Source: an optimization exercise on an open RTL-to-GDS flow (aim: small area and a short achievable clock period). Production flows keep margins and buffers that such runs may drop.
RTL that was checked went through simulation tests only; none was proved equivalent to the original.
Some runs may be left out. An edit can pass the tests and still lose a function that they never use.
No functional check of the RTL was part of runs 1 to 5.
Power is estimated from default activity; no workload was simulated.

**Run 1: sequential cells grouped by signal name**

Bar = 100 um. Other sequential cells in the stronger gray, the rest of the logic in the fainter gray.
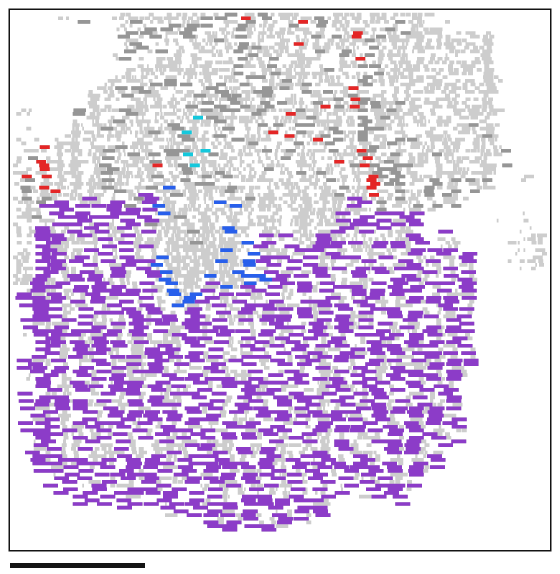
**Run 1: close-up of the layout**

Region (287, 287) to (312, 312) um. Cells in gray, sequential cells in the stronger gray; small squares are vias.
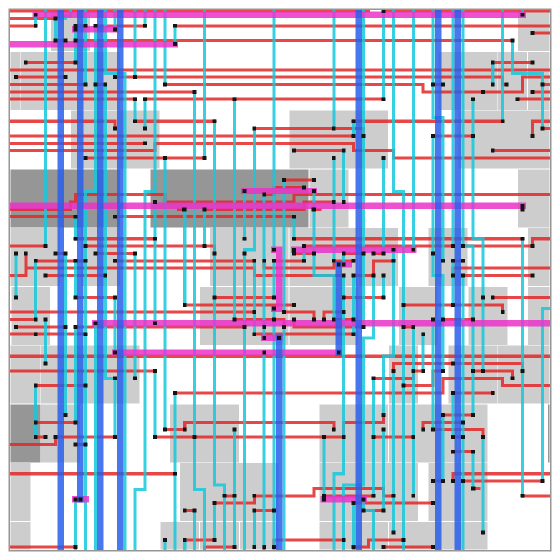
**Run 1: gate-type map**

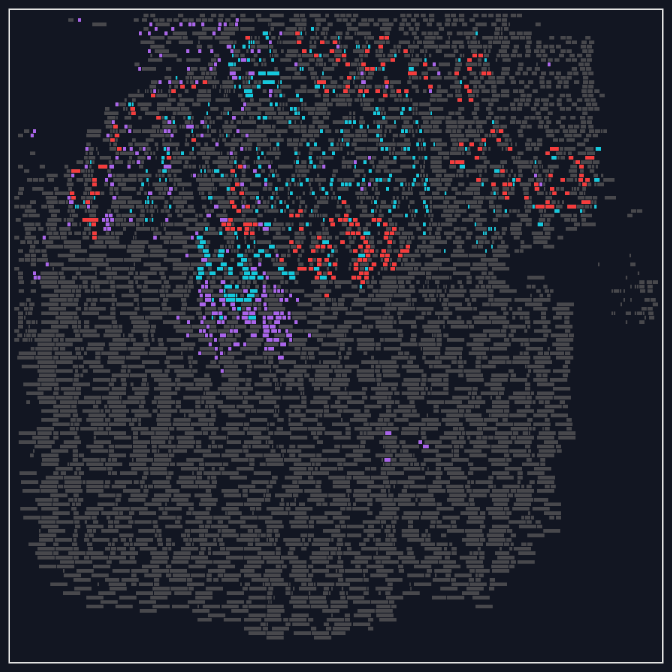
`design/flow/run.sh`:
```
#!/bin/bash
# synth_recipe.tcl (not shown) runs the flow's synth.tcl, then flattens the netlist and writes it again
# the make line also repeats each setting of config.mk as NAME=value (left out here)
make -C /OpenROAD-flow-scripts/flow DESIGN_CONFIG=/design/flow/config.mk WORK_HOME=/design/flow/orfs CLKGATE_MAP_FILE= SYNTH_SCRIPT=/design/flow/synth_recipe.tcl finish
```
`design/flow/constraint.sdc`:
```
create_clock -name core_clock -period 10.0 [get_ports {clk}]
set_input_delay 2.0000 -clock core_clock [delete_from_list [all_inputs] [get_ports {clk}]]
set_output_delay 2.0000 -clock core_clock [all_outputs]
set_load 0.01 [all_outputs]
```
`design/flow/design.v`:
```
module CPU(reset, clk, imem_addr, imem_data, mem_addr, mem_wdata, mem_rdata, mem_read, mem_write);
input reset, clk;
output [31:0] imem_addr;
input [31:0] imem_data;
output [31:0] mem_addr;
output [31:0] mem_wdata;
input [31:0] mem_rdata;
output mem_read;
output mem_write;
reg [31:0] PC;
reg [31:0] ir;           
reg [31:0] pc4_id;       
reg [31:0] d1_ex;        
reg [31:0] d2_ex;        
reg [31:0] e_ex;         
reg        fwdA_ex, fwdB_ex, fwdS_ex;
reg        mrd_ex, mwr_ex, rw_ex, mv_ex, wv_ex, link_ex;
reg [4:0]  wreg_ex;
reg        sub_ex, add_ex, slt_ex, log_ex, sh_ex;
reg [1:0]  lop_ex, sop_ex;
reg [31:0] outZ_mem, d2_mem;
reg        mrd_mem, mwr_mem, mv_mem, wv_mem, link_mem;
reg [4:0]  wreg_mem;
reg [31:0] rf [1:31];
reg [31:1] rvalid;
wire [4:0] rs = ir[25:21];
wire [4:0] rt = ir[20:16];
wire is_branch, is_jump, is_jr, undef, is_lw, is_sw, regwrite, mv, wv;
wire alusrc1, alusrc2, link;
wire [4:0] wreg;
wire sub_d, add_d, slt_d, log_d, sh_d;
wire [1:0] lop_d, sop_d;
wire [31:0] lu_out;
id_decode dec (.ir(ir), .is_branch(is_branch), .is_jump(is_jump), .is_jr(is_jr), .undef(undef),
    .is_lw(is_lw), .is_sw(is_sw), .regwrite(regwrite), .wreg(wreg), .mv(mv), .wv(wv),
    .alusrc1(alusrc1), .alusrc2(alusrc2), .link(link),
    .sub(sub_d), .add(add_d), .slt(slt_d), .log(log_d), .sh(sh_d), .lop(lop_d), .sop(sop_d),
    .lu_out(lu_out));
wire [30:0] sel1, sel2;
wire [31:0] rf1, rf2;
genvar gj, gb;
generate
    for (gj = 1; gj < 32; gj = gj + 1) begin : dec1
        assign sel1[gj-1] = rvalid[gj] && (rs == gj);
        assign sel2[gj-1] = rvalid[gj] && (rt == gj);
    end
    for (gb = 0; gb < 32; gb = gb + 1) begin : rdcol
        wire [30:0] col;
        for (gj = 1; gj < 32; gj = gj + 1) begin : c
            assign col[gj-1] = rf[gj][gb];
        end
        rf_rdbit u1 (.s(sel1), .d(col), .y(rf1[gb]));
        rf_rdbit u2 (.s(sel2), .d(col), .y(rf2[gb]));
    end
endgenerate
wire ex_hit_rs = (wreg_ex == rs);
wire ex_hit_rt = (wreg_ex == rt);
wire loaduse = !is_sw && mrd_ex && (ex_hit_rs || ex_hit_rt);
wire special = rw_ex && (is_branch || is_jr) && (wreg_ex != 5'd0) && (ex_hit_rs || ex_hit_rt);
wire exflush = loaduse || special;
wire ifflush = is_branch || is_jump || is_jr || exflush;
wire fwdA_d = !alusrc1 && mv_ex && ex_hit_rs;
wire fwdB_d = !alusrc2 && mv_ex && ex_hit_rt;
wire fwdS_d = is_sw && mv_ex && ex_hit_rt;
wire mem_hit_rs = (wreg_mem == rs);
wire mem_hit_rt = (wreg_mem == rt);
wire wbA = !alusrc1 && wv_mem && mem_hit_rs;
wire wbB = (!alusrc2 || is_sw) && wv_mem && mem_hit_rt && !(rw_ex && ex_hit_rs);
wire [31:0] rt_val = wbB ? outZ_mem : rf2;
wire taken;
br_compare cmp (.a(rf1), .b(rf2), .z(outZ_mem), .fa(mv_mem && mem_hit_rs), .fb(mv_mem && mem_hit_rt), .eq(taken));
wire [31:0] pc_other, pc_sum, pc4_next;
next_pc npc (.pc(PC), .ir(ir), .rf1(rf1), .undef(undef), .exflush(exflush), .is_branch(is_branch),
    .is_jump(is_jump), .is_jr(is_jr), .pc_other(pc_other), .sum(pc_sum));
assign pc4_next = pc_sum;
wire brt = taken && is_branch && !undef && !exflush;
wire [31:0] PC_next;
generate
    for (gb = 0; gb < 32; gb = gb + 1) begin : pcm
        cpu_mux2 m (.a0(pc_other[gb]), .a1(pc_sum[gb]), .s(brt), .y(PC_next[gb]));
    end
endgenerate
assign imem_addr = PC;
always @(negedge reset or posedge clk)
    if (!reset) PC <= 32'h0;
    else PC <= PC_next;
always @(negedge reset or posedge clk)
    if (!reset) ir <= 32'h0;
    else ir <= ifflush ? 32'h0 : imem_data;
always @(posedge clk) pc4_id <= pc4_next;
always @(posedge clk) begin
    d1_ex <= alusrc1 ? {27'h0, ir[10:6]} : (wbA ? outZ_mem : rf1);
    d2_ex <= alusrc2 ? lu_out : rt_val;
    e_ex  <= link ? pc4_id : rt_val;
    wreg_ex <= wreg;
    sub_ex <= sub_d; add_ex <= add_d; slt_ex <= slt_d; log_ex <= log_d; sh_ex <= sh_d;
    lop_ex <= lop_d; sop_ex <= sop_d;
    link_ex <= link;
end
always @(negedge reset or posedge clk)
    if (!reset) begin
        fwdA_ex <= 1'b0; fwdB_ex <= 1'b0; fwdS_ex <= 1'b0; mrd_ex <= 1'b0; mwr_ex <= 1'b0;
        rw_ex <= 1'b0; mv_ex <= 1'b0; wv_ex <= 1'b0;
    end else if (exflush) begin
        fwdA_ex <= 1'b0; fwdB_ex <= 1'b0; fwdS_ex <= 1'b0; mrd_ex <= 1'b0; mwr_ex <= 1'b0;
        rw_ex <= 1'b0; mv_ex <= 1'b0; wv_ex <= 1'b0;
    end else begin
        fwdA_ex <= fwdA_d; fwdB_ex <= fwdB_d; fwdS_ex <= fwdS_d; mrd_ex <= is_lw; mwr_ex <= is_sw;
        rw_ex <= regwrite; mv_ex <= mv; wv_ex <= wv;
    end
wire [31:0] inA = fwdA_ex ? outZ_mem : d1_ex;
wire [31:0] inB = fwdB_ex ? outZ_mem : d2_ex;
wire [31:0] alu_out;
alu alu0 (.a(inA), .b(inB), .sub(sub_ex), .add(add_ex), .slt(slt_ex), .log(log_ex), .sh(sh_ex),
    .lop(lop_ex), .sop(sop_ex), .y(alu_out));
always @(posedge clk) begin
    outZ_mem <= alu_out;
    d2_mem <= fwdS_ex ? outZ_mem : e_ex;
    wreg_mem <= wreg_ex;
    link_mem <= link_ex;
end
always @(negedge reset or posedge clk)
    if (!reset) begin
        mrd_mem <= 1'b0; mwr_mem <= 1'b0; mv_mem <= 1'b0; wv_mem <= 1'b0;
    end else begin
        mrd_mem <= mrd_ex; mwr_mem <= mwr_ex; mv_mem <= mv_ex; wv_mem <= wv_ex;
    end
assign mem_addr = outZ_mem;
assign mem_wdata = d2_mem;
assign mem_read = mrd_mem;
assign mem_write = mwr_mem;
wire [31:0] wdata = mrd_mem ? mem_rdata : link_mem ? d2_mem : outZ_mem;
integer i;
always @(posedge clk)
    for (i = 1; i < 32; i = i + 1)
        if (wv_mem && wreg_mem == i) rf[i] <= wdata;
always @(negedge reset or posedge clk)
    if (!reset) rvalid <= 31'h0;
    else for (i = 1; i < 32; i = i + 1)
        if (wv_mem && wreg_mem == i) rvalid[i] <= 1'b1;
endmodule
module id_decode(ir, is_branch, is_jump, is_jr, undef, is_lw, is_sw, regwrite, wreg, mv, wv,
    alusrc1, alusrc2, link, sub, add, slt, log, sh, lop, sop, lu_out);
input [31:0] ir;
output is_branch, is_jump, is_jr, undef, is_lw, is_sw, regwrite, mv, wv, alusrc1, alusrc2, link;
output [4:0] wreg;
output reg sub, add, slt, log, sh;
output reg [1:0] lop, sop;
output [31:0] lu_out;
wire [5:0] op = ir[31:26];
wire [5:0] fn = ir[5:0];
wire [4:0] rt = ir[20:16];
wire [4:0] rd = ir[15:11];
wire [15:0] imm16 = ir[15:0];
wire opR = (op == 6'h00);
wire fn_alu = (fn[5:3] == 3'b100);                        
wire fn_sh  = (fn == 6'h00) || (fn == 6'h02) || (fn == 6'h03);
wire fn_slt = (fn == 6'h2a);
wire fn_jr  = (fn == 6'h08) || (fn == 6'h09);
assign is_branch = (op == 6'h01) || (op[5:2] == 4'b0001);
assign is_jump   = (op == 6'h02) || (op == 6'h03);
assign is_jr     = opR && fn_jr;
wire is_itype  = (op[5:3] == 3'b001) || (op == 6'h10);      
assign is_lw = (op == 6'h23);
assign is_sw = (op == 6'h2b);
wire defined = is_branch || is_jump || is_itype || is_lw || is_sw ||
               (opR && (fn_jr || fn_alu || fn_sh || fn_slt));
assign undef = !defined;
assign regwrite = !((op == 6'h10) || is_sw || ((op[5:3] == 3'b000) && op != 6'h00 && op != 6'h03) ||
                    (opR && fn == 6'h08));
wire [1:0] regdst = opR ? 2'b00 : (op == 6'h03) ? 2'b10 :
                    ((op >= 6'h04 && op <= 6'h10) || op == 6'h01 || op == 6'h02 || is_lw || is_sw) ? 2'b01 : 2'b11;
assign wreg = (regdst == 2'b00) ? rd : (regdst == 2'b01) ? rt : (regdst == 2'b10) ? 5'd31 : 5'd26;
assign mv = regwrite && (wreg != 5'd0);
assign wv = mv && (regdst != 2'b11);
assign alusrc1 = opR && (fn[5:2] == 4'b0000);
assign alusrc2 = (op[5:3] != 3'b000) && (op != 6'h10);
wire memtoreg_alu = is_itype && op != 6'h10 || (opR && (fn_alu || fn_sh || fn_slt));
assign link = regwrite && !is_lw && !memtoreg_alu && (regdst != 2'b11);    
wire extop = !(op == 6'h0c || op == 6'h0d || op == 6'h0e);
wire luop = (op == 6'h0f);
assign lu_out = luop ? {imm16, 16'h0000} : {extop ? {16{imm16[15]}} : 16'h0000, imm16};
always @(*) begin
    sub = 1'b0; add = 1'b1; slt = 1'b0; log = 1'b0; sh = 1'b0; lop = 2'd0; sop = 2'd0;
    if (opR) begin
        case (fn)
        6'h22, 6'h23: sub = 1'b1;
        6'h24: begin add = 1'b0; log = 1'b1; lop = 2'd0; end
        6'h25: begin add = 1'b0; log = 1'b1; lop = 2'd1; end
        6'h26: begin add = 1'b0; log = 1'b1; lop = 2'd2; end
        6'h27: begin add = 1'b0; log = 1'b1; lop = 2'd3; end
        6'h00: begin add = 1'b0; sh = 1'b1; sop = 2'b00; end
        6'h02: begin add = 1'b0; sh = 1'b1; sop = 2'b01; end
        6'h03: begin add = 1'b0; sh = 1'b1; sop = 2'b11; end
        6'h2a: begin add = 1'b0; slt = 1'b1; sub = 1'b1; end
        default: ;
        endcase
    end else begin
        case (op)
        6'h0c: begin add = 1'b0; log = 1'b1; lop = 2'd0; end
        6'h0d: begin add = 1'b0; log = 1'b1; lop = 2'd1; end
        6'h0e: begin add = 1'b0; log = 1'b1; lop = 2'd2; end
        6'h0a: begin add = 1'b0; slt = 1'b1; sub = 1'b1; end
        6'h0b: add = 1'b0;
        default: ;
        endcase
    end
end
endmodule
module br_compare(a, b, z, fa, fb, eq);
input [31:0] a, b, z;
input fa, fb;
output eq;
wire [31:0] x = fa ? z : a;
wire [31:0] y = fb ? z : b;
assign eq = (x == y);
endmodule
module next_pc(pc, ir, rf1, undef, exflush, is_branch, is_jump, is_jr, pc_other, sum);
input [31:0] pc, ir, rf1;
input undef, exflush, is_branch, is_jump, is_jr;
output [31:0] pc_other, sum;
wire [31:0] off = {{14{ir[15]}}, ir[15:0], 2'b00};
cpu_adder32 add (.a(pc), .b(is_branch ? off : 32'd4), .cin(1'b0), .y(sum));
wire [31:0] pcm4 = {pc[31:2] - 30'd1, pc[1:0]};
assign pc_other = undef ? 32'h8 :
                  exflush ? pcm4 :
                  is_branch ? pc :
                  is_jump ? {sum[31:28], ir[25:0], 2'b00} :
                  is_jr ? rf1 :
                  sum;
endmodule
module cpu_mux2(a0, a1, s, y);
input a0, a1, s;
output y;
assign y = s ? a1 : a0;
endmodule
module alu(a, b, sub, add, slt, log, sh, lop, sop, y);
input [31:0] a, b;
input sub, add, slt, log, sh;
input [1:0] lop, sop;       
output [31:0] y;
wire [31:0] bb = b ^ {32{sub}};
wire [31:0] s;
cpu_adder32 add0 (.a(a), .b(bb), .cin(sub), .y(s));
wire [31:0] g = a & bb, p = a ^ bb, gp = g | p;
wire [31:0] l = lop[1] ? (lop[0] ? ~gp : p) : (lop[0] ? gp : g);
wire [31:0] shv;
alu_shift shf (.b(b), .a(a[4:0]), .sop(sop), .shv(shv));
assign y = ({32{add}} & s) | {31'h0, slt & s[31]} | ({32{log}} & l) | ({32{sh}} & shv);
endmodule
module alu_shift(b, a, sop, shv);
input [31:0] b;
input [4:0] a;
input [1:0] sop;            
output [31:0] shv;
wire f = sop[1] & b[31];    
wire [31:0] l0, l1, l2, l3, l4, l5;
genvar k;
generate for (k = 0; k < 32; k = k + 1) begin : g
    alu_mx2i m0 (.a0(b[31-k]), .a1(b[k]), .s(sop[0]), .y(l0[k]));
    if (k < 16) begin : s16 alu_mx2i m (.a0(l0[k]), .a1(l0[k+16]), .s(a[4]), .y(l1[k])); end
    else begin : f16 alu_mx2i m (.a0(l0[k]), .a1(~f), .s(a[4]), .y(l1[k])); end
    if (k < 24) begin : s8 alu_mx2i m (.a0(l1[k]), .a1(l1[k+8]), .s(a[3]), .y(l2[k])); end
    else begin : f8 alu_mx2i m (.a0(l1[k]), .a1(f), .s(a[3]), .y(l2[k])); end
    if (k < 28) begin : s4 alu_mx2i m (.a0(l2[k]), .a1(l2[k+4]), .s(a[2]), .y(l3[k])); end
    else begin : f4 alu_mx2i m (.a0(l2[k]), .a1(~f), .s(a[2]), .y(l3[k])); end
    if (k < 30) begin : s2 alu_mx2i m (.a0(l3[k]), .a1(l3[k+2]), .s(a[1]), .y(l4[k])); end
    else begin : f2 alu_mx2i m (.a0(l3[k]), .a1(f), .s(a[1]), .y(l4[k])); end
    if (k < 31) begin : s1 alu_mx2i m (.a0(l4[k]), .a1(l4[k+1]), .s(a[0]), .y(l5[k])); end
    else begin : f1 alu_mx2i m (.a0(l4[k]), .a1(~f), .s(a[0]), .y(l5[k])); end
    assign shv[k] = sop[0] ? l5[k] : l5[31-k];
end endgenerate
endmodule
module alu_mx2i(a0, a1, s, y);
input a0, a1, s;
output y;
assign y = ~(s ? a1 : a0);
endmodule
module rf_rdbit(s, d, y);
input [30:0] s, d;
output y;
wire [10:0] g;
genvar k;
generate
    for (k = 0; k < 10; k = k + 1) begin : grp
        rf_aoi222 u (.a(s[3*k]), .b(d[3*k]), .c(s[3*k+1]), .d(d[3*k+1]), .e(s[3*k+2]), .f(d[3*k+2]), .y(g[k]));
    end
endgenerate
assign g[10] = ~(s[30] & d[30]);
assign y = ~(&g);
endmodule
module rf_aoi222(a, b, c, d, e, f, y);
input a, b, c, d, e, f;
output y;
assign y = ~((a & b) | (c & d) | (e & f));
endmodule
module cpu_adder32(a, b, cin, y);
input [31:0] a, b;
input cin;
output [31:0] y;
wire [31:0] g = a & b, p = a ^ b;
wire g0c = g[0] | (p[0] & cin);
wire n0_g = g[1] | (p[1] & g0c);
wire n0_p = p[1] & p[0];
wire n1_g = g[3] | (p[3] & g[2]);
wire n1_p = p[3] & p[2];
wire n2_g = g[5] | (p[5] & g[4]);
wire n2_p = p[5] & p[4];
wire n3_g = g[7] | (p[7] & g[6]);
wire n3_p = p[7] & p[6];
wire n4_g = g[9] | (p[9] & g[8]);
wire n4_p = p[9] & p[8];
wire n5_g = g[11] | (p[11] & g[10]);
wire n5_p = p[11] & p[10];
wire n6_g = g[13] | (p[13] & g[12]);
wire n6_p = p[13] & p[12];
wire n7_g = g[15] | (p[15] & g[14]);
wire n7_p = p[15] & p[14];
wire n8_g = g[17] | (p[17] & g[16]);
wire n8_p = p[17] & p[16];
wire n9_g = g[19] | (p[19] & g[18]);
wire n9_p = p[19] & p[18];
wire n10_g = g[21] | (p[21] & g[20]);
wire n10_p = p[21] & p[20];
wire n11_g = g[23] | (p[23] & g[22]);
wire n11_p = p[23] & p[22];
wire n12_g = g[25] | (p[25] & g[24]);
wire n12_p = p[25] & p[24];
wire n13_g = g[27] | (p[27] & g[26]);
wire n13_p = p[27] & p[26];
wire n14_g = g[29] | (p[29] & g[28]);
wire n14_p = p[29] & p[28];
wire n15_g = g[31] | (p[31] & g[30]);
wire n15_p = p[31] & p[30];
wire n16_g = g[2] | (p[2] & n0_g);
wire n16_p = p[2] & n0_p;
wire n17_g = n1_g | (n1_p & n0_g);
wire n17_p = n1_p & n0_p;
wire n18_g = g[6] | (p[6] & n2_g);
wire n18_p = p[6] & n2_p;
wire n19_g = n3_g | (n3_p & n2_g);
wire n19_p = n3_p & n2_p;
wire n20_g = g[10] | (p[10] & n4_g);
wire n20_p = p[10] & n4_p;
wire n21_g = n5_g | (n5_p & n4_g);
wire n21_p = n5_p & n4_p;
wire n22_g = g[14] | (p[14] & n6_g);
wire n22_p = p[14] & n6_p;
wire n23_g = n7_g | (n7_p & n6_g);
wire n23_p = n7_p & n6_p;
wire n24_g = g[18] | (p[18] & n8_g);
wire n24_p = p[18] & n8_p;
wire n25_g = n9_g | (n9_p & n8_g);
wire n25_p = n9_p & n8_p;
wire n26_g = g[22] | (p[22] & n10_g);
wire n26_p = p[22] & n10_p;
wire n27_g = n11_g | (n11_p & n10_g);
wire n27_p = n11_p & n10_p;
wire n28_g = g[26] | (p[26] & n12_g);
wire n28_p = p[26] & n12_p;
wire n29_g = n13_g | (n13_p & n12_g);
wire n29_p = n13_p & n12_p;
wire n30_g = g[30] | (p[30] & n14_g);
wire n30_p = p[30] & n14_p;
wire n31_g = n15_g | (n15_p & n14_g);
wire n31_p = n15_p & n14_p;
wire n32_g = g[4] | (p[4] & n17_g);
wire n32_p = p[4] & n17_p;
wire n33_g = n2_g | (n2_p & n17_g);
wire n33_p = n2_p & n17_p;
wire n34_g = n18_g | (n18_p & n17_g);
wire n34_p = n18_p & n17_p;
wire n35_g = n19_g | (n19_p & n17_g);
wire n35_p = n19_p & n17_p;
wire n36_g = g[12] | (p[12] & n21_g);
wire n36_p = p[12] & n21_p;
wire n37_g = n6_g | (n6_p & n21_g);
wire n37_p = n6_p & n21_p;
wire n38_g = n22_g | (n22_p & n21_g);
wire n38_p = n22_p & n21_p;
wire n39_g = n23_g | (n23_p & n21_g);
wire n39_p = n23_p & n21_p;
wire n40_g = g[20] | (p[20] & n25_g);
wire n40_p = p[20] & n25_p;
wire n41_g = n10_g | (n10_p & n25_g);
wire n41_p = n10_p & n25_p;
wire n42_g = n26_g | (n26_p & n25_g);
wire n42_p = n26_p & n25_p;
wire n43_g = n27_g | (n27_p & n25_g);
wire n43_p = n27_p & n25_p;
wire n44_g = g[28] | (p[28] & n29_g);
wire n44_p = p[28] & n29_p;
wire n45_g = n14_g | (n14_p & n29_g);
wire n45_p = n14_p & n29_p;
wire n46_g = n30_g | (n30_p & n29_g);
wire n46_p = n30_p & n29_p;
wire n47_g = n31_g | (n31_p & n29_g);
wire n47_p = n31_p & n29_p;
wire n48_g = g[8] | (p[8] & n35_g);
wire n48_p = p[8] & n35_p;
wire n49_g = n4_g | (n4_p & n35_g);
wire n49_p = n4_p & n35_p;
wire n50_g = n20_g | (n20_p & n35_g);
wire n50_p = n20_p & n35_p;
wire n51_g = n21_g | (n21_p & n35_g);
wire n51_p = n21_p & n35_p;
wire n52_g = n36_g | (n36_p & n35_g);
wire n52_p = n36_p & n35_p;
wire n53_g = n37_g | (n37_p & n35_g);
wire n53_p = n37_p & n35_p;
wire n54_g = n38_g | (n38_p & n35_g);
wire n54_p = n38_p & n35_p;
wire n55_g = n39_g | (n39_p & n35_g);
wire n55_p = n39_p & n35_p;
wire n56_g = g[24] | (p[24] & n43_g);
wire n56_p = p[24] & n43_p;
wire n57_g = n12_g | (n12_p & n43_g);
wire n57_p = n12_p & n43_p;
wire n58_g = n28_g | (n28_p & n43_g);
wire n58_p = n28_p & n43_p;
wire n59_g = n29_g | (n29_p & n43_g);
wire n59_p = n29_p & n43_p;
wire n60_g = n44_g | (n44_p & n43_g);
wire n60_p = n44_p & n43_p;
wire n61_g = n45_g | (n45_p & n43_g);
wire n61_p = n45_p & n43_p;
wire n62_g = n46_g | (n46_p & n43_g);
wire n62_p = n46_p & n43_p;
wire n63_g = n47_g | (n47_p & n43_g);
wire n63_p = n47_p & n43_p;
wire n64_g = g[16] | (p[16] & n55_g);
wire n64_p = p[16] & n55_p;
wire n65_g = n8_g | (n8_p & n55_g);
wire n65_p = n8_p & n55_p;
wire n66_g = n24_g | (n24_p & n55_g);
wire n66_p = n24_p & n55_p;
wire n67_g = n25_g | (n25_p & n55_g);
wire n67_p = n25_p & n55_p;
wire n68_g = n40_g | (n40_p & n55_g);
wire n68_p = n40_p & n55_p;
wire n69_g = n41_g | (n41_p & n55_g);
wire n69_p = n41_p & n55_p;
wire n70_g = n42_g | (n42_p & n55_g);
wire n70_p = n42_p & n55_p;
wire n71_g = n43_g | (n43_p & n55_g);
wire n71_p = n43_p & n55_p;
wire n72_g = n56_g | (n56_p & n55_g);
wire n72_p = n56_p & n55_p;
wire n73_g = n57_g | (n57_p & n55_g);
wire n73_p = n57_p & n55_p;
wire n74_g = n58_g | (n58_p & n55_g);
wire n74_p = n58_p & n55_p;
wire n75_g = n59_g | (n59_p & n55_g);
wire n75_p = n59_p & n55_p;
wire n76_g = n60_g | (n60_p & n55_g);
wire n76_p = n60_p & n55_p;
wire n77_g = n61_g | (n61_p & n55_g);
wire n77_p = n61_p & n55_p;
wire n78_g = n62_g | (n62_p & n55_g);
wire n78_p = n62_p & n55_p;
wire n79_g = n63_g | (n63_p & n55_g);
wire n79_p = n63_p & n55_p;
wire [31:0] c = {n78_g, n77_g, n76_g, n75_g, n74_g, n73_g, n72_g, n71_g, n70_g, n69_g, n68_g, n67_g, n66_g, n65_g, n64_g, n55_g, n54_g, n53_g, n52_g, n51_g, n50_g, n49_g, n48_g, n35_g, n34_g, n33_g, n32_g, n17_g, n16_g, n0_g, g0c, cin};
assign y = p ^ c;
endmodule
```
`design/flow/config.mk`:
```
export PLATFORM = sky130hd
export DESIGN_NAME = CPU
export DESIGN_NICKNAME = CPU
export VERILOG_FILES = /design/flow/design.v
export SDC_FILE = /design/flow/constraint.sdc
export NUM_CORES = 8
export LEC_CHECK = 0
export CAP_MARGIN = 20
export CORE_MARGIN = 2
export CORE_UTILIZATION = 40
export SETUP_SLACK_MARGIN = 5
export SLEW_MARGIN = 20
export SYNTH_HIERARCHICAL = 1
```
==> results.ini, run 1 <==
[synth]
synth_edf_count = 992
synth.top_cell.area_share_pct = 47.7
synth_top_flop_cell = sky130_fd_sc_hd__edfxtp_1
synthArstFlopShare_pct = 8.16
syn-mean-instance-area_um2 = 13.7
synth_compound_gate_area_share_pct = 17.6
synth.lib_cells_used.distinct = 94
synthesis_warnings = 9
ffs_latches_synth = 1312
synth.cell_area_um2 = 62500

[power]
post-layout-total-power_w = 0.0186
vdd.ir_drop.worst_mv = 0.181

[routing]
wl_per_cell_um = 37.7
post_drt_via_cell_ratio = 7.12
remaining_drcs = 0

[run_status]
run_status = complete, no violations

[layout]
area_of_the_multi_input_gates_um2 = 25600
fillerInstances = 13700

[setup_path]
critical_path.n_buffers_inverters = 4
setup_crit_path_kind = reg -> reg
worst-r2r-setup-slack_ps = 4930
worstPathRequired_ps = 10670
worst_ep_arrival_time_ps = 5740

[global_routing]
grt_first_pass_wirelength_um = 358000
antenna_found_initial = 16
globalRouteTotalUtil_pct = 31.6

[floorplan]
floorplan.die.width_um = 399
floorplan.die.height_um = 399
ioPinCount = 164
die-area_um2 = 159000
initial_utilization_pct = 40.1

[clocking]
htree_num_levels = 4
clock_tree.root_cell = sky130_fd_sc_hd__clkbuf_16
cts.sinks = 1312
clkTransAtPathRegs_ps = 60

[sta]
max_freq_mhz = 197
final.setup.tns_ps = 0
period_needed_ps = 5070
drv_slew = 0

[place]
place.detailed.hpwl_um = 164000

[job]
cap_violations = 0

[hold_path]
hold_path.class = reg -> reg

## Picture notes: 'sequential cells grouped by signal name'
cyan -> `wreg_ex`  # flops 5
blue -> `rvalid`  # flops 31, where middle
red -> `e_ex`  # flops 32
purple -> `rf`  # flops 992
Core Util, Final: 47.3%
power in sequential cells: 0.00769 W

## Picture notes: 'close-up of the layout'
magenta -> metal 3
cyan -> metal 2
red -> metal 1
blue -> metal 4
most frequent = ha_1 (5), a21oi_1 (4)
netlist names of flops here include = `d2_ex` (1), `outZ_mem` (1)
sequential cells in the window = 2
cells with their middle in the window = 33

## Picture notes: 'gate-type map'
cyan -> nor cells  # cells 326
red -> xor and xnor cells  # cells 213
purple -> and/or cells  # cells 244
count of placed standard cells in the final layout, fillers left out: 7115
multi-input gate share of the layout cell area: 34.7%
leading cell type in the layout, fill and taps excluded: sky130_fd_sc_hd__edfxtp_1

run 1: state kept, by name, summed over array words and instances, names as in the netlist, 2 cells and up:
| register | cells |
|---|---|
| rf | 992 |
| PC | 32 |
| d1_ex | 32 |
| d2_ex | 32 |
| d2_mem | 32 |
| e_ex | 32 |
| ir | 32 |
| outZ_mem | 32 |
| pc4_id | 32 |
| rvalid | 31 |
| wreg_ex | 5 |
| wreg_mem | 5 |
| lop_ex | 2 |
| sop_ex | 2 |
run 1: final timing paths:
check / end / depth (start not counted) / from
min in group asynchronous: mwr_mem / 1 / reset
max in group asynchronous: ir[23] / 2 / reset
hold / removal: link_mem / 0 / link_ex
setup reg to reg: PC[7] / 17 / ir[23]
hold reg to reg: link_mem / 0 / link_ex
setup / recovery: PC[7] / 17 / ir[23]
run 1: routing by layer:
| metal | GRT usage (%) | part of all wire, % | up-vias |
|---|---|---|---|
| met2 | 44.9 | 42 | 4513 |
| met1 | 42.7 | 37 | 25000 |
| met4 | 15.2 | 5.8 | 18 |
| met5 | 0 | 0.047 | - |
| li1 | - | - | 20300 |
| met3 | 11.3 | 16 | 832 |
run 1: layout by cell type (no fill, tap or decap), types with 50 or more instances in the layout:
cell type	n
sky130_fd_sc_hd__edfxtp_1	992
sky130_fd_sc_hd__a222oi_1	641
sky130_fd_sc_hd__mux2i_1	298
sky130_fd_sc_hd__dfxtp_1	210
sky130_fd_sc_hd__buf_4	188
sky130_fd_sc_hd__a21oi_1	187
sky130_fd_sc_hd__nand2_1	186
sky130_fd_sc_hd__clkdlybuf4s50_1	162
sky130_fd_sc_hd__clkbuf_16	155
sky130_fd_sc_hd__nand4_1	142
sky130_fd_sc_hd__xor2_1	126
sky130_fd_sc_hd__mux2_2	110
sky130_fd_sc_hd__o21ai_0	98
sky130_fd_sc_hd__nor2b_1	96
sky130_fd_sc_hd__dfrtp_1	93
sky130_fd_sc_hd__ha_1	91
sky130_fd_sc_hd__nor2_1	79
sky130_fd_sc_hd__xnor2_1	72
sky130_fd_sc_hd__mux2_4	63
sky130_fd_sc_hd__and2_1	57
sky130_fd_sc_hd__and3_1	50
sky130_fd_sc_hd__a2111o_1	50
run 1: final cells by class:
class	instances	area share, %
Clock inverter	74	1.01
Tap cell	2058	3.49
Multi-Input combinational cell	3025	34.7
Clock buffer	183	5.14
Inverter	47	0.245
Antenna cell	10	0.0340
Sequential cell	1312	49.9
Timing Repair Buffer	406	5.46
run 1: through the flow:
stage | utilization, % | area (um2) | worst slack [ps]
4_1_cts | 46.5 | 72400 | 5000
3_5_place_dp | 43.4 | 67500 | 3660
2_1_floorplan | - | 62500 | 5020
5_1_grt | 47.3 | 73700 | 4950
6_report | 47.3 | 73700 | 4930
3_3_place_gp | 43.3 | 67500 | 3770
run 1: timing repair:
| action | in CTS | in global routing |
|---|---|---|
| cloned | 2 | 15 |
| buffers inserted | 15 | 55 |
| hold buffers | 0 | 0 |
| gates resized for setup | 76 | 148 |
| endpoints found under the setup margin | 33 | 33 |
| pin swaps | 32 | 94 |
| hold endpoints to repair | 0 | 0 |
run 1: modules after synthesis (local to each module, per instance):
| module | flip-flops and latches | times used |
|---|---|---|
| next_pc | 0 | 1 |
| rf_rdbit | 0 | 64 |
| cpu_mux2 | 0 | 32 |
| id_decode | 0 | 1 |
| rf_aoi222 | 0 | 640 |
| alu_shift | 0 | 1 |
| alu_mx2i | 0 | 192 |
| br_compare | 0 | 1 |
| alu | 0 | 1 |
| cpu_adder32 | 0 | 2 |
| CPU | 1312 | 1 |
run 1: power breakdown:
group / internal, W / switching, W / leakage [nW] / total (W)
Combinational: 0.00194 / 0.00374 / 11.8 / 0.00568
Clock: 0.00289 / 0.00229 / 2.20 / 0.00518
Sequential: 0.00705 / 0.000643 / 12.1 / 0.00769
Total: 0.0119 / 0.00668 / 26.2 / 0.0186
run 1: kinds of logic (layout without fill, tap and decap cells):
family,after synthesis,after routing
DFF,1312,1312
AOI/OAI and AO/OA,1294,1294
and+or+nand+nor,935,940
muxes,472,472
buffers and inverters,215,710
xor gates and xnor gates,213,213
adders and majority gates,103,103
other,1,13
**Run 1: congestion heat map**

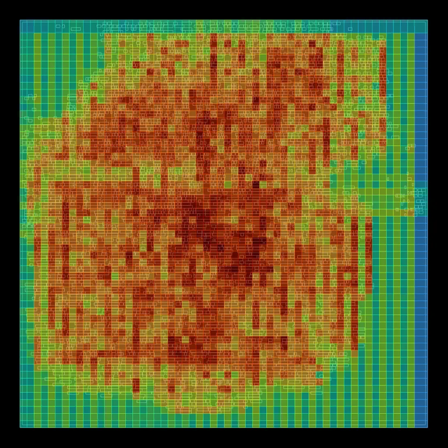

## Run 2: what changed since run 1
==> design/flow/flow/run.sh (new file) <==
#!/bin/bash
# Standard ORFS layout, with timing repair aimed below the clock period:
# repair_timing works until the setup slack reaches SETUP_SLACK_MARGIN.
set -euo pipefail
bash standard.sh SETUP_SLACK_MARGIN=6.5 finish > standard_flow.log 2>&1
==> design/flow/standard.sh (new file) <==
#!/bin/bash
# synth_recipe.tcl (not shown) runs the flow's synth.tcl, then flattens the netlist and writes it again
# the make line also repeats each setting of config.mk as NAME=value (left out here)
make -C /OpenROAD-flow-scripts/flow DESIGN_CONFIG=/design/flow/config.mk WORK_HOME=/design/flow/orfs CLKGATE_MAP_FILE= SYNTH_SCRIPT=/design/flow/synth_recipe.tcl "${@:-finish}"
--- a/design/flow/config.mk
+++ b/design/flow/config.mk
@@ -8,6 +8,5 @@
 export CAP_MARGIN = 20
 export CORE_MARGIN = 2
 export CORE_UTILIZATION = 40
-export SETUP_SLACK_MARGIN = 5
 export SLEW_MARGIN = 20
 export SYNTH_HIERARCHICAL = 1
removed: design/flow/run.sh
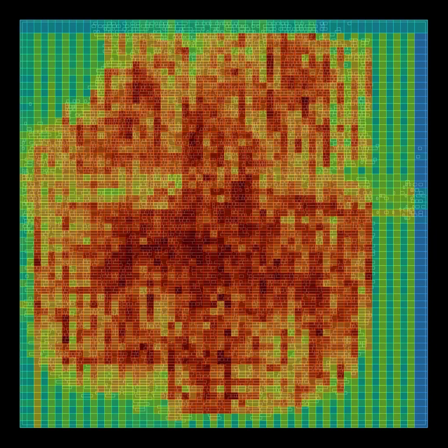
**Above:** run 2 (congestion heat map).
routing usage on met3: 12.5%
most crowded layer after global routing: met2
Avg WL per Cell: 40.9 um
met1 global-route usage: 43.9%

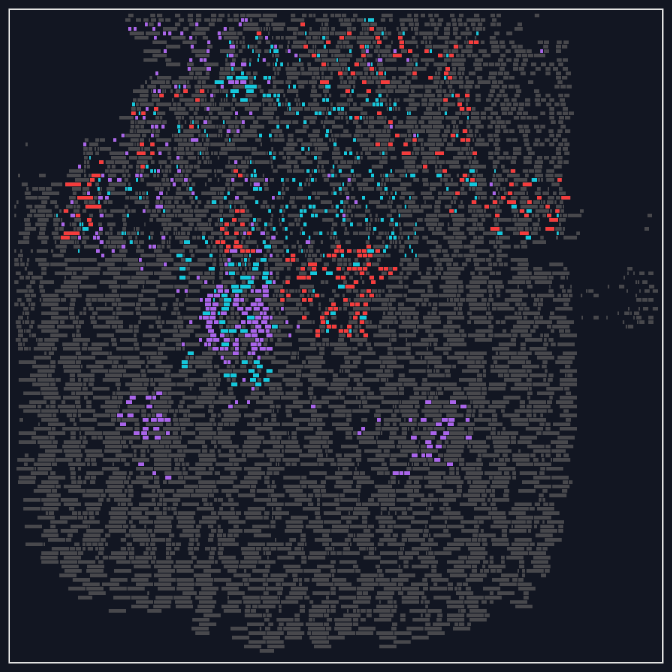
**Above:** run 2 (gate-type map).
multi-input gate share of the layout cell area: 35.1%
count of placed standard cells in the final layout, fillers left out: 7376

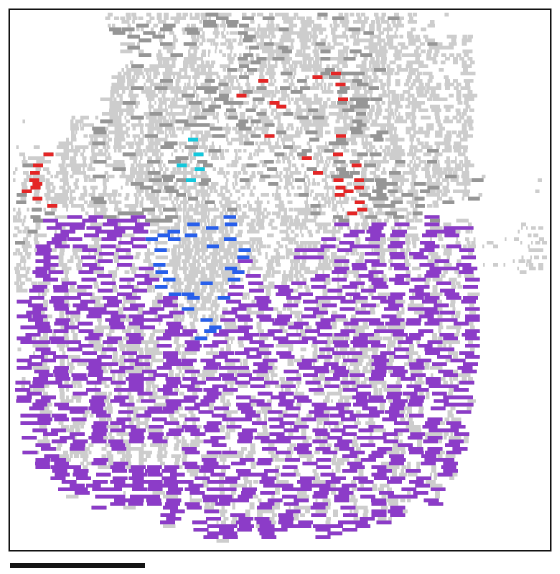
**Above:** run 2 (sequential cells grouped by signal name).
Bar = 100 um. Other sequential cells in the stronger gray, the rest of the logic in the fainter gray.
cyan -> `wreg_ex`  # flops 5
red -> `e_ex`  # flops 32
blue -> `rvalid`  # flops 31
purple -> `rf`  # flops 992

==> results.ini, run 2 <==
[global_routing]
antenna_found_initial = 31  ; +15
grt_first_pass_wirelength_um = 374000  ; +4.5%
globalRouteTotalUtil_pct = 33.2  ; +1.6 points

[sta]
fin_crit_sh_pct = 51.2
final.setup.tns_ps = 0  ; unchanged
period_needed_ps = 5120  ; +47.1 ps
max_freq_mhz = 195  ; -0.92%
drv_slew = 0  ; unchanged

[clocking]
htree_num_levels = 4  ; unchanged
clkTransAtPathRegs_ps = 60  ; about the same
ctsHoldBuffers = 0  ; unchanged
cts.sinks = 1312  ; unchanged

[synth]
synth.lib_cells_used.distinct = 94  ; unchanged
synth.top_cell.area_share_pct = 47.7  ; unchanged
synthArstFlopShare_pct = 8.16  ; unchanged
ffs_latches_synth = 1312  ; unchanged
synth.cell_area_um2 = 62500  ; unchanged
synth_edf_count = 992  ; unchanged
synthesis_warnings = 9  ; unchanged
syn-mean-instance-area_um2 = 13.7  ; unchanged
synth_top_flop_cell = sky130_fd_sc_hd__edfxtp_1

[setup_path]
setup_crit_path_kind = reg -> reg
critical_path.n_buffers_inverters = 2  ; -2
timing.critical_path.slowest_cell_delay_ps = 660
worst-r2r-setup-slack_ps = 4880  ; -50 ps
critical_path.reg2reg.endpoint = PC[16]
crit_path_start = ir[21]
critical_path.endpoint = PC[16]
ff2ff_path_depth = 16  ; -1
worstPathRequired_ps = 10670  ; about the same
worst_ep_arrival_time_ps = 5790  ; +50 ps

[power]
power_leakage_nw = 27.9
p_comb_share_pct = 32.7  ; +2.1 points
internal_power_w = 0.0123  ; +3.4%
power_switching_share_pct = 36.6  ; +0.65 points
switching_power_w = 0.00710  ; +6.3%
vdd.ir_drop.worst_mv = 0.229  ; +27%
clockPowerShare_pct = 27.5  ; -0.4 points
p_seq_share_pct = 39.8  ; -1.7 points
post-layout-total-power_w = 0.0194  ; +4.4%

[floorplan]
die-area_um2 = 159000  ; unchanged
ioPinCount = 164  ; unchanged
initial_utilization_pct = 40.1  ; unchanged
floorplan.die.height_um = 399  ; unchanged
floorplan.die.width_um = 399  ; unchanged
fp.coreArea_um2 = 156000

[layout]
fillerInstances = 13400  ; -2.6%
top_register = rf
final_common_cell = sky130_fd_sc_hd__edfxtp_1
layout.cells.most_common_list = 992 x sky130_fd_sc_hd__edfxtp_1, 641 x sky130_fd_sc_hd__a222oi_1, 378 x sky130_fd_sc_hd__buf_4
area_of_the_multi_input_gates_um2 = 27000  ; +5.7%
number_of_flip_flops_under_the_largest_register_name = 992  ; unchanged

[hold_path]
hold_path.class = reg -> reg

[routing]
post_drt_via_cell_ratio = 7.42  ; +4.2%
remaining_drcs = 0  ; unchanged

[place]
place.detailed.hpwl_um = 162000  ; -0.90%
place_congestion = 0.964

[run_status]
run_status = complete, no violations

[job]
cap_violations = 0  ; unchanged

## run 2: cell types whose count changed in the layout (fill, tap and decap cells not counted), moves of 15 or more
cell,previous run,this run
sky130_fd_sc_hd__a21oi_1,187,168
sky130_fd_sc_hd__a21oi_2,2,17
sky130_fd_sc_hd__and3_1,50,27
sky130_fd_sc_hd__and3_4,34,92
sky130_fd_sc_hd__buf_2,1,21
sky130_fd_sc_hd__buf_4,188,378
sky130_fd_sc_hd__buf_6,18,38
sky130_fd_sc_hd__clkdlybuf4s50_1,162,64
sky130_fd_sc_hd__dfrtp_1,93,56
sky130_fd_sc_hd__dfrtp_2,13,48
sky130_fd_sc_hd__dfxtp_1,210,158
sky130_fd_sc_hd__dfxtp_4,2,48
sky130_fd_sc_hd__dlygate4sd2_1,0,47
## run 2: final cells by class
class | instances | area share (%)
inverter | 47 | 0.237
timing repair buffer | 611 | 7.20
tap | 2058 | 3.34
clock buffer | 175 | 4.85
antenna | 18 | 0.0585
sequential | 1312 | 48.0
multi-input combinational | 3077 | 35.1
clock inverter | 78 | 1.15
## run 2: Yosys stat by module (local to each module, per instance)
module / times used / flops+latches / area [um2] / cells
cpu_adder32: 2 / 0 / 1290 / 155
rf_rdbit: 64 / 0 / 27.5 / 4
alu_mx2i: 192 / 0 / 10.0 / 1
next_pc: 1 / 0 / 1980 / 304
alu_shift: 1 / 0 / 554 / 38
CPU: 1 / 1312 / 42400 / 2199
rf_aoi222: 640 / 0 / 10.0 / 1
br_compare: 1 / 0 / 1150 / 140
alu: 1 / 0 / 2310 / 290
id_decode: 1 / 0 / 932 / 144
cpu_mux2: 32 / 0 / 15.0 / 1
## run 2: worst min-delay path by stage
stage	cells past startpoint	end	slack [ps]	start
after detailed placement	0	link_mem	320	link_ex
after global routing	0	link_mem	330	link_ex
final	0	link_mem	330	link_ex
after global placement	0	link_mem	310	link_ex
after floorplan	0	link_mem	310	link_ex
after CTS	0	link_mem	330	link_ex
## run 2: layer usage
metal	vias up	part of all wire (%)	GRT usage (%)
met3	1322	17	12.5
met1	26900	35	43.9
met4	36	7.7	18.2
met2	5582	40	46.6
met5	-	0.26	0.636
li1	20900	-	-
## run 2: repair_timing
| action | CTS | global route |
|---|---|---|
| resized for setup | 481 | 203 |
| pin swaps | 65 | 162 |
| endpoints found under the setup margin | 234 | 117 |
| setup buffers | 129 | 193 |
| cloned | 13 | 49 |
## run 2: cell families (layout without fill, tap and decap cells)
| group | after synthesis | after routing | share of synthesized area (%) |
|---|---|---|---|
| flops | 1312 | 1312 | 58.8 |
| simple gates | 935 | 991 | 8.34 |
| fa+ha+maj | 103 | 103 | 2.21 |
| buf+inv | 215 | 911 | 1.65 |
| mux | 472 | 473 | 8.29 |
| xor+xnor | 213 | 213 | 3.11 |
| other cells | 1 | 21 | 0.00600 |
| compound gates | 1294 | 1294 | 17.6 |
## run 2: power groups by stage
stage | logic [W] | registers, W | clock network (W)
after detailed placement | 0.00516 | 0.00788 | 0
after global routing | 0.00647 | 0.00769 | 0.00553
after global placement | 0.00510 | 0.00787 | 0
after CTS | 0.00568 | 0.00760 | 0.00532
after floorplan | 0.00290 | 0.00755 | 0
final | 0.00634 | 0.00771 | 0.00533
## run 2: through the flow
stage / setup slack, ps / utilization (%) / std cells / instance area, um2 / hold WS, ps
6_report: 4880 / 49.5 / 7376 / 77000 / 329
5_1_grt: 4960 / 49.4 / 7359 / 77000 / 330
4_1_cts: 5020 / 47.5 / 7116 / 74000 / 329
3_5_place_dp: 4450 / 43.4 / 6721 / 67600 / 316
3_3_place_gp: 4530 / 43.4 / 6721 / 67600 / 311
2_1_floorplan: 6050 / - / 4547 / 63000 / 310
**Run 2: I/O nets highlighted**

Bar = 100 um.
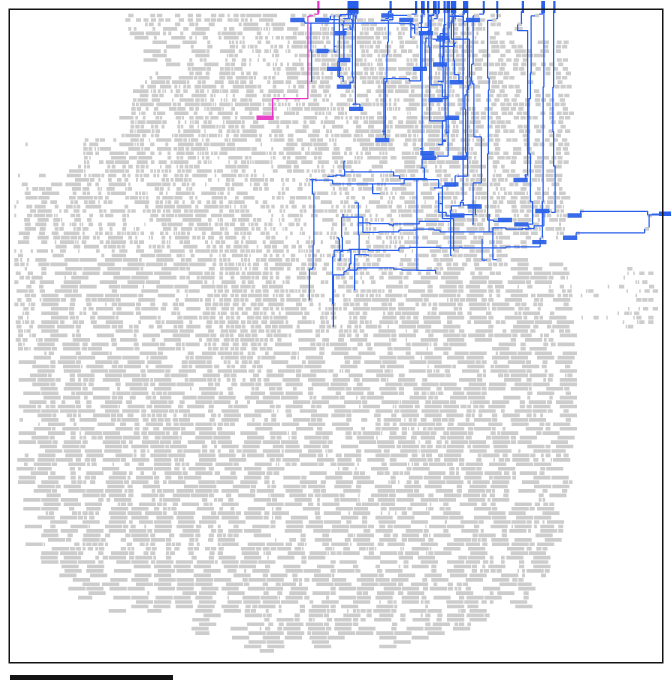

## Run 3: what changed since run 2
--- a/design/flow/design.v
+++ b/design/flow/design.v
@@ -10,6 +10,8 @@
 reg [31:0] PC;
 reg [31:0] ir;           
 reg [31:0] pc4_id;       
+reg [7:0]  rs_hi, rt_hi;  
+reg [3:0]  rs_lo, rt_lo;  
 reg [31:0] d1_ex;        
 reg [31:0] d2_ex;        
 reg [31:0] e_ex;         
@@ -41,8 +43,8 @@
 genvar gj, gb;
 generate
     for (gj = 1; gj < 32; gj = gj + 1) begin : dec1
-        assign sel1[gj-1] = rvalid[gj] && (rs == gj);
-        assign sel2[gj-1] = rvalid[gj] && (rt == gj);
+        assign sel1[gj-1] = rvalid[gj] && rs_hi[gj/4] && rs_lo[gj%4];
+        assign sel2[gj-1] = rvalid[gj] && rt_hi[gj/4] && rt_lo[gj%4];
     end
     for (gb = 0; gb < 32; gb = gb + 1) begin : rdcol
         wire [30:0] col;
@@ -84,9 +86,17 @@
 always @(negedge reset or posedge clk)
     if (!reset) PC <= 32'h0;
     else PC <= PC_next;
+wire [31:0] ir_next = ifflush ? 32'h0 : imem_data;
 always @(negedge reset or posedge clk)
     if (!reset) ir <= 32'h0;
-    else ir <= ifflush ? 32'h0 : imem_data;
+    else ir <= ir_next;
+always @(negedge reset or posedge clk)
+    if (!reset) begin
+        rs_hi <= 8'h01; rs_lo <= 4'h1; rt_hi <= 8'h01; rt_lo <= 4'h1;
+    end else begin
+        rs_hi <= 8'h01 << ir_next[25:23]; rs_lo <= 4'h1 << ir_next[22:21];
+        rt_hi <= 8'h01 << ir_next[20:18]; rt_lo <= 4'h1 << ir_next[17:16];
+    end
 always @(posedge clk) pc4_id <= pc4_next;
 always @(posedge clk) begin
     d1_ex <= alusrc1 ? {27'h0, ir[10:6]} : (wbA ? outZ_mem : rf1);
==> design/flow/run.sh (new file) <==
#!/bin/bash
# synth_recipe.tcl (not shown) runs the flow's synth.tcl, then flattens the netlist and writes it again
# the make line also repeats each setting of config.mk as NAME=value (left out here)
make -C /OpenROAD-flow-scripts/flow DESIGN_CONFIG=/design/flow/config.mk WORK_HOME=/design/flow/orfs CLKGATE_MAP_FILE= SYNTH_SCRIPT=/design/flow/synth_recipe.tcl finish
--- a/design/flow/config.mk
+++ b/design/flow/config.mk
@@ -8,5 +8,6 @@
 export CAP_MARGIN = 20
 export CORE_MARGIN = 2
 export CORE_UTILIZATION = 40
+export SETUP_SLACK_MARGIN = 5
 export SLEW_MARGIN = 20
 export SYNTH_HIERARCHICAL = 1
removed: design/flow/flow/run.sh
removed: design/flow/standard.sh
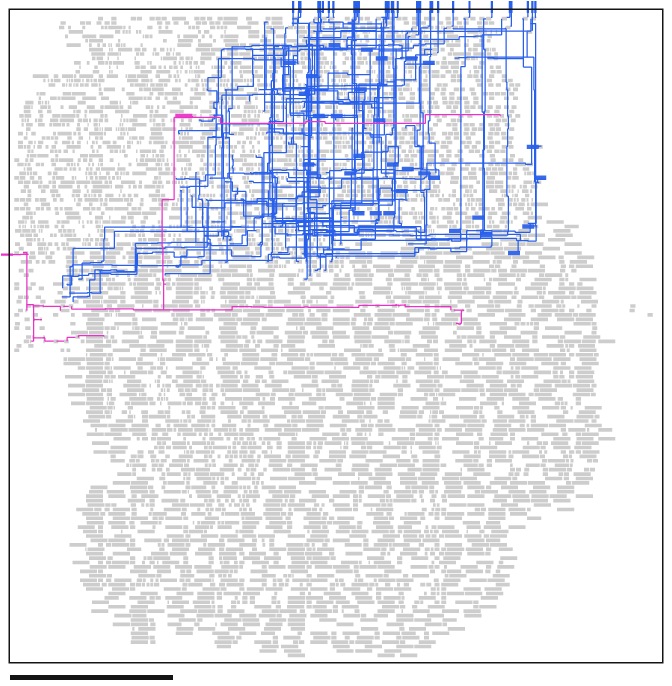
**Above:** run 3 (I/O nets highlighted).
Bar = 100 um.
magenta -> `mem_read`  # direction output, end cells 1, buffers 1, wire 756 um
blue -> `mem_addr`  # direction output, end cells 32, buffers 46, wire 11800 um

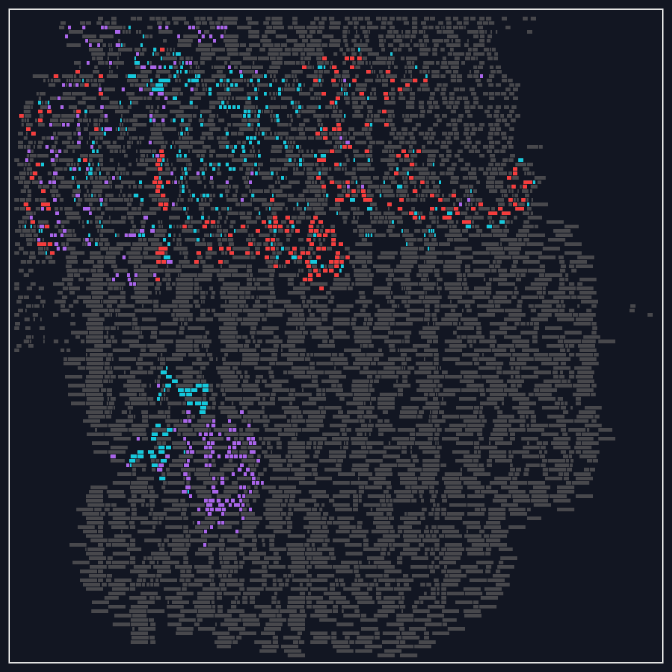
**Above:** run 3 (gate-type map).
multi-input gate share of the layout cell area: 34.5%
count of placed standard cells in the final layout, fillers left out: 7084

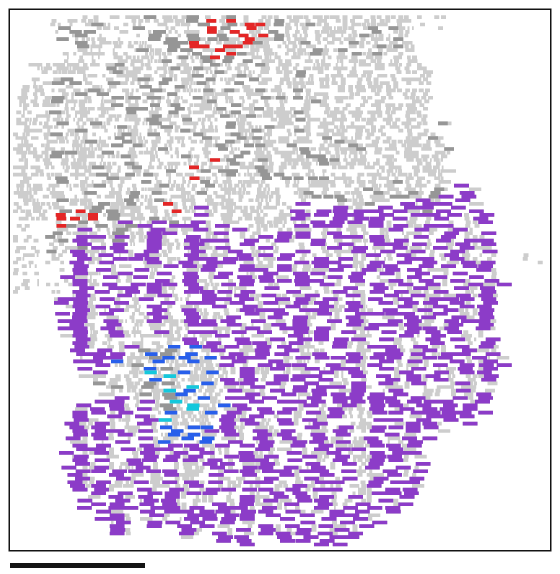
**Above:** run 3 (sequential cells grouped by signal name).
Bar = 100 um. Other sequential cells in the stronger gray, the rest of the logic in the fainter gray.
blue -> `rvalid`  # flops 31
cyan -> `rs_hi`  # flops 8
purple -> `rf`  # flops 992
red -> `e_ex`  # flops 32
Seq. cell area: 37400 um2
power in sequential cells: 0.00771 W

==> results.ini, run 3 <==
[floorplan]
fp.coreArea_um2 = 156000  ; +0.47%
floorplan.die.width_um = 401  ; +0.48%
die-area_um2 = 161000  ; +0.96%
floorplan.die.height_um = 401  ; +0.48%

[routing]
routed.top_layer = met5
wirelength_met1_um = 97000  ; -7.1%
detailroute.wirelength.met3_um = 35400  ; -33%
remaining_drcs = 0  ; unchanged
wl_per_cell_um = 36.4  ; -11%

[setup_path]
ff2ff_path_depth = 13  ; -3
worstPathRequired_ps = 10670  ; about the same
critical_path.n_buffers_inverters = 2  ; unchanged
worst_ep_arrival_time_ps = 5770  ; -20 ps
worst-r2r-setup-slack_ps = 4900  ; +20 ps
timing.critical_path.slowest_cell_delay_ps = 650  ; about the same

[clocking]
htree_num_levels = 4  ; unchanged
clkTransAtPathRegs_ps = 60  ; about the same
cts.sinks = 1336  ; +1.8%
ctsHoldBuffers = 0  ; unchanged

[synth]
synthArstFlopShare_pct = 9.81  ; +1.6 points

[power]
vdd.ir_drop.worst_mv = 0.208  ; -9.1%

[sta]
final.setup.tns_ps = 0  ; unchanged
max_freq_mhz = 196  ; +0.32%
fin_hold_ws_ps = 323  ; -6.10 ps

[place]
place.detailed.hpwl_um = 165000  ; +1.9%
place_congestion = 0.964  ; about the same

[layout]
area_of_the_multi_input_gates_um2 = 25400  ; -6.2%
final_common_cell = sky130_fd_sc_hd__edfxtp_1
top_register = rf
postLayoutCellArea_um2 = 73400  ; -4.6%

[run_status]
run_status = complete, no violations

[hold_path]
hold_path.class = reg -> reg

[global_routing]
antenna_found_initial = 13  ; -58%

==> run 3: cell count changes after synthesis, sizes merged, moves of 3 or more <==
cell    delta
and4b      +6
and3       +3
nor2b      -9
dfrtp     +20
xor2      +10
dfstp      +4
and2       -6
clkbuf     -8
xnor2     -10
nor4bb     +3
nor3b      -3
==> run 3: final timing paths <==
kind	startpoint	endpoint
max	rt_lo[3]	PC[4]
min	link_ex	link_mem
max reg2reg	rt_lo[3]	PC[4]
min reg2reg	link_ex	link_mem
max in group asynchronous	reset	rt_hi[0]
min in group asynchronous	reset	ir[13]
==> run 3: stage by stage <==
| stage | std cells | utilization (%) | total power (W) |
|---|---|---|---|
| 3_3_place_gp | 6801 | 43.7 | 0.0128 |
| 5_1_grt | 7082 | 47.0 | 0.0189 |
| 4_1_cts | 7064 | 46.7 | 0.0182 |
| 2_1_floorplan | 4564 | - | 0.0103 |
| 3_5_place_dp | 6801 | 43.7 | 0.0129 |
| 6_report | 7084 | 47.0 | 0.0184 |
==> run 3: modules after synthesis, one instance, submodules excluded, excerpt <==
module | cells | area (um2) | copies in the design
rf_aoi222 | 1 | 10.0 | 640
CPU | 2216 | 43000 | 1
cpu_adder32 | 155 | 1290 | 2
alu | 290 | 2310 | 1
alu_shift | 38 | 554 | 1
alu_mx2i | 1 | 10.0 | 192
next_pc | 304 | 1980 | 1
br_compare | 140 | 1150 | 1
cpu_mux2 | 1 | 15.0 | 32
id_decode | 144 | 932 | 1
==> run 3: what timing repair did <==
item	CTS	global route
setup endpoints to repair	32	35
gates resized for setup	15	76
pin swaps	3	29
cloned	1	0
setup buffers	3	17
==> run 3: layer usage <==
layer	track usage, %	up-vias
li1	-	20300
met1	41.8	24800
met2	45.0	4131
met3	8.09	758
met4	16.5	14
met5	0	-
==> run 3: report_power, final <==
| part | switching (W) | internal, W | total (W) |
|---|---|---|---|
| combinational | 0.00352 | 0.00178 | 0.00530 |
| clock | 0.00227 | 0.00311 | 0.00537 |
| sequential | 0.000574 | 0.00713 | 0.00771 |
| total | 0.00636 | 0.0120 | 0.0184 |
==> run 3: kinds of logic (layout without fill, tap and decap cells) <==
| kind of cell | after synthesis | in the layout | share of synthesized area (%) |
|---|---|---|---|
| adder cells (fa/ha/maj) | 103 | 103 | 2.19 |
| buffers and inverters | 208 | 667 | 1.58 |
| AO/OA/AOI/OAI | 1298 | 1298 | 17.5 |
| other | 1 | 5 | 0.00595 |
| multiplexers | 472 | 472 | 8.21 |
| flip-flops | 1336 | 1336 | 59.2 |
| XOR/XNOR | 213 | 213 | 3.09 |
| AND/OR/NAND/NOR | 931 | 932 | 8.28 |
==> run 3: final cells by class <==
| cell class | count | share of cell area, % |
|---|---|---|
| flip-flops and latches | 1336 | 50.9 |
| well taps | 2058 | 3.51 |
| inverters | 46 | 0.240 |
| multi-input cells | 3021 | 34.5 |
| diodes | 2 | 0.00681 |
| clock inverters | 81 | 1.24 |
| repair buffers | 362 | 4.48 |
| clock buffers | 178 | 5.13 |
**Run 3: congestion heat map**

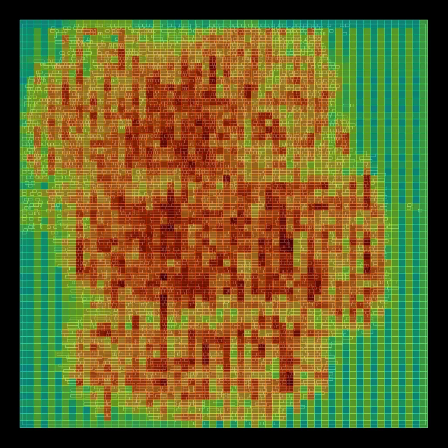

==> run 4: too many edits to list; what changed since run 3 <==
design/flow/design.v: 475 -> 1512 lines; modules unchanged: 6
  ex_alu: new, 1050 lines
  cx_nand2: new, 1 lines
  cx_nor2: new, 1 lines
  cx_xor2: new, 1 lines
  cx_xnor2: new, 1 lines
  cx_inv: new, 1 lines
  cx_a21oi: new, 1 lines
  cx_o21ai: new, 1 lines
  cx_a22oi: new, 1 lines
  cx_a222oi: new, 2 lines
  cx_mx2i: new, 1 lines
  cx_nand3: new, 1 lines
  CPU: edited, 151 -> 161 lines
  br_compare: edited, 8 -> 10 lines
  cpu_eq32: new, 5 lines
  removed: alu, alu_shift, alu_mx2i
==> module cx_nand3 as of run 4 <==
module cx_nand3(a, b, c, y); input a, b, c; output y; assign y = ~(a & b & c); endmodule
==> module cx_nor2 as of run 4 <==
module cx_nor2(a, b, y); input a, b; output y; assign y = ~(a | b); endmodule
==> module CPU as of run 4 <==
module CPU(reset, clk, imem_addr, imem_data, mem_addr, mem_wdata, mem_rdata, mem_read, mem_write);
input reset, clk;
output [31:0] imem_addr;
input [31:0] imem_data;
output [31:0] mem_addr;
output [31:0] mem_wdata;
input [31:0] mem_rdata;
output mem_read;
output mem_write;
reg [31:0] PC;
reg [31:0] ir;           
reg [31:0] pc4_id;       
reg [31:0] rf1_id, rf2_id;   
reg        hit1_id, hit2_id;  
reg [31:0] d1_ex;        
reg [31:0] d2x_ex;       
reg [31:0] e_ex;         
reg        fwdA_ex, fwdB_ex, fwdS_ex;
reg        mrd_ex, mwr_ex, rw_ex, mv_ex, wv_ex, link_ex;
reg [4:0]  wreg_ex;
reg        sub_ex, add_ex, slt_ex, sh_ex, k1_ex, k2_ex, k3_ex;
reg [1:0]  sop_ex;
reg [31:0] outZ_mem, d2_mem;
reg        mrd_mem, mwr_mem, mv_mem, wv_mem, link_mem;
reg [4:0]  wreg_mem;
reg [31:0] wdata_wb;
reg [31:0] rf [1:31];
reg [31:1] rvalid;
wire [4:0] nrs = imem_data[25:21];
wire [4:0] nrt = imem_data[20:16];
wire [30:0] sel1, sel2;
wire [31:0] rf1_if, rf2_if;
genvar gj, gb;
generate
    for (gj = 1; gj < 32; gj = gj + 1) begin : dec1
        assign sel1[gj-1] = rvalid[gj] && (nrs == gj);
        assign sel2[gj-1] = rvalid[gj] && (nrt == gj);
    end
    for (gb = 0; gb < 32; gb = gb + 1) begin : rdcol
        wire [30:0] col;
        for (gj = 1; gj < 32; gj = gj + 1) begin : c
            assign col[gj-1] = rf[gj][gb];
        end
        rf_rdbit u1 (.s(sel1), .d(col), .y(rf1_if[gb]));
        rf_rdbit u2 (.s(sel2), .d(col), .y(rf2_if[gb]));
    end
endgenerate
wire hit1_if = wv_mem && (wreg_mem == nrs);
wire hit2_if = wv_mem && (wreg_mem == nrt);
wire [4:0] rs = ir[25:21];
wire [4:0] rt = ir[20:16];
wire is_branch, is_jump, is_jr, undef, is_lw, is_sw, regwrite, mv, wv;
wire alusrc1, alusrc2, link;
wire [4:0] wreg;
wire sub_d, add_d, slt_d, log_d, sh_d;
wire [1:0] lop_d, sop_d;
wire [31:0] lu_out;
id_decode dec (.ir(ir), .is_branch(is_branch), .is_jump(is_jump), .is_jr(is_jr), .undef(undef),
    .is_lw(is_lw), .is_sw(is_sw), .regwrite(regwrite), .wreg(wreg), .mv(mv), .wv(wv),
    .alusrc1(alusrc1), .alusrc2(alusrc2), .link(link),
    .sub(sub_d), .add(add_d), .slt(slt_d), .log(log_d), .sh(sh_d), .lop(lop_d), .sop(sop_d),
    .lu_out(lu_out));
wire [31:0] rf1 = hit1_id ? wdata_wb : rf1_id;
wire [31:0] rf2 = hit2_id ? wdata_wb : rf2_id;
wire ex_hit_rs = (wreg_ex == rs);
wire ex_hit_rt = (wreg_ex == rt);
wire loaduse = !is_sw && mrd_ex && (ex_hit_rs || ex_hit_rt);
wire special = rw_ex && (is_branch || is_jr) && (wreg_ex != 5'd0) && (ex_hit_rs || ex_hit_rt);
wire exflush = loaduse || special;
wire ifflush = is_branch || is_jump || is_jr || exflush;
wire fwdA_d = !alusrc1 && mv_ex && ex_hit_rs;
wire fwdB_d = !alusrc2 && mv_ex && ex_hit_rt;
wire fwdS_d = is_sw && mv_ex && ex_hit_rt;
wire mem_hit_rs = (wreg_mem == rs);
wire mem_hit_rt = (wreg_mem == rt);
wire wbA = !alusrc1 && wv_mem && mem_hit_rs;
wire wbB = (!alusrc2 || is_sw) && wv_mem && mem_hit_rt && !(rw_ex && ex_hit_rs);
wire [31:0] rt_val = wbB ? outZ_mem : rf2;
wire taken;
br_compare cmp (.a(rf1), .b(rf2), .z(outZ_mem), .fa(mv_mem && mem_hit_rs), .fb(mv_mem && mem_hit_rt), .eq(taken));
wire [31:0] pc_other, pc_sum, pc4_next;
next_pc npc (.pc(PC), .ir(ir), .rf1(rf1), .undef(undef), .exflush(exflush), .is_branch(is_branch),
    .is_jump(is_jump), .is_jr(is_jr), .pc_other(pc_other), .sum(pc_sum));
assign pc4_next = pc_sum;
wire brt = taken && is_branch && !undef && !exflush;
wire [31:0] PC_next;
generate
    for (gb = 0; gb < 32; gb = gb + 1) begin : pcm
        cpu_mux2 m (.a0(pc_other[gb]), .a1(pc_sum[gb]), .s(brt), .y(PC_next[gb]));
    end
endgenerate
assign imem_addr = PC;
always @(negedge reset or posedge clk)
    if (!reset) PC <= 32'h0;
    else PC <= PC_next;
always @(negedge reset or posedge clk)
    if (!reset) ir <= 32'h0;
    else ir <= ifflush ? 32'h0 : imem_data;
always @(posedge clk) begin
    pc4_id <= pc4_next;
    rf1_id <= rf1_if;
    rf2_id <= rf2_if;
end
always @(negedge reset or posedge clk)
    if (!reset) begin
        hit1_id <= 1'b0; hit2_id <= 1'b0;
    end else begin
        hit1_id <= hit1_if; hit2_id <= hit2_if;
    end
always @(posedge clk) begin
    d1_ex <= alusrc1 ? {27'h0, ir[10:6]} : (wbA ? outZ_mem : rf1);
    d2x_ex <= (alusrc2 ? lu_out : rt_val) ^ {32{sub_d}};
    e_ex  <= link ? pc4_id : rt_val;
    wreg_ex <= wreg;
    sub_ex <= sub_d; add_ex <= add_d; slt_ex <= slt_d; sh_ex <= sh_d; sop_ex <= sop_d;
    k1_ex <= log_d && !lop_d[1];                 
    k2_ex <= log_d && (lop_d == 2'd1 || lop_d == 2'd2);   
    k3_ex <= log_d && (lop_d == 2'd3);           
    link_ex <= link;
end
always @(negedge reset or posedge clk)
    if (!reset) begin
        fwdA_ex <= 1'b0; fwdB_ex <= 1'b0; fwdS_ex <= 1'b0; mrd_ex <= 1'b0; mwr_ex <= 1'b0;
        rw_ex <= 1'b0; mv_ex <= 1'b0; wv_ex <= 1'b0;
    end else if (exflush) begin
        fwdA_ex <= 1'b0; fwdB_ex <= 1'b0; fwdS_ex <= 1'b0; mrd_ex <= 1'b0; mwr_ex <= 1'b0;
        rw_ex <= 1'b0; mv_ex <= 1'b0; wv_ex <= 1'b0;
    end else begin
        fwdA_ex <= fwdA_d; fwdB_ex <= fwdB_d; fwdS_ex <= fwdS_d; mrd_ex <= is_lw; mwr_ex <= is_sw;
        rw_ex <= regwrite; mv_ex <= mv; wv_ex <= wv;
    end
wire [31:0] alu_out;
ex_alu alu0 (.d1(d1_ex), .d2x(d2x_ex), .z(outZ_mem), .sub(sub_ex), .fwdA(fwdA_ex), .fwdB(fwdB_ex),
    .add(add_ex), .slt(slt_ex), .k1(k1_ex), .k2(k2_ex), .k3(k3_ex), .sh(sh_ex), .sop(sop_ex), .y(alu_out));
always @(posedge clk) begin
    outZ_mem <= alu_out;
    d2_mem <= fwdS_ex ? outZ_mem : e_ex;
    wreg_mem <= wreg_ex;
    link_mem <= link_ex;
end
always @(negedge reset or posedge clk)
    if (!reset) begin
        mrd_mem <= 1'b0; mwr_mem <= 1'b0; mv_mem <= 1'b0; wv_mem <= 1'b0;
    end else begin
        mrd_mem <= mrd_ex; mwr_mem <= mwr_ex; mv_mem <= mv_ex; wv_mem <= wv_ex;
    end
assign mem_addr = outZ_mem;
assign mem_wdata = d2_mem;
assign mem_read = mrd_mem;
assign mem_write = mwr_mem;
wire [31:0] wdata = mrd_mem ? mem_rdata : link_mem ? d2_mem : outZ_mem;
always @(posedge clk) wdata_wb <= wdata;
integer i;
always @(posedge clk)
    for (i = 1; i < 32; i = i + 1)
        if (wv_mem && wreg_mem == i) rf[i] <= wdata;
always @(negedge reset or posedge clk)
    if (!reset) rvalid <= 31'h0;
    else for (i = 1; i < 32; i = i + 1)
        if (wv_mem && wreg_mem == i) rvalid[i] <= 1'b1;
endmodule
==> module cx_xnor2 as of run 4 <==
module cx_xnor2(a, b, y); input a, b; output y; assign y = ~(a ^ b); endmodule
==> module br_compare as of run 4 <==
module br_compare(a, b, z, fa, fb, eq);
input [31:0] a, b, z;
input fa, fb;
output eq;
wire eab, ezb, eaz;
cpu_eq32 c0 (.x(a), .y(b), .e(eab));
cpu_eq32 c1 (.x(z), .y(b), .e(ezb));
cpu_eq32 c2 (.x(a), .y(z), .e(eaz));
assign eq = fa ? (fb | ezb) : (fb ? eaz : eab);
endmodule
==> module cx_a21oi as of run 4 <==
module cx_a21oi(a1, a2, b1, y); input a1, a2, b1; output y; assign y = ~((a1 & a2) | b1); endmodule
==> module cx_a22oi as of run 4 <==
module cx_a22oi(a1, a2, b1, b2, y); input a1, a2, b1, b2; output y; assign y = ~((a1 & a2) | (b1 & b2)); endmodule
==> module cx_a222oi as of run 4 <==
module cx_a222oi(a1, a2, b1, b2, c1, c2, y); input a1, a2, b1, b2, c1, c2; output y;
    assign y = ~((a1 & a2) | (b1 & b2) | (c1 & c2)); endmodule
==> module cx_o21ai as of run 4 <==
module cx_o21ai(a1, a2, b1, y); input a1, a2, b1; output y; assign y = ~((a1 | a2) & b1); endmodule
==> module cx_mx2i as of run 4 <==
module cx_mx2i(a0, a1, s, y); input a0, a1, s; output y; assign y = ~(s ? a1 : a0); endmodule
==> module cx_inv as of run 4 <==
module cx_inv(a, y); input a; output y; assign y = ~a; endmodule
==> module cpu_eq32 as of run 4 <==
module cpu_eq32(x, y, e);
input [31:0] x, y;
output e;
assign e = (x == y);
endmodule
==> module cx_xor2 as of run 4 <==
module cx_xor2(a, b, y); input a, b; output y; assign y = a ^ b; endmodule
==> module cx_nand2 as of run 4 <==
module cx_nand2(a, b, y); input a, b; output y; assign y = ~(a & b); endmodule
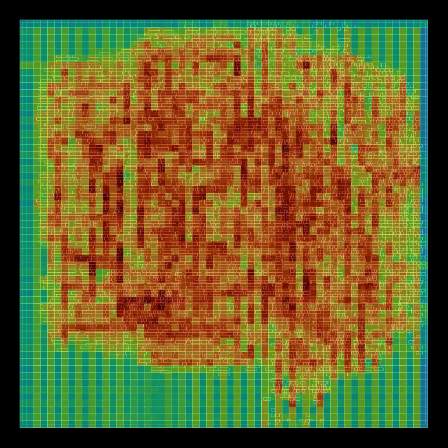
**Above:** run 4 (congestion heat map).
Core Util, Final: 46.7%
routing usage on met3: 9.34%

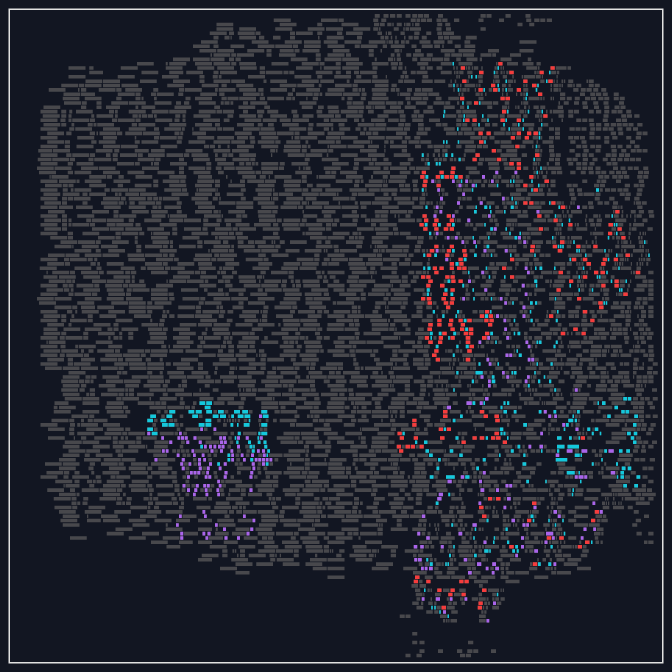
**Above:** run 4 (gate-type map).
purple -> and/or cells  # cells 255
cyan -> nor cells  # cells 402
red -> xor and xnor cells  # cells 246
multi-input gate share of the layout cell area: 34.4%
count of placed standard cells in the final layout, fillers left out: 7505

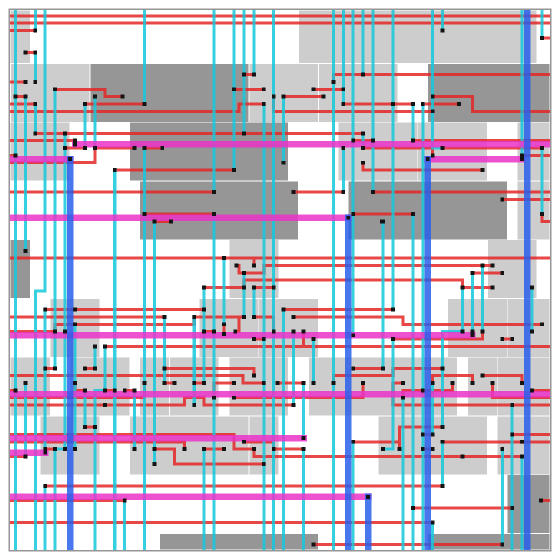
**Above:** run 4 (close-up of the layout).
Region (293, 293) to (318, 318) um. Cells in gray, sequential cells in the stronger gray; small squares are vias.
magenta -> metal 3
red -> metal 1
cyan -> metal 2
blue -> metal 4
cells with their middle in the window = 32
netlist names of flops here include = `d2x_ex` (5)
sequential cells in the window = 5
most frequent = mux2i_1 (5), dfxtp_1 (5), or3_1 (4)

==> results.ini, run 4 <==
[run_status]
run_status = complete, no violations

[hold_path]
min_from = link_ex
holdPathEnd = link_mem
hold_path.class = reg -> reg

[layout]
top_register = rf
seqCellArea_um2 = 38700  ; +3.7%
postLayoutCellArea_um2 = 75700  ; +3.1%
final_common_cell = sky130_fd_sc_hd__edfxtp_1

[power]
power_switching_share_pct = 35.2  ; +0.57 points
internal_power_w = 0.0126  ; +4.6%
vdd.ir_drop.worst_mv = 0.173  ; -17%
p_seq_share_pct = 43.6  ; +1.7 points
clockPowerShare_pct = 29.0  ; -0.2 points
switching_power_w = 0.00683  ; +7.3%

[synth]
largest_family_of_logic_cells_by_synthesized_area = compound AO/OA/AOI/OAI gates
synthSimpleGateAreaFrac_pct = 9.69  ; +1.4 points
yosys.area_share.xor_xnor_pct = 3.31  ; +0.22 points
synth_compound_gate_area_share_pct = 17.0  ; -0.43 points
synthArstFlopShare_pct = 7.73  ; -2.1 points

[floorplan]
die-area_um2 = 166000  ; +3.3%
floorplan.die.width_um = 408  ; +1.6%
fp.coreArea_um2 = 162000  ; +3.7%
floorplan.die.height_um = 408  ; +1.6%

[clocking]
cts.sinks = 1410  ; +5.5%
htree_num_levels = 4  ; unchanged

[setup_path]
worst-r2r-setup-slack_ps = 5210  ; +310 ps
timing.critical_path.slowest_cell_delay_ps = 940  ; +290 ps
worst_ep_arrival_time_ps = 5560  ; -210 ps
crit-reg2reg-launch = ir[26]
worstPathRequired_ps = 10720  ; +50 ps
crit_path_start = imem_data[23]
ff2ff_path_depth = 19  ; +6

[place]
place_congestion = 0.958  ; -0.71%
place.detailed.hpwl_um = 160000  ; -3.4%
dpl.cell_count = 7221  ; +6.2%

[sta]
max_freq_mhz = 207  ; +5.4%

[routing]
remaining_drcs = 0  ; unchanged
wl_per_cell_um = 34.9  ; -4.2%

[global_routing]
antenna_found_initial = 16  ; +3

## run 4: changes by cell type in the layout (fill, tap and decap cells not counted), moves of 46 or more
cell | before | now
sky130_fd_sc_hd__ha_1 | 91 | 31
sky130_fd_sc_hd__a21oi_2 | 2 | 48
sky130_fd_sc_hd__nand2_1 | 186 | 304
sky130_fd_sc_hd__nor2_1 | 80 | 185
sky130_fd_sc_hd__xor2_1 | 138 | 202
sky130_fd_sc_hd__mux2i_1 | 298 | 376
sky130_fd_sc_hd__or3_1 | 10 | 74
sky130_fd_sc_hd__dfxtp_1 | 210 | 306
sky130_fd_sc_hd__a21oi_1 | 189 | 62
sky130_fd_sc_hd__o21ai_0 | 101 | 35
## run 4: routing by layer
metal	wire length, um	GRT usage [%]
met1	96800	38.4
met2	116000	46.6
met3	34500	9.34
met4	14900	15.8
met5	51	0
## run 4: logic make-up (layout without fill, tap and decap cells)
family / after synthesis / in the layout
and+or+nand+nor: 1206 / 1206
xor gates and xnor gates: 246 / 246
other: 1 / 7
buffers and inverters: 234 / 692
AOI/OAI and AO/OA: 1219 / 1220
adders and majority gates: 37 / 37
muxes: 512 / 512
DFF: 1410 / 1410
## run 4: worst max-delay path by stage
stage / to / slack [ps]
after CTS: PC[27] / 5050
after global routing: PC[17] / 4990
final: rf1_id[12] / 5160
after detailed placement: PC[17] / 4510
after global placement: PC[17] / 4470
after floorplan: outZ_mem[0] / 5020
## run 4: cell type report
class / instances / area share, %
sequential: 1410 / 51.1
multi-input combinational: 3224 / 34.4
clock buffer: 198 / 5.35
timing repair buffer: 342 / 3.99
tap: 2175 / 3.59
clock inverter: 75 / 1.19
inverter: 77 / 0.387
antenna: 4 / 0.0132
## run 4: metrics by stage
stage	hold slack [ps]	worst slack (ps)
after floorplan	310	5020
after detailed placement	312	4510
after CTS	325	5050
after global placement	312	4470
final	325	5160
after global routing	335	4990
## run 4: worst reg2reg max path: cells and delay by family, from the launching register on
family | cells | cell delay [ps]
flops | 1 | 540
compound gates | 7 | 1560
simple gates | 6 | 1330
buf+inv | 2 | 400
fa+ha+maj | 1 | 320
xor+xnor | 1 | 290
mux | 2 | 320
## run 4: power by group through the flow
stage          clock network (W)  registers (W)  logic, W
2_1_floorplan                  0        0.00823   0.00301
3_3_place_gp                   0        0.00853   0.00507
3_5_place_dp                   0        0.00854   0.00514
4_1_cts                  0.00565        0.00842   0.00516
5_1_grt                  0.00590        0.00850   0.00562
6_report                 0.00563        0.00846   0.00532
## run 4: modules after synthesis (local to each module, per instance), a selection
module       area (um2)  times used  flops+latches
cx_nand2           3.75          93              0
cx_a22oi           12.5           1              0
cx_a222oi          10.0          32              0
rf_rdbit           27.5          64              0
CPU               45600           1           1410
cx_a21oi           8.76          46              0
cpu_mux2           15.0          32              0
cx_inv             3.75          50              0
next_pc            1980           1              0
cx_o21ai           5.00          30              0
cx_mx2i            10.0         288              0
ex_alu             12.5           1              0
cx_nand3           5.00          32              0
cx_xnor2           8.76          16              0
cpu_adder32        1290           1              0
rf_aoi222          10.0         640              0
## run 4: what timing repair did
item | in CTS | in global routing
buffers inserted | 1 | 3
gates cloned | 1 | 0
endpoints found under the setup margin | 31 | 16
gates resized for setup | 5 | 6
pin swaps | 0 | 0
**Run 4: I/O nets highlighted**

Bar = 100 um.
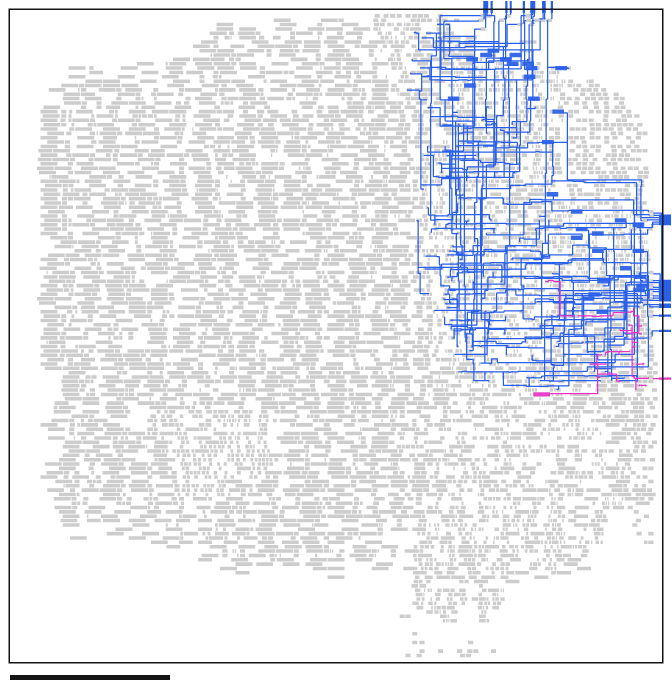

## Run 5: what changed since run 4
--- a/design/flow/design.v
+++ b/design/flow/design.v
@@ -1138,17 +1138,25 @@
 wire wbA = !alusrc1 && wv_mem && mem_hit_rs;
 wire wbB = (!alusrc2 || is_sw) && wv_mem && mem_hit_rt && !(rw_ex && ex_hit_rs);
 wire [31:0] rt_val = wbB ? outZ_mem : rf2;
-wire taken;
-br_compare cmp (.a(rf1), .b(rf2), .z(outZ_mem), .fa(mv_mem && mem_hit_rs), .fb(mv_mem && mem_hit_rt), .eq(taken));
+wire eab, ezb, eaz;
+cpu_eq32 c0 (.x(rf1), .y(rf2), .e(eab));
+cpu_eq32 c1 (.x(outZ_mem), .y(rf2), .e(ezb));
+cpu_eq32 c2 (.x(rf1), .y(outZ_mem), .e(eaz));
+wire fa = mv_mem && mem_hit_rs;
+wire fb = mv_mem && mem_hit_rt;
+wire br_ok = is_branch && !undef && !exflush;
+wire [3:0] brsel = {br_ok && fa && fb, br_ok && !fa && fb, br_ok && fa && !fb, br_ok && !fa && !fb};
 wire [31:0] pc_other, pc_sum, pc4_next;
 next_pc npc (.pc(PC), .ir(ir), .rf1(rf1), .undef(undef), .exflush(exflush), .is_branch(is_branch),
     .is_jump(is_jump), .is_jr(is_jr), .pc_other(pc_other), .sum(pc_sum));
 assign pc4_next = pc_sum;
-wire brt = taken && is_branch && !undef && !exflush;
+wire [1:0] brt;
+br_taken bt0 (.sel(brsel), .eab(eab), .ezb(ezb), .eaz(eaz), .t(brt[0]));
+br_taken bt1 (.sel(brsel), .eab(eab), .ezb(ezb), .eaz(eaz), .t(brt[1]));
 wire [31:0] PC_next;
 generate
     for (gb = 0; gb < 32; gb = gb + 1) begin : pcm
-        cpu_mux2 m (.a0(pc_other[gb]), .a1(pc_sum[gb]), .s(brt), .y(PC_next[gb]));
+        cpu_mux2 m (.a0(pc_other[gb]), .a1(pc_sum[gb]), .s(brt[gb/16]), .y(PC_next[gb]));
     end
 endgenerate
 assign imem_addr = PC;
@@ -1289,15 +1297,11 @@
     end
 end
 endmodule
-module br_compare(a, b, z, fa, fb, eq);
-input [31:0] a, b, z;
-input fa, fb;
-output eq;
-wire eab, ezb, eaz;
-cpu_eq32 c0 (.x(a), .y(b), .e(eab));
-cpu_eq32 c1 (.x(z), .y(b), .e(ezb));
-cpu_eq32 c2 (.x(a), .y(z), .e(eaz));
-assign eq = fa ? (fb | ezb) : (fb ? eaz : eab);
+module br_taken(sel, eab, ezb, eaz, t);
+input [3:0] sel;
+input eab, ezb, eaz;
+output t;
+assign t = (sel[0] & eab) | (sel[1] & ezb) | (sel[2] & eaz) | sel[3];
 endmodule
 module cpu_eq32(x, y, e);
 input [31:0] x, y;
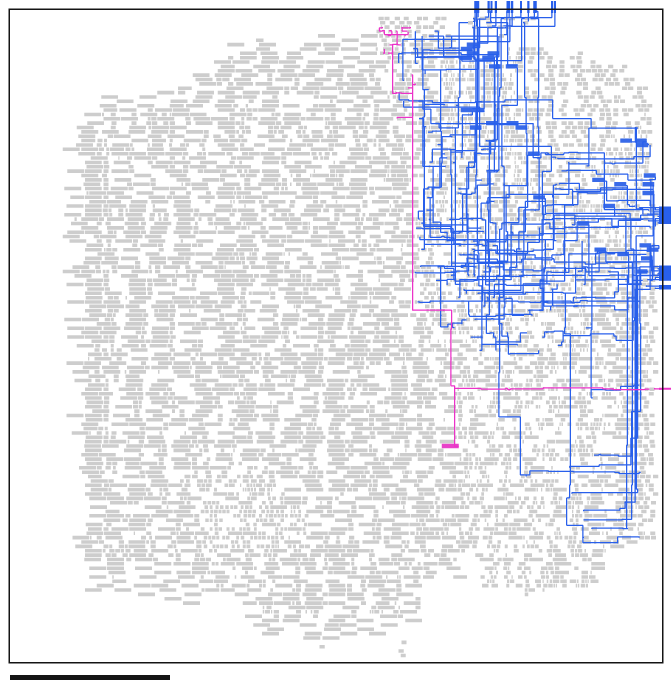
**Above:** run 5 (I/O nets highlighted).
Bar = 100 um.
magenta -> `mem_read`  # direction output, end cells 1, buffers 1, wire 519 um
blue -> `mem_addr`  # direction output, end cells 32, buffers 36, wire 10100 um
I/O Buffers: 163
number of top-level pins: 164

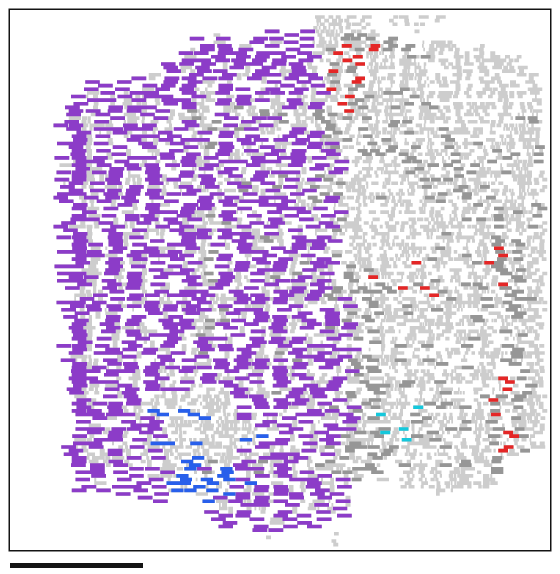
**Above:** run 5 (sequential cells grouped by signal name).
Bar = 100 um. Other sequential cells in the stronger gray, the rest of the logic in the fainter gray.
blue -> `rvalid`  # flops 31
cyan -> `wreg_ex`  # flops 5, where bottom right
red -> `e_ex`  # flops 32
purple -> `rf`  # flops 992
Core Util, Final: 46.9%
Seq. cell area: 38700 um2
sequential cell area share: 51.3%

==> results.ini, run 5 <==
[run_status]
run_status = complete, no violations

[routing]
wl_per_cell_um = 35.1  ; +0.56%
drt_pass1_iterations = 15
remaining_drcs = 0  ; unchanged

[power]
clockPowerShare_pct = 29.4  ; +0.4 points
vdd.ir_drop.worst_mv = 0.171  ; -1.1%
internal_power_w = 0.0126  ; -0.15%
switching_power_w = 0.00670  ; -1.9%

[global_routing]
total_grt_overflow = 0

[hold_path]
hold_path.class = reg -> reg

[clocking]
htree_num_levels = 4  ; unchanged

[layout]
top_register = rf
count_of_placed_standard_cells_in_the_final_layout_fillers_left_out = 7460  ; -0.60%
final_common_cell = sky130_fd_sc_hd__edfxtp_1
drive_above_1_share_pct = 13.7

[sta]
max_freq_mhz = 205  ; -0.95%
final_hold_viol_count = 0

[floorplan]
fp.coreArea_um2 = 161000  ; -0.90%
die-area_um2 = 165000  ; -0.56%
floorplan.die.height_um = 406  ; -0.28%

[place]
place_congestion = 0.931  ; -2.8%
place.detailed.hpwl_um = 161000  ; +1.1%

[setup_path]
timing.critical_path.slowest_cell_delay_ps = 610  ; -330 ps
worstPathRequired_ps = 10700  ; -20 ps
worst_ep_arrival_time_ps = 5590  ; +30 ps

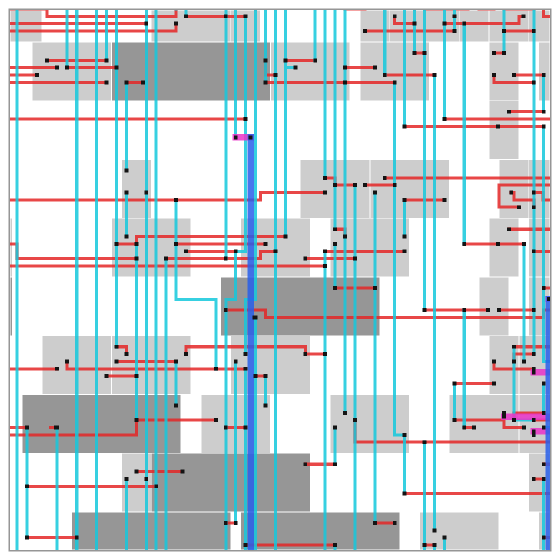
**Above:** run 5 (close-up of the layout).
Region (292, 292) to (317, 317) um. Cells in gray, sequential cells in the stronger gray; small squares are vias.
red -> metal 1
magenta -> metal 3
blue -> metal 4
cyan -> metal 2
sequential cells in the window = 6
cells with their middle in the window = 40
most frequent = mux2i_1 (10), nor2_1 (7), dfxtp_1 (6)
netlist names of flops here include = `d2x_ex` (4), `d1_ex` (2)

-- run 5: cell types whose count changed after synthesis, sizes merged, moves of 29 or more --
cell,previous run,this run
a21oi,110,143
o21ai,105,138
nor3,60,24
a211oi,49,17
o31ai,44,12
mux2i,381,411
a22oi,36,6
and2,35,64
-- run 5: per-layer routing --
layer | wire length [um] | track usage [%] | part of all wire (%)
met4 | 17100 | 18.2 | 6.5
met2 | 115000 | 46.5 | 44
met1 | 95000 | 39.1 | 36
met3 | 34600 | 8.38 | 13
met5 | 91 | 0 | 0.035
-- run 5: final timing paths --
path	start	to	slack [ps]	cells after the start
max in group asynchronous	reset	rvalid[14]	7370	2
worst min register to register	link_ex	link_mem	340	0
worst max register to register	ir[29]	PC[17]	5110	15
min in group asynchronous	reset	PC[29]	1270	1
worst min-delay path	link_ex	link_mem	340	0
worst max-delay path	ir[29]	PC[17]	5110	15
-- run 5: stage by stage --
stage | total power [W] | setup slack (ps)
2_1_floorplan | 0.0111 | 5000
3_3_place_gp | 0.0134 | 4880
5_1_grt | 0.0199 | 4990
6_report | 0.0193 | 5110
3_5_place_dp | 0.0135 | 4720
4_1_cts | 0.0191 | 4930
-- run 5: cells by family after synthesis --
family                   Yosys count  synth area share [%]
adder cells (fa/ha/maj)           37                 0.784
multiplexers                     542                  8.81
flip-flops                      1410                  59.7
AND/OR/NAND/NOR                 1166                  9.40
AO/OA/AOI/OAI                   1195                  16.5
other                              1               0.00579
buffers and inverters            218                  1.39
XOR/XNOR                         250                  3.38
-- run 5: power groups by stage --
stage	clock [W]	combinational, W	sequential, W
after floorplan	0	0.00293	0.00820
after global placement	0	0.00497	0.00848
after detailed placement	0	0.00504	0.00848
after CTS	0.00568	0.00506	0.00836
after global routing	0.00591	0.00551	0.00843
final	0.00565	0.00520	0.00840
-- run 5: Yosys stat by module (local to each module, per instance), a selection --
| module | times used | cells inside | flip-flops and latches |
|---|---|---|---|
| cpu_mux2 | 32 | 1 | 0 |
| cx_nand3 | 32 | 1 | 0 |
| cx_mx2i | 288 | 1 | 0 |
| cx_xor2 | 80 | 1 | 0 |
| id_decode | 1 | 144 | 0 |
| cpu_adder32 | 1 | 155 | 0 |
| cx_a22oi | 1 | 1 | 0 |
| cx_a222oi | 32 | 1 | 0 |
| cx_a21oi | 46 | 1 | 0 |
| cx_o21ai | 30 | 1 | 0 |
| ex_alu | 1 | 2 | 0 |
| rf_aoi222 | 640 | 1 | 0 |
| cx_inv | 50 | 1 | 0 |
| cx_nand2 | 93 | 1 | 0 |
| cpu_eq32 | 3 | 43 | 0 |
-- run 5: final cells by class --
class                      instances  area [um2]
inverter                          78         297
multi-input combinational       3194       25700
clock inverter                    74         798
clock buffer                     204        4170
tap                             2160        2700
antenna                            4        10.0
fill                           14200       85400
timing repair buffer             336        2980
sequential                      1410       38700
-- run 5: critical path: cells and delay by family, from the launching register on --
| family | cells | cell delay (ps) |
|---|---|---|
| DFF | 1 | 560 |
| buffers and inverters | 5 | 1230 |
| muxes | 1 | 280 |
| AOI/OAI and AO/OA | 4 | 960 |
| and+or+nand+nor | 5 | 1690 |
-- run 5: timing repair --
item,4_1_cts,5_1_grt
gates resized for setup,5,11
buffers inserted,0,3
setup endpoints to repair,32,30
gates cloned,0,1
**Run 5: congestion heat map**

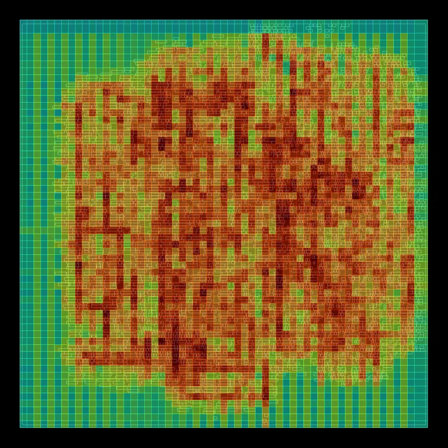

--- run 6: outline of the changes from run 5 ---
design/flow/design.v: 1516 -> 1486 lines; modules unchanged: 18
  ex_alu: edited, 1050 -> 1018 lines
  cx_a21boi: new, 1 lines
  cx_o21bai: new, 1 lines
  CPU: edited, 169 -> 168 lines
  next_pc: edited, 14 -> 15 lines
==> module cx_o21bai as of run 6 <==
module cx_o21bai(a1, a2, b1_n, y); input a1, a2, b1_n; output y; assign y = ~((a1 | a2) & ~b1_n); endmodule
==> module cx_a21boi as of run 6 <==
module cx_a21boi(a1, a2, b1_n, y); input a1, a2, b1_n; output y; assign y = ~((a1 & a2) | ~b1_n); endmodule
==> module next_pc as of run 6 <==
module next_pc(pc, ir, rf1, undef, exflush, is_branch, is_jump, is_jr, pc_other, btgt, pc4);
input [31:0] pc, ir, rf1;
input undef, exflush, is_branch, is_jump, is_jr;
output [31:0] pc_other, btgt, pc4;
wire [31:0] off = {{14{ir[15]}}, ir[15:0], 2'b00};
cpu_adder32 add (.a(pc), .b(off), .cin(1'b0), .y(btgt));
assign pc4 = {pc[31:2] + 30'd1, pc[1:0]};
wire [31:0] pcm4 = {pc[31:2] - 30'd1, pc[1:0]};
assign pc_other = undef ? 32'h8 :
                  exflush ? pcm4 :
                  is_branch ? pc :
                  is_jump ? {pc4[31:28], ir[25:0], 2'b00} :
                  is_jr ? rf1 :
                  pc4;
endmodule
==> design/flow/flow/run.sh (new file) <==
#!/bin/bash
# Layout: the standard ORFS flow (standard.sh), with
#  - timing repair aimed below the clock period (repair_timing runs until the setup
#    slack reaches SETUP_SLACK_MARGIN),
#  - plain buffers on the ports instead of the delay cells buffer_ports picks,
#  - clock tree synthesis without dummy loads.
# ORFS writes each step's full log under orfs/logs; make's own output goes to flow.log.
set -euo pipefail
bash standard.sh \
    SETUP_SLACK_MARGIN=6.5 \
    "BUFFER_PORTS_ARGS=-buffer_cell sky130_fd_sc_hd__buf_2" \
    "CTS_ARGS=-sink_clustering_enable -repair_clock_nets -dont_use_dummy_load" \
    finish > flow.log 2>&1
==> design/flow/standard.sh (new file) <==
#!/bin/bash
# synth_recipe.tcl (not shown) runs the flow's synth.tcl, then flattens the netlist and writes it again
# the make line also repeats each setting of config.mk as NAME=value (left out here)
make -C /OpenROAD-flow-scripts/flow DESIGN_CONFIG=/design/flow/config.mk WORK_HOME=/design/flow/orfs CLKGATE_MAP_FILE= SYNTH_SCRIPT=/design/flow/synth_recipe.tcl "${@:-finish}"
--- a/design/flow/config.mk
+++ b/design/flow/config.mk
@@ -9,5 +9,4 @@
 export CORE_MARGIN = 2
 export CORE_UTILIZATION = 40
-export SETUP_SLACK_MARGIN = 5
 export SLEW_MARGIN = 20
 export SYNTH_HIERARCHICAL = 1
removed: design/flow/run.sh
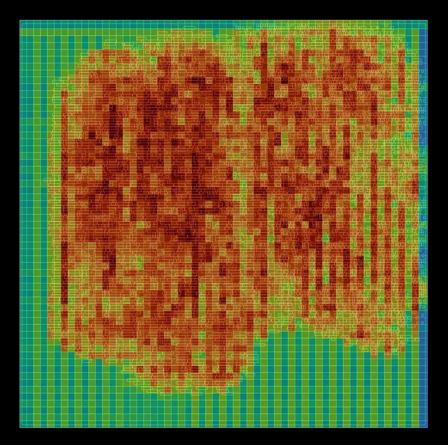
**Above:** run 6 (congestion heat map).
Avg WL per Cell: 38.4 um
Core Util, Final: 46.7%
aggregate global-route resource usage: 30.5%
met1 global-route usage: 39.7%

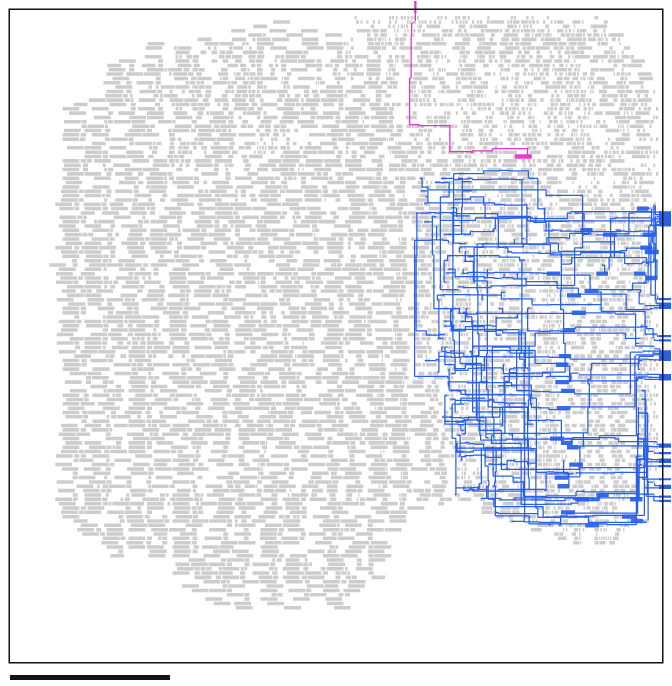
**Above:** run 6 (I/O nets highlighted).
Bar = 100 um.
magenta -> `mem_read`  # direction output, end cells 1, buffers 1, wire 174 um
blue -> `mem_addr`  # direction output, end cells 32, buffers 43, wire 9040 um

==> results.ini, run 6 <==
[routing]
post_drt_via_cell_ratio = 7.17
remaining_drcs = 0  ; unchanged
drt_pass1_iterations = 17  ; +2

[setup_path]
worst_ep_arrival_time_ps = 4490  ; -1100 ps
crit_path_max_fanout = 3
crit_path_start = ir[31]
ff2ff_path_depth = 14  ; -1
timing.critical_path.slowest_stage_cell = sky130_fd_sc_hd__or4_4
critical_path.reg2reg.endpoint = PC[13]
timing.critical_path.slowest_cell_delay_ps = 520  ; -90 ps
worstPathRequired_ps = 10650  ; -50 ps
critical_path.endpoint = PC[13]
worst-r2r-setup-slack_ps = 6160  ; +1050 ps
crit-reg2reg-launch = ir[31]

[global_routing]
grt_pass1_vias = 49600
total_grt_overflow = 0  ; unchanged

[layout]
postLayoutCellArea_um2 = 76000
top_register = rf
area_of_the_multi_input_gates_um2 = 27800  ; +7.9%
drive_above_1_share_pct = 20.7  ; +7.0 points
final_common_cell = sky130_fd_sc_hd__edfxtp_1
fillerInstances = 14300  ; +0.82%
design.final.nets = 5439
seqCellArea_um2 = 38800  ; +0.34%

[clocking]
tritoncts = built
htree_num_levels = 4  ; unchanged
clkTransAtPathRegs_ps = 50
cts-root-to-sink-buffers = 3

[synth]
synthesis_warnings = 9
synth.top_cell.area_share_pct = 45.5

[place]
placement.cell_area_um2 = 70000
place_congestion = 0.955  ; +2.6%
place.detailed.hpwl_um = 162000  ; +0.41%
buffer_ports.inserted = 163  ; unchanged

[hold_path]
hold_path.class = reg -> reg

[sta]
fin_crit_sh_pct = 38.4
slew_headroom_pct = 19.8
max_freq_mhz = 260  ; +27%
final.setup.tns_ps = 0
final_hold_viol_count = 0  ; unchanged
finalSetupViolations = 0

[run_status]
run_status = complete, no violations

[floorplan]
ioPinCount = 164  ; unchanged
floorplan.die.width_um = 409
die-area_um2 = 167000  ; +1.1%
fp.coreArea_um2 = 163000  ; +1.3%
floorplan.die.height_um = 409  ; +0.56%

[power]
vdd.ir_drop.worst_mv = 0.236  ; +38%

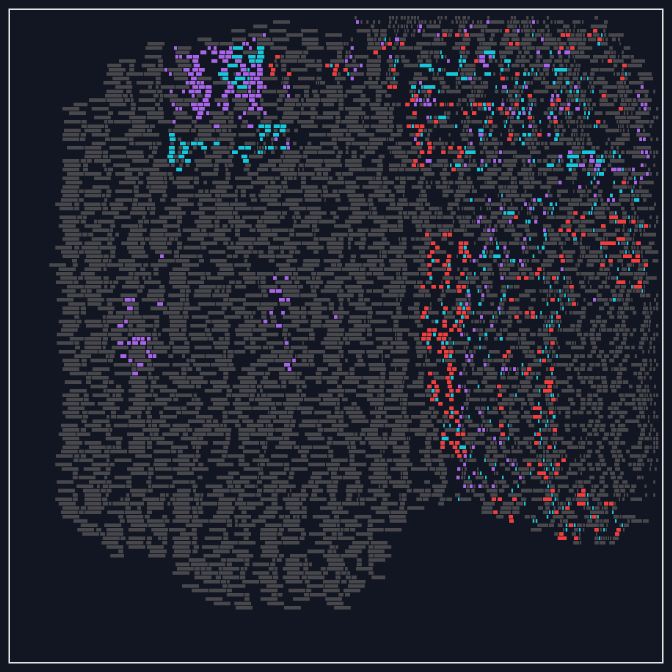
**Above:** run 6 (gate-type map).
cyan -> nor cells  # cells 375
purple -> and/or cells  # cells 311
red -> xor and xnor cells  # cells 278
count of placed standard cells in the final layout, fillers left out: 7515
multi-input gate share of the layout cell area: 36.5%

-- run 6: logic make-up (layout without fill, tap and decap cells) --
kind of cell,Yosys count,in the layout,synth area share (%)
compound gates,1211,1211,16.5
xor+xnor,278,278,3.72
fa+ha+maj,38,38,0.794
buf+inv,232,579,1.47
flops,1410,1410,59.1
mux,531,531,8.56
other cells,1,10,0.00572
simple gates,1243,1283,9.86
-- run 6: critical path: cells and delay by family (launching register included) --
| kind | cells | cell delay, ps |
|---|---|---|
| AND/OR/NAND/NOR | 8 | 2320 |
| AO/OA/AOI/OAI | 4 | 610 |
| flip-flops | 1 | 420 |
| multiplexers | 1 | 260 |
| buffers and inverters | 1 | 100 |
-- run 6: worst min path at each step --
stage               startpoint  endpoint  slack (ps)  cells past startpoint
finish                 link_ex  link_mem         330                      0
floorplan              link_ex  link_mem         310                      0
global placement       link_ex  link_mem         310                      0
CTS                    link_ex  link_mem         330                      0
detailed placement     link_ex  link_mem         320                      0
global route           link_ex  link_mem         330                      0
-- run 6: through the flow --
step	setup slack, ps	hold slack (ps)	std cells	total power [W]
2_1_floorplan	6170	310	4946	0.0109
3_3_place_gp	5120	313	7226	0.0129
3_5_place_dp	5060	316	7227	0.0130
4_1_cts	6180	327	7449	0.0178
5_1_grt	6030	335	7508	0.0187
6_report	6160	326	7515	0.0182
-- run 6: per-module statistics from Yosys (local to each module, per instance), excerpt --
module,times used,flip-flops and latches
ex_alu,1,0
cx_mx2i,288,0
rf_rdbit,64,0
cx_a222oi,32,0
cx_xor2,85,0
next_pc,1,0
cx_nand3,32,0
cpu_mux2,32,0
cx_inv,33,0
cx_a22oi,1,0
cpu_eq32,3,0
cx_o21ai,16,0
br_taken,2,0
cpu_adder32,1,0
-- run 6: per-layer routing --
metal  part of all wire [%]  up-vias  wire length [um]  track usage (%)
met5                  0.038        -               111                0
met4                    7.9       16             22900             17.3
met3                     14     1074             39900             7.75
met2                     43     4824            125000             46.1
met1                     35    26500            101000             39.7
li1                       -    21500                 -                -
-- run 6: repair_timing --
action / CTS / global route
setup endpoints to repair: 220 / 175
setup buffers: 66 / 20
gates cloned: 5 / 39
resized for setup: 177 / 127
pin swaps: 10 / 62
-- run 6: final cells by class --
cell class | count | share of cell area (%)
inverter | 67 | 0.346
clock buffer | 151 | 4.97
timing repair buffer | 360 | 3.42
tap | 2175 | 3.58
timing repair inverter | 1 | 0.00823
multi-input combinational | 3344 | 36.5
sequential | 1410 | 51.1
antenna | 7 | 0.0231
-- run 6: report_power, final --
part           total (W)  switching [W]  internal (W)
logic            0.00504        0.00345       0.00160
registers        0.00840       0.000846       0.00755
clock network    0.00479        0.00216       0.00263
total             0.0182        0.00645        0.0118
**Run 6: close-up of the layout**

Region (294, 294) to (319, 319) um. Cells in gray, sequential cells in the stronger gray; small squares are vias.
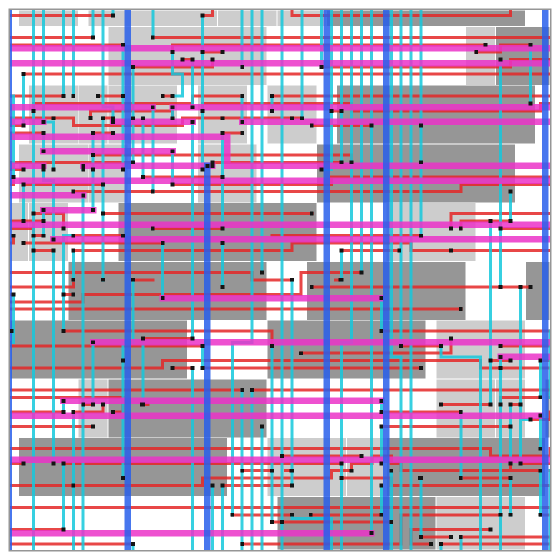

## Run 7: what changed since run 6
--- a/design/flow/design.v
+++ b/design/flow/design.v
@@ -1030,6 +1030,9 @@
 module cx_a21boi(a1, a2, b1_n, y); input a1, a2, b1_n; output y; assign y = ~((a1 & a2) | ~b1_n); endmodule
 module cx_o21bai(a1, a2, b1_n, y); input a1, a2, b1_n; output y; assign y = ~((a1 | a2) & ~b1_n); endmodule
 module cx_nand3(a, b, c, y); input a, b, c; output y; assign y = ~(a & b & c); endmodule
+module cx_nand4(a, b, c, d, y); input a, b, c, d; output y; assign y = ~(a & b & c & d); endmodule
+module cx_nor3(a, b, c, y); input a, b, c; output y; assign y = ~(a | b | c); endmodule
+module cx_and3(a, b, c, y); input a, b, c; output y; assign y = a & b & c; endmodule
 module CPU(reset, clk, imem_addr, imem_data, mem_addr, mem_wdata, mem_rdata, mem_read, mem_write);
 input reset, clk;
 output [31:0] imem_addr;
@@ -1042,8 +1045,10 @@
 reg [31:0] PC;
 reg [31:0] ir;           
 reg [31:0] pc4_id;       
-reg [31:0] rf1_id, rf2_id;   
+reg [31:0] rf1n_id, rf2n_id;  
 reg        hit1_id, hit2_id;  
+reg        br_id, jmp_id, jr_id, und_id, sw_id, nas1_id, as2_id, nbs_id, link_id;
+reg        exh_rs, exh_rt, memh_rs, memh_rt;
 reg [31:0] d1_ex;        
 reg [31:0] d2x_ex;       
 reg [31:0] e_ex;         
@@ -1055,70 +1060,76 @@
 reg [31:0] outZ_mem, d2_mem;
 reg        mrd_mem, mwr_mem, mv_mem, wv_mem, link_mem;
 reg [4:0]  wreg_mem;
-reg [31:0] wdata_wb;
+reg [31:0] wdatan_wb;
 reg [31:0] rf [1:31];
 reg [31:1] rvalid;
+wire ifflush;
+wire [4:0] wreg;
 wire [4:0] nrs = imem_data[25:21];
 wire [4:0] nrt = imem_data[20:16];
 wire [30:0] sel1, sel2;
-wire [31:0] rf1_if, rf2_if;
+wire [31:0] rf1n_if, rf2n_if;
+rf_dec dc1 (.n(nrs), .valid(rvalid), .sel(sel1));
+rf_dec dc2 (.n(nrt), .valid(rvalid), .sel(sel2));
 genvar gj, gb;
 generate
-    for (gj = 1; gj < 32; gj = gj + 1) begin : dec1
-        assign sel1[gj-1] = rvalid[gj] && (nrs == gj);
-        assign sel2[gj-1] = rvalid[gj] && (nrt == gj);
-    end
     for (gb = 0; gb < 32; gb = gb + 1) begin : rdcol
         wire [30:0] col;
         for (gj = 1; gj < 32; gj = gj + 1) begin : c
             assign col[gj-1] = rf[gj][gb];
         end
-        rf_rdbit u1 (.s(sel1), .d(col), .y(rf1_if[gb]));
-        rf_rdbit u2 (.s(sel2), .d(col), .y(rf2_if[gb]));
+        rf_rdbit_n u1 (.s(sel1), .d(col), .yn(rf1n_if[gb]));
+        rf_rdbit_n u2 (.s(sel2), .d(col), .yn(rf2n_if[gb]));
     end
 endgenerate
 wire hit1_if = wv_mem && (wreg_mem == nrs);
 wire hit2_if = wv_mem && (wreg_mem == nrt);
+wire [31:0] ir_next = ifflush ? 32'h0 : imem_data;
+wire n_br, n_jmp, n_jr, n_und, n_sw, n_as1, n_as2, n_link;
+id_decode pdec (.ir(ir_next), .is_branch(n_br), .is_jump(n_jmp), .is_jr(n_jr), .undef(n_und),
+    .is_lw(), .is_sw(n_sw), .regwrite(), .wreg(), .mv(), .wv(), .alusrc1(n_as1), .alusrc2(n_as2),
+    .link(n_link), .sub(), .add(), .slt(), .log(), .sh(), .lop(), .sop(), .lu_out());
+wire [4:0] rs_next = ir_next[25:21];
+wire [4:0] rt_next = ir_next[20:16];
 wire [4:0] rs = ir[25:21];
 wire [4:0] rt = ir[20:16];
-wire is_branch, is_jump, is_jr, undef, is_lw, is_sw, regwrite, mv, wv;
-wire alusrc1, alusrc2, link;
-wire [4:0] wreg;
+wire is_lw, regwrite, mv, wv;
 wire sub_d, add_d, slt_d, log_d, sh_d;
 wire [1:0] lop_d, sop_d;
 wire [31:0] lu_out;
-id_decode dec (.ir(ir), .is_branch(is_branch), .is_jump(is_jump), .is_jr(is_jr), .undef(undef),
-    .is_lw(is_lw), .is_sw(is_sw), .regwrite(regwrite), .wreg(wreg), .mv(mv), .wv(wv),
-    .alusrc1(alusrc1), .alusrc2(alusrc2), .link(link),
+id_decode dec (.ir(ir), .is_branch(), .is_jump(), .is_jr(), .undef(),
+    .is_lw(is_lw), .is_sw(), .regwrite(regwrite), .wreg(wreg), .mv(mv), .wv(wv),
+    .alusrc1(), .alusrc2(), .link(),
     .sub(sub_d), .add(add_d), .slt(slt_d), .log(log_d), .sh(sh_d), .lop(lop_d), .sop(sop_d),
     .lu_out(lu_out));
-wire [31:0] rf1 = hit1_id ? wdata_wb : rf1_id;
-wire [31:0] rf2 = hit2_id ? wdata_wb : rf2_id;
-wire ex_hit_rs = (wreg_ex == rs);
-wire ex_hit_rt = (wreg_ex == rt);
-wire loaduse = !is_sw && mrd_ex && (ex_hit_rs || ex_hit_rt);
-wire special = rw_ex && (is_branch || is_jr) && (wreg_ex != 5'd0) && (ex_hit_rs || ex_hit_rt);
+wire [31:0] rf1, rf2;
+generate
+    for (gb = 0; gb < 32; gb = gb + 1) begin : byp
+        cx_mx2i m1 (.a0(rf1n_id[gb]), .a1(wdatan_wb[gb]), .s(hit1_id), .y(rf1[gb]));
+        cx_mx2i m2 (.a0(rf2n_id[gb]), .a1(wdatan_wb[gb]), .s(hit2_id), .y(rf2[gb]));
+    end
+endgenerate
+wire loaduse = !sw_id && mrd_ex && (exh_rs || exh_rt);
+wire special = rw_ex && (br_id || jr_id) && (wreg_ex != 5'd0) && (exh_rs || exh_rt);
 wire exflush = loaduse || special;
-wire ifflush = is_branch || is_jump || is_jr || exflush;
-wire fwdA_d = !alusrc1 && mv_ex && ex_hit_rs;
-wire fwdB_d = !alusrc2 && mv_ex && ex_hit_rt;
-wire fwdS_d = is_sw && mv_ex && ex_hit_rt;
-wire mem_hit_rs = (wreg_mem == rs);
-wire mem_hit_rt = (wreg_mem == rt);
-wire wbA = !alusrc1 && wv_mem && mem_hit_rs;
-wire wbB = (!alusrc2 || is_sw) && wv_mem && mem_hit_rt && !(rw_ex && ex_hit_rs);
+assign ifflush = br_id || jmp_id || jr_id || exflush;
+wire fwdA_d = nas1_id && mv_ex && exh_rs;
+wire fwdB_d = !as2_id && mv_ex && exh_rt;
+wire fwdS_d = sw_id && mv_ex && exh_rt;
+wire wbA = nas1_id && wv_mem && memh_rs;
+wire wbB = !nbs_id && wv_mem && memh_rt && !(rw_ex && exh_rs);
 wire [31:0] rt_val = wbB ? outZ_mem : rf2;
 wire eab, ezb, eaz;
 cpu_eq32 c0 (.x(rf1), .y(rf2), .e(eab));
 cpu_eq32 c1 (.x(outZ_mem), .y(rf2), .e(ezb));
 cpu_eq32 c2 (.x(rf1), .y(outZ_mem), .e(eaz));
-wire fa = mv_mem && mem_hit_rs;
-wire fb = mv_mem && mem_hit_rt;
-wire br_ok = is_branch && !undef && !exflush;
+wire fa = mv_mem && memh_rs;
+wire fb = mv_mem && memh_rt;
+wire br_ok = br_id && !und_id && !exflush;
 wire [3:0] brsel = {br_ok && fa && fb, br_ok && !fa && fb, br_ok && fa && !fb, br_ok && !fa && !fb};
 wire [31:0] pc_other, pc_btgt, pc4_next;
-next_pc npc (.pc(PC), .ir(ir), .rf1(rf1), .undef(undef), .exflush(exflush), .is_branch(is_branch),
-    .is_jump(is_jump), .is_jr(is_jr), .pc_other(pc_other), .btgt(pc_btgt), .pc4(pc4_next));
+next_pc npc (.pc(PC), .ir(ir), .rf1(rf1), .undef(und_id), .exflush(exflush), .is_branch(br_id),
+    .is_jump(jmp_id), .is_jr(jr_id), .pc_other(pc_other), .btgt(pc_btgt), .pc4(pc4_next));
 wire [1:0] brt;
 br_taken bt0 (.sel(brsel), .eab(eab), .ezb(ezb), .eaz(eaz), .t(brt[0]));
 br_taken bt1 (.sel(brsel), .eab(eab), .ezb(ezb), .eaz(eaz), .t(brt[1]));
@@ -1133,12 +1144,23 @@
     if (!reset) PC <= 32'h0;
     else PC <= PC_next;
 always @(negedge reset or posedge clk)
-    if (!reset) ir <= 32'h0;
-    else ir <= ifflush ? 32'h0 : imem_data;
+    if (!reset) begin
+        ir <= 32'h0;
+        br_id <= 1'b0; jmp_id <= 1'b0; jr_id <= 1'b0; und_id <= 1'b0; sw_id <= 1'b0;
+        nas1_id <= 1'b0; as2_id <= 1'b0; nbs_id <= 1'b0; link_id <= 1'b0;
+    end else begin
+        ir <= ir_next;
+        br_id <= n_br; jmp_id <= n_jmp; jr_id <= n_jr; und_id <= n_und; sw_id <= n_sw;
+        nas1_id <= !n_as1; as2_id <= n_as2; nbs_id <= n_as2 && !n_sw; link_id <= n_link;
+    end
 always @(posedge clk) begin
     pc4_id <= pc4_next;
-    rf1_id <= rf1_if;
-    rf2_id <= rf2_if;
+    rf1n_id <= rf1n_if;
+    rf2n_id <= rf2n_if;
+    exh_rs <= (wreg == rs_next);
+    exh_rt <= (wreg == rt_next);
+    memh_rs <= (wreg_ex == rs_next);
+    memh_rt <= (wreg_ex == rt_next);
 end
 always @(negedge reset or posedge clk)
     if (!reset) begin
@@ -1147,15 +1169,15 @@
         hit1_id <= hit1_if; hit2_id <= hit2_if;
     end
 always @(posedge clk) begin
-    d1_ex <= alusrc1 ? {27'h0, ir[10:6]} : (wbA ? outZ_mem : rf1);
-    d2x_ex <= (alusrc2 ? lu_out : rt_val) ^ {32{sub_d}};
-    e_ex  <= link ? pc4_id : rt_val;
+    d1_ex <= !nas1_id ? {27'h0, ir[10:6]} : (wbA ? outZ_mem : rf1);
+    d2x_ex <= (as2_id ? lu_out : rt_val) ^ {32{sub_d}};
+    e_ex  <= link_id ? pc4_id : rt_val;
     wreg_ex <= wreg;
     sub_ex <= sub_d; add_ex <= add_d; slt_ex <= slt_d; sh_ex <= sh_d; sop_ex <= sop_d;
     k1_ex <= log_d && !lop_d[1];                 
     k2_ex <= log_d && (lop_d == 2'd1 || lop_d == 2'd2);   
     k3_ex <= log_d && (lop_d == 2'd3);           
-    link_ex <= link;
+    link_ex <= link_id;
 end
 always @(negedge reset or posedge clk)
     if (!reset) begin
@@ -1165,7 +1187,7 @@
         fwdA_ex <= 1'b0; fwdB_ex <= 1'b0; fwdS_ex <= 1'b0; mrd_ex <= 1'b0; mwr_ex <= 1'b0;
         rw_ex <= 1'b0; mv_ex <= 1'b0; wv_ex <= 1'b0;
     end else begin
-        fwdA_ex <= fwdA_d; fwdB_ex <= fwdB_d; fwdS_ex <= fwdS_d; mrd_ex <= is_lw; mwr_ex <= is_sw;
+        fwdA_ex <= fwdA_d; fwdB_ex <= fwdB_d; fwdS_ex <= fwdS_d; mrd_ex <= is_lw; mwr_ex <= sw_id;
         rw_ex <= regwrite; mv_ex <= mv; wv_ex <= wv;
     end
 wire [31:0] alu_out;
@@ -1188,7 +1210,7 @@
 assign mem_read = mrd_mem;
 assign mem_write = mwr_mem;
 wire [31:0] wdata = mrd_mem ? mem_rdata : link_mem ? d2_mem : outZ_mem;
-always @(posedge clk) wdata_wb <= wdata;
+always @(posedge clk) wdatan_wb <= ~wdata;
 integer i;
 always @(posedge clk)
     for (i = 1; i < 32; i = i + 1)
@@ -1297,23 +1319,45 @@
 output y;
 assign y = s ? a1 : a0;
 endmodule
-module rf_rdbit(s, d, y);
+module rf_rdbit_n(s, d, yn);
 input [30:0] s, d;
-output y;
+output yn;
 wire [10:0] g;
+wire [2:0] h;
 genvar k;
 generate
     for (k = 0; k < 10; k = k + 1) begin : grp
-        rf_aoi222 u (.a(s[3*k]), .b(d[3*k]), .c(s[3*k+1]), .d(d[3*k+1]), .e(s[3*k+2]), .f(d[3*k+2]), .y(g[k]));
+        cx_a222oi u (.a1(s[3*k]), .a2(d[3*k]), .b1(s[3*k+1]), .b2(d[3*k+1]), .c1(s[3*k+2]), .c2(d[3*k+2]), .y(g[k]));
     end
 endgenerate
-assign g[10] = ~(s[30] & d[30]);
-assign y = ~(&g);
+cx_nand2 u10 (.a(s[30]), .b(d[30]), .y(g[10]));
+cx_nand4 v0 (.a(g[0]), .b(g[1]), .c(g[2]), .d(g[3]), .y(h[0]));
+cx_nand4 v1 (.a(g[4]), .b(g[5]), .c(g[6]), .d(g[7]), .y(h[1]));
+cx_nand3 v2 (.a(g[8]), .b(g[9]), .c(g[10]), .y(h[2]));
+cx_nor3 o (.a(h[0]), .b(h[1]), .c(h[2]), .y(yn));
 endmodule
-module rf_aoi222(a, b, c, d, e, f, y);
-input a, b, c, d, e, f;
-output y;
-assign y = ~((a & b) | (c & d) | (e & f));
+module rf_dec(n, valid, sel);
+input [4:0] n;
+input [31:1] valid;
+output [30:0] sel;
+wire [4:0] nn;
+wire [7:0] hi;
+wire [3:0] lo;
+genvar k;
+generate
+    for (k = 0; k < 5; k = k + 1) begin : iv
+        cx_inv u (.a(n[k]), .y(nn[k]));
+    end
+    for (k = 0; k < 8; k = k + 1) begin : h
+        cx_nor3 u (.a(k & 4 ? nn[4] : n[4]), .b(k & 2 ? nn[3] : n[3]), .c(k & 1 ? nn[2] : n[2]), .y(hi[k]));
+    end
+    for (k = 0; k < 4; k = k + 1) begin : l
+        cx_nor2 u (.a(k & 2 ? nn[1] : n[1]), .b(k & 1 ? nn[0] : n[0]), .y(lo[k]));
+    end
+    for (k = 1; k < 32; k = k + 1) begin : s
+        cx_and3 u (.a(valid[k]), .b(hi[k/4]), .c(lo[k%4]), .y(sel[k-1]));
+    end
+endgenerate
 endmodule
 module cpu_adder32(a, b, cin, y);
 input [31:0] a, b;
--- a/design/flow/flow/run.sh
+++ b/design/flow/flow/run.sh
@@ -9,5 +9,5 @@
 bash standard.sh \
     SETUP_SLACK_MARGIN=6.5 \
     "BUFFER_PORTS_ARGS=-buffer_cell sky130_fd_sc_hd__buf_2" \
-    "CTS_ARGS=-sink_clustering_enable -repair_clock_nets -dont_use_dummy_load" \
+    "CTS_ARGS=-sink_clustering_enable -repair_clock_nets -dont_use_dummy_load -buf_list sky130_fd_sc_hd__clkbuf_8 -sink_clustering_size 12 -sink_clustering_max_diameter 80" \
     finish > flow.log 2>&1
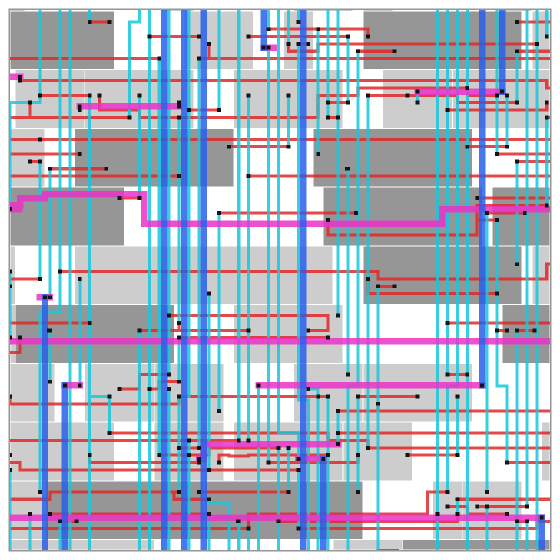
**Above:** run 7 (close-up of the layout).
Region (296, 296) to (321, 321) um. Cells in gray, sequential cells in the stronger gray; small squares are vias.

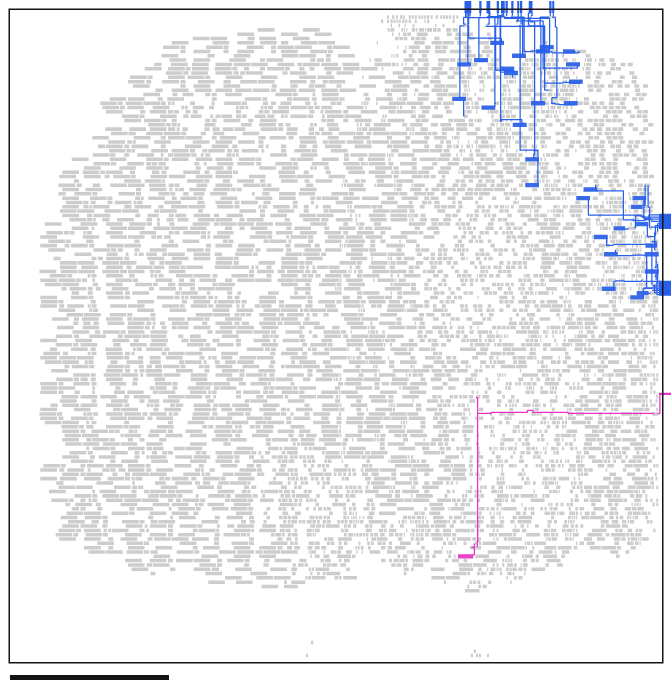
**Above:** run 7 (I/O nets highlighted).
Bar = 100 um.
blue -> `mem_addr`  # direction output, end cells 32, buffers 37, wire 1710 um
magenta -> `mem_read`  # direction output, end cells 1, buffers 2, wire 236 um

==> results.ini, run 7 <==
[layout]
design.final.nets = 5482  ; +0.79%
final_common_cell = sky130_fd_sc_hd__edfxtp_1
fillerInstances = 14800  ; +3.4%
postLayoutCoreUtil_pct = 44.9  ; -1.7 points
synthToLayoutAreaGrowth_pct = 11.8
postLayoutCellArea_um2 = 74100  ; -2.5%
drive_above_1_share_pct = 19.8  ; -0.82 points
top_register = rf
number_of_flip_flops_under_the_largest_register_name = 992

[global_routing]
total_grt_overflow = 0  ; unchanged
globalRouteTotalUtil_pct = 31.2  ; +0.69 points
grt_pass1_vias = 49900  ; +0.73%
grt_first_pass_wirelength_um = 377000

[floorplan]
ioPinCount = 164  ; unchanged
floorplan.die.width_um = 411  ; +0.56%
fp.coreArea_um2 = 165000  ; +1.2%
die-area_um2 = 169000  ; +1.1%
floorplan.die.height_um = 411  ; +0.56%

[run_status]
run_status = complete, no violations

[routing]
wl_per_cell_um = 36.1  ; -5.9%
post_drt_via_cell_ratio = 6.90  ; -3.8%
routed-via-count = 52300
drt_pass1_iterations = 13  ; -4
remaining_drcs = 0  ; unchanged

[setup_path]
worstPathRequired_ps = 8000  ; -2650 ps
crit_path_max_fanout = 2  ; -1
worst_ep_arrival_time_ps = 1550  ; -2940 ps
timing.critical_path.to_type = output pin

[sta]
max_freq_mhz = 282  ; +8.2%
final_hold_viol_count = 0  ; unchanged
slew_headroom_pct = 16.3  ; -3.6 points
fin_crit_sh_pct = 35.5  ; -2.9 points
final.setup.tns_ps = 0  ; unchanged
fin_hold_ws_ps = 331  ; +4.11 ps
finalSetupViolations = 0  ; unchanged

[place]
place.detailed.hpwl_um = 170000  ; +4.7%
placement.cell_area_um2 = 70600  ; +0.88%
place_congestion = 0.998  ; +4.4%
buffer_ports.inserted = 163  ; unchanged

[power]
vdd.ir_drop.worst_mv = 0.194  ; -18%

[clocking]
cts-root-to-sink-buffers = 3  ; unchanged
htree_num_levels = 4  ; unchanged
clkTransAtPathRegs_ps = 80  ; +30 ps
tritoncts = built

[hold_path]
hold_path.class = reg -> reg

[synth]
synthesis_warnings = 9  ; unchanged
synth_cells = 4983
synth.cell_area_um2 = 66300

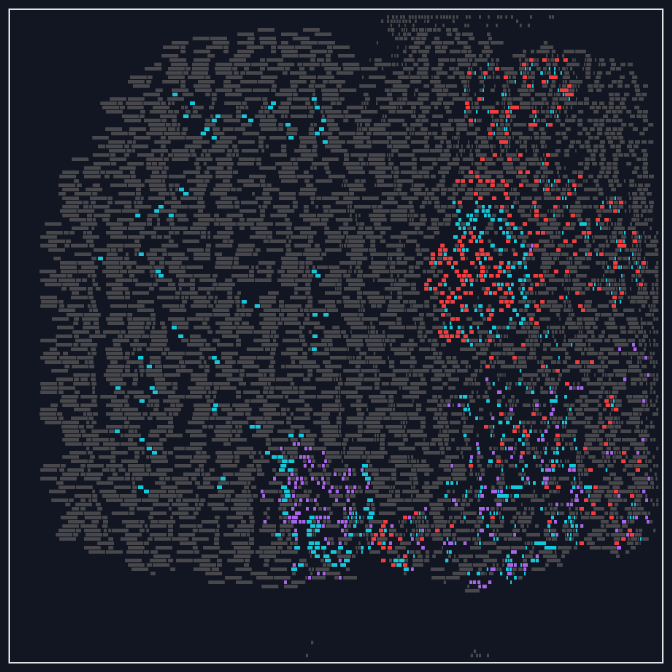
**Above:** run 7 (gate-type map).
purple -> and/or cells  # cells 202
cyan -> nor cells  # cells 485
red -> xor and xnor cells  # cells 300

-- run 7: report_power, final --
part           total (W)  switching, W  internal [W]
Clock            0.00316       0.00193       0.00123
Sequential       0.00801      0.000562       0.00745
Combinational    0.00433       0.00295       0.00139
-- run 7: worst max-delay path, stage by stage, from the launching register on --
cell,delay [ps]
sky130_fd_sc_hd__dfrtp_2,430
sky130_fd_sc_hd__buf_12,150
sky130_fd_sc_hd__buf_6,120
-- run 7: area by class of cell --
type                            count  area (um2)  share of cell area (%)
Antenna cell                        7        17.5                  0.0236
Clock buffer                      138        1900                    2.56
Tap cell                         2189        2740                    3.70
Inverter                          110         413                   0.557
Multi-Input combinational cell   3298       26900                    36.3
Timing Repair Buffer              407        2920                    3.94
Sequential cell                  1423       39200                    52.9
-- run 7: routing by layer --
layer	wire, um	track usage, %	vias to the layer above
li1	-	-	21400
met1	98500	39.7	25900
met2	121000	48.0	4124
met3	36200	8.42	834
met4	17600	17.5	8
met5	48	0	-
-- run 7: through the flow --
step | power, W | cells | setup slack [ps]
4_1_cts | 0.0153 | 7556 | 6380
6_report | 0.0155 | 7572 | 6450
5_1_grt | 0.0160 | 7567 | 6390
3_5_place_dp | 0.0120 | 7333 | 5270
3_3_place_gp | 0.0119 | 7333 | 5320
2_1_floorplan | 0.0102 | 4985 | 6370
-- run 7: final timing paths --
check | start | to | slack [ps] | cells past startpoint
setup / recovery | mrd_mem | mem_read | 6450 | 2
hold / removal | link_ex | link_mem | 330 | 0
setup reg to reg | wreg_ex[1] | PC[18] | 6500 | 10
hold reg to reg | link_ex | link_mem | 330 | 0
max in group asynchronous | reset | hit2_id | 7520 | 2
min in group asynchronous | reset | ir[24] | 1140 | 1
-- run 7: repair_timing --
item	CTS	global route
setup buffers	82	5
pin swaps	2	0
endpoints found under the hold margin	0	0
endpoints found under the setup margin	174	83
gates resized for setup	155	50
gates cloned	3	1
hold buffers	0	0

==> notes/layouts.md <==
Pictures saved along the way, in no particular order.

Sequential cells grouped by signal name.
Bar = 100 um. Other sequential cells in the stronger gray, the rest of the logic in the fainter gray.
panel A
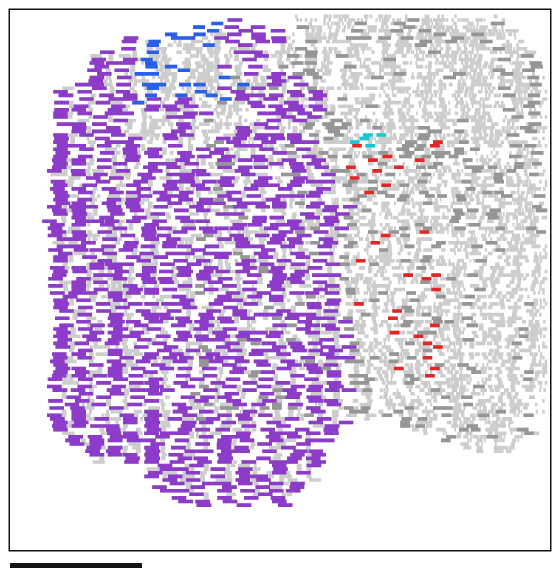
panel B
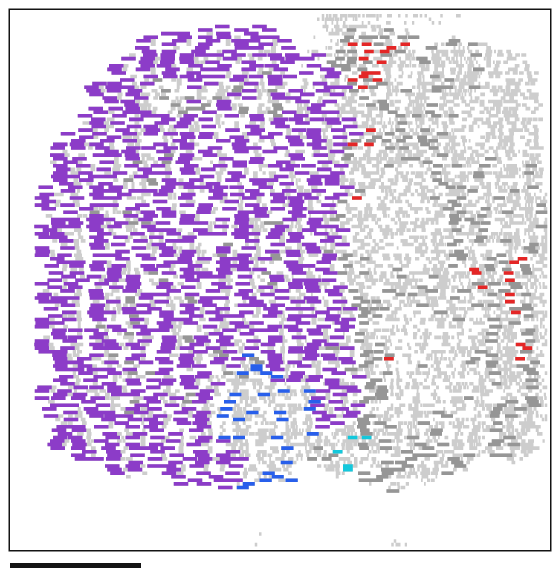
Run 7 is panel B.
Run 6 is panel A.

Key to panel B:
purple -> `rf`  # flops 992
blue -> `rvalid`  # flops 31, where bottom middle
cyan -> `wreg_ex`  # flops 5
red -> `e_ex`  # flops 32
not colored = 363

separate check: timing with driven ports:
No port has a modelled driver above. Below, the same layouts with a new extraction and two added sets of constraints. Step 1: set_driving_cell puts a clkbuf_16 on clk and a buf_2 on each other input, an assumption about the parent block. Step 2 also shifts input and output timing later by t, the mid clock arrival at the registers, as if the neighbouring blocks saw the same clock. Slacks: no drivers / after step 1 / after step 2; pairs: no drivers / after step 1.
run | t, ns | setup WS [ns] | worst hold slack (ns) | latest minus earliest clock arrival (ns) | slew at the worst register clock pin (ns)
run 1 | 0.885 | 4.927 / 4.927 / 4.927 | 0.330 / 0.330 / 0.330 | 0.049 / 0.049 | 0.07 / 0.07
run 2 | 0.894 | 4.880 / 4.880 / 4.880 | 0.329 / 0.329 / 0.329 | 0.038 / 0.038 | 0.07 / 0.07
run 3 | 0.853 | 4.896 / 4.896 / 4.896 | 0.323 / 0.323 / 0.323 | 0.050 / 0.049 | 0.07 / 0.07
run 4 | 0.891 | 5.159 / 5.203 / 4.313 | 0.325 / 0.325 / 0.325 | 0.061 / 0.061 | 0.07 / 0.07
run 5 | 0.886 | 5.112 / 5.112 / 4.593 | 0.340 / 0.340 / 0.340 | 0.031 / 0.030 | 0.07 / 0.07
run 6 | 0.867 | 6.160 / 6.160 / 5.391 | 0.326 / 0.326 / 0.326 | 0.102 / 0.102 | 0.07 / 0.07
run 7 | 0.949 | 6.450 / 6.378 / 5.452 | 0.331 / 0.331 / 0.331 | 0.111 / 0.111 | 0.10 / 0.10
After both steps setup and hold are still met in every run listed. The setup slack of run 7, which loses most, moves by -0.072 ns with the drivers and by -0.998 ns with both steps.
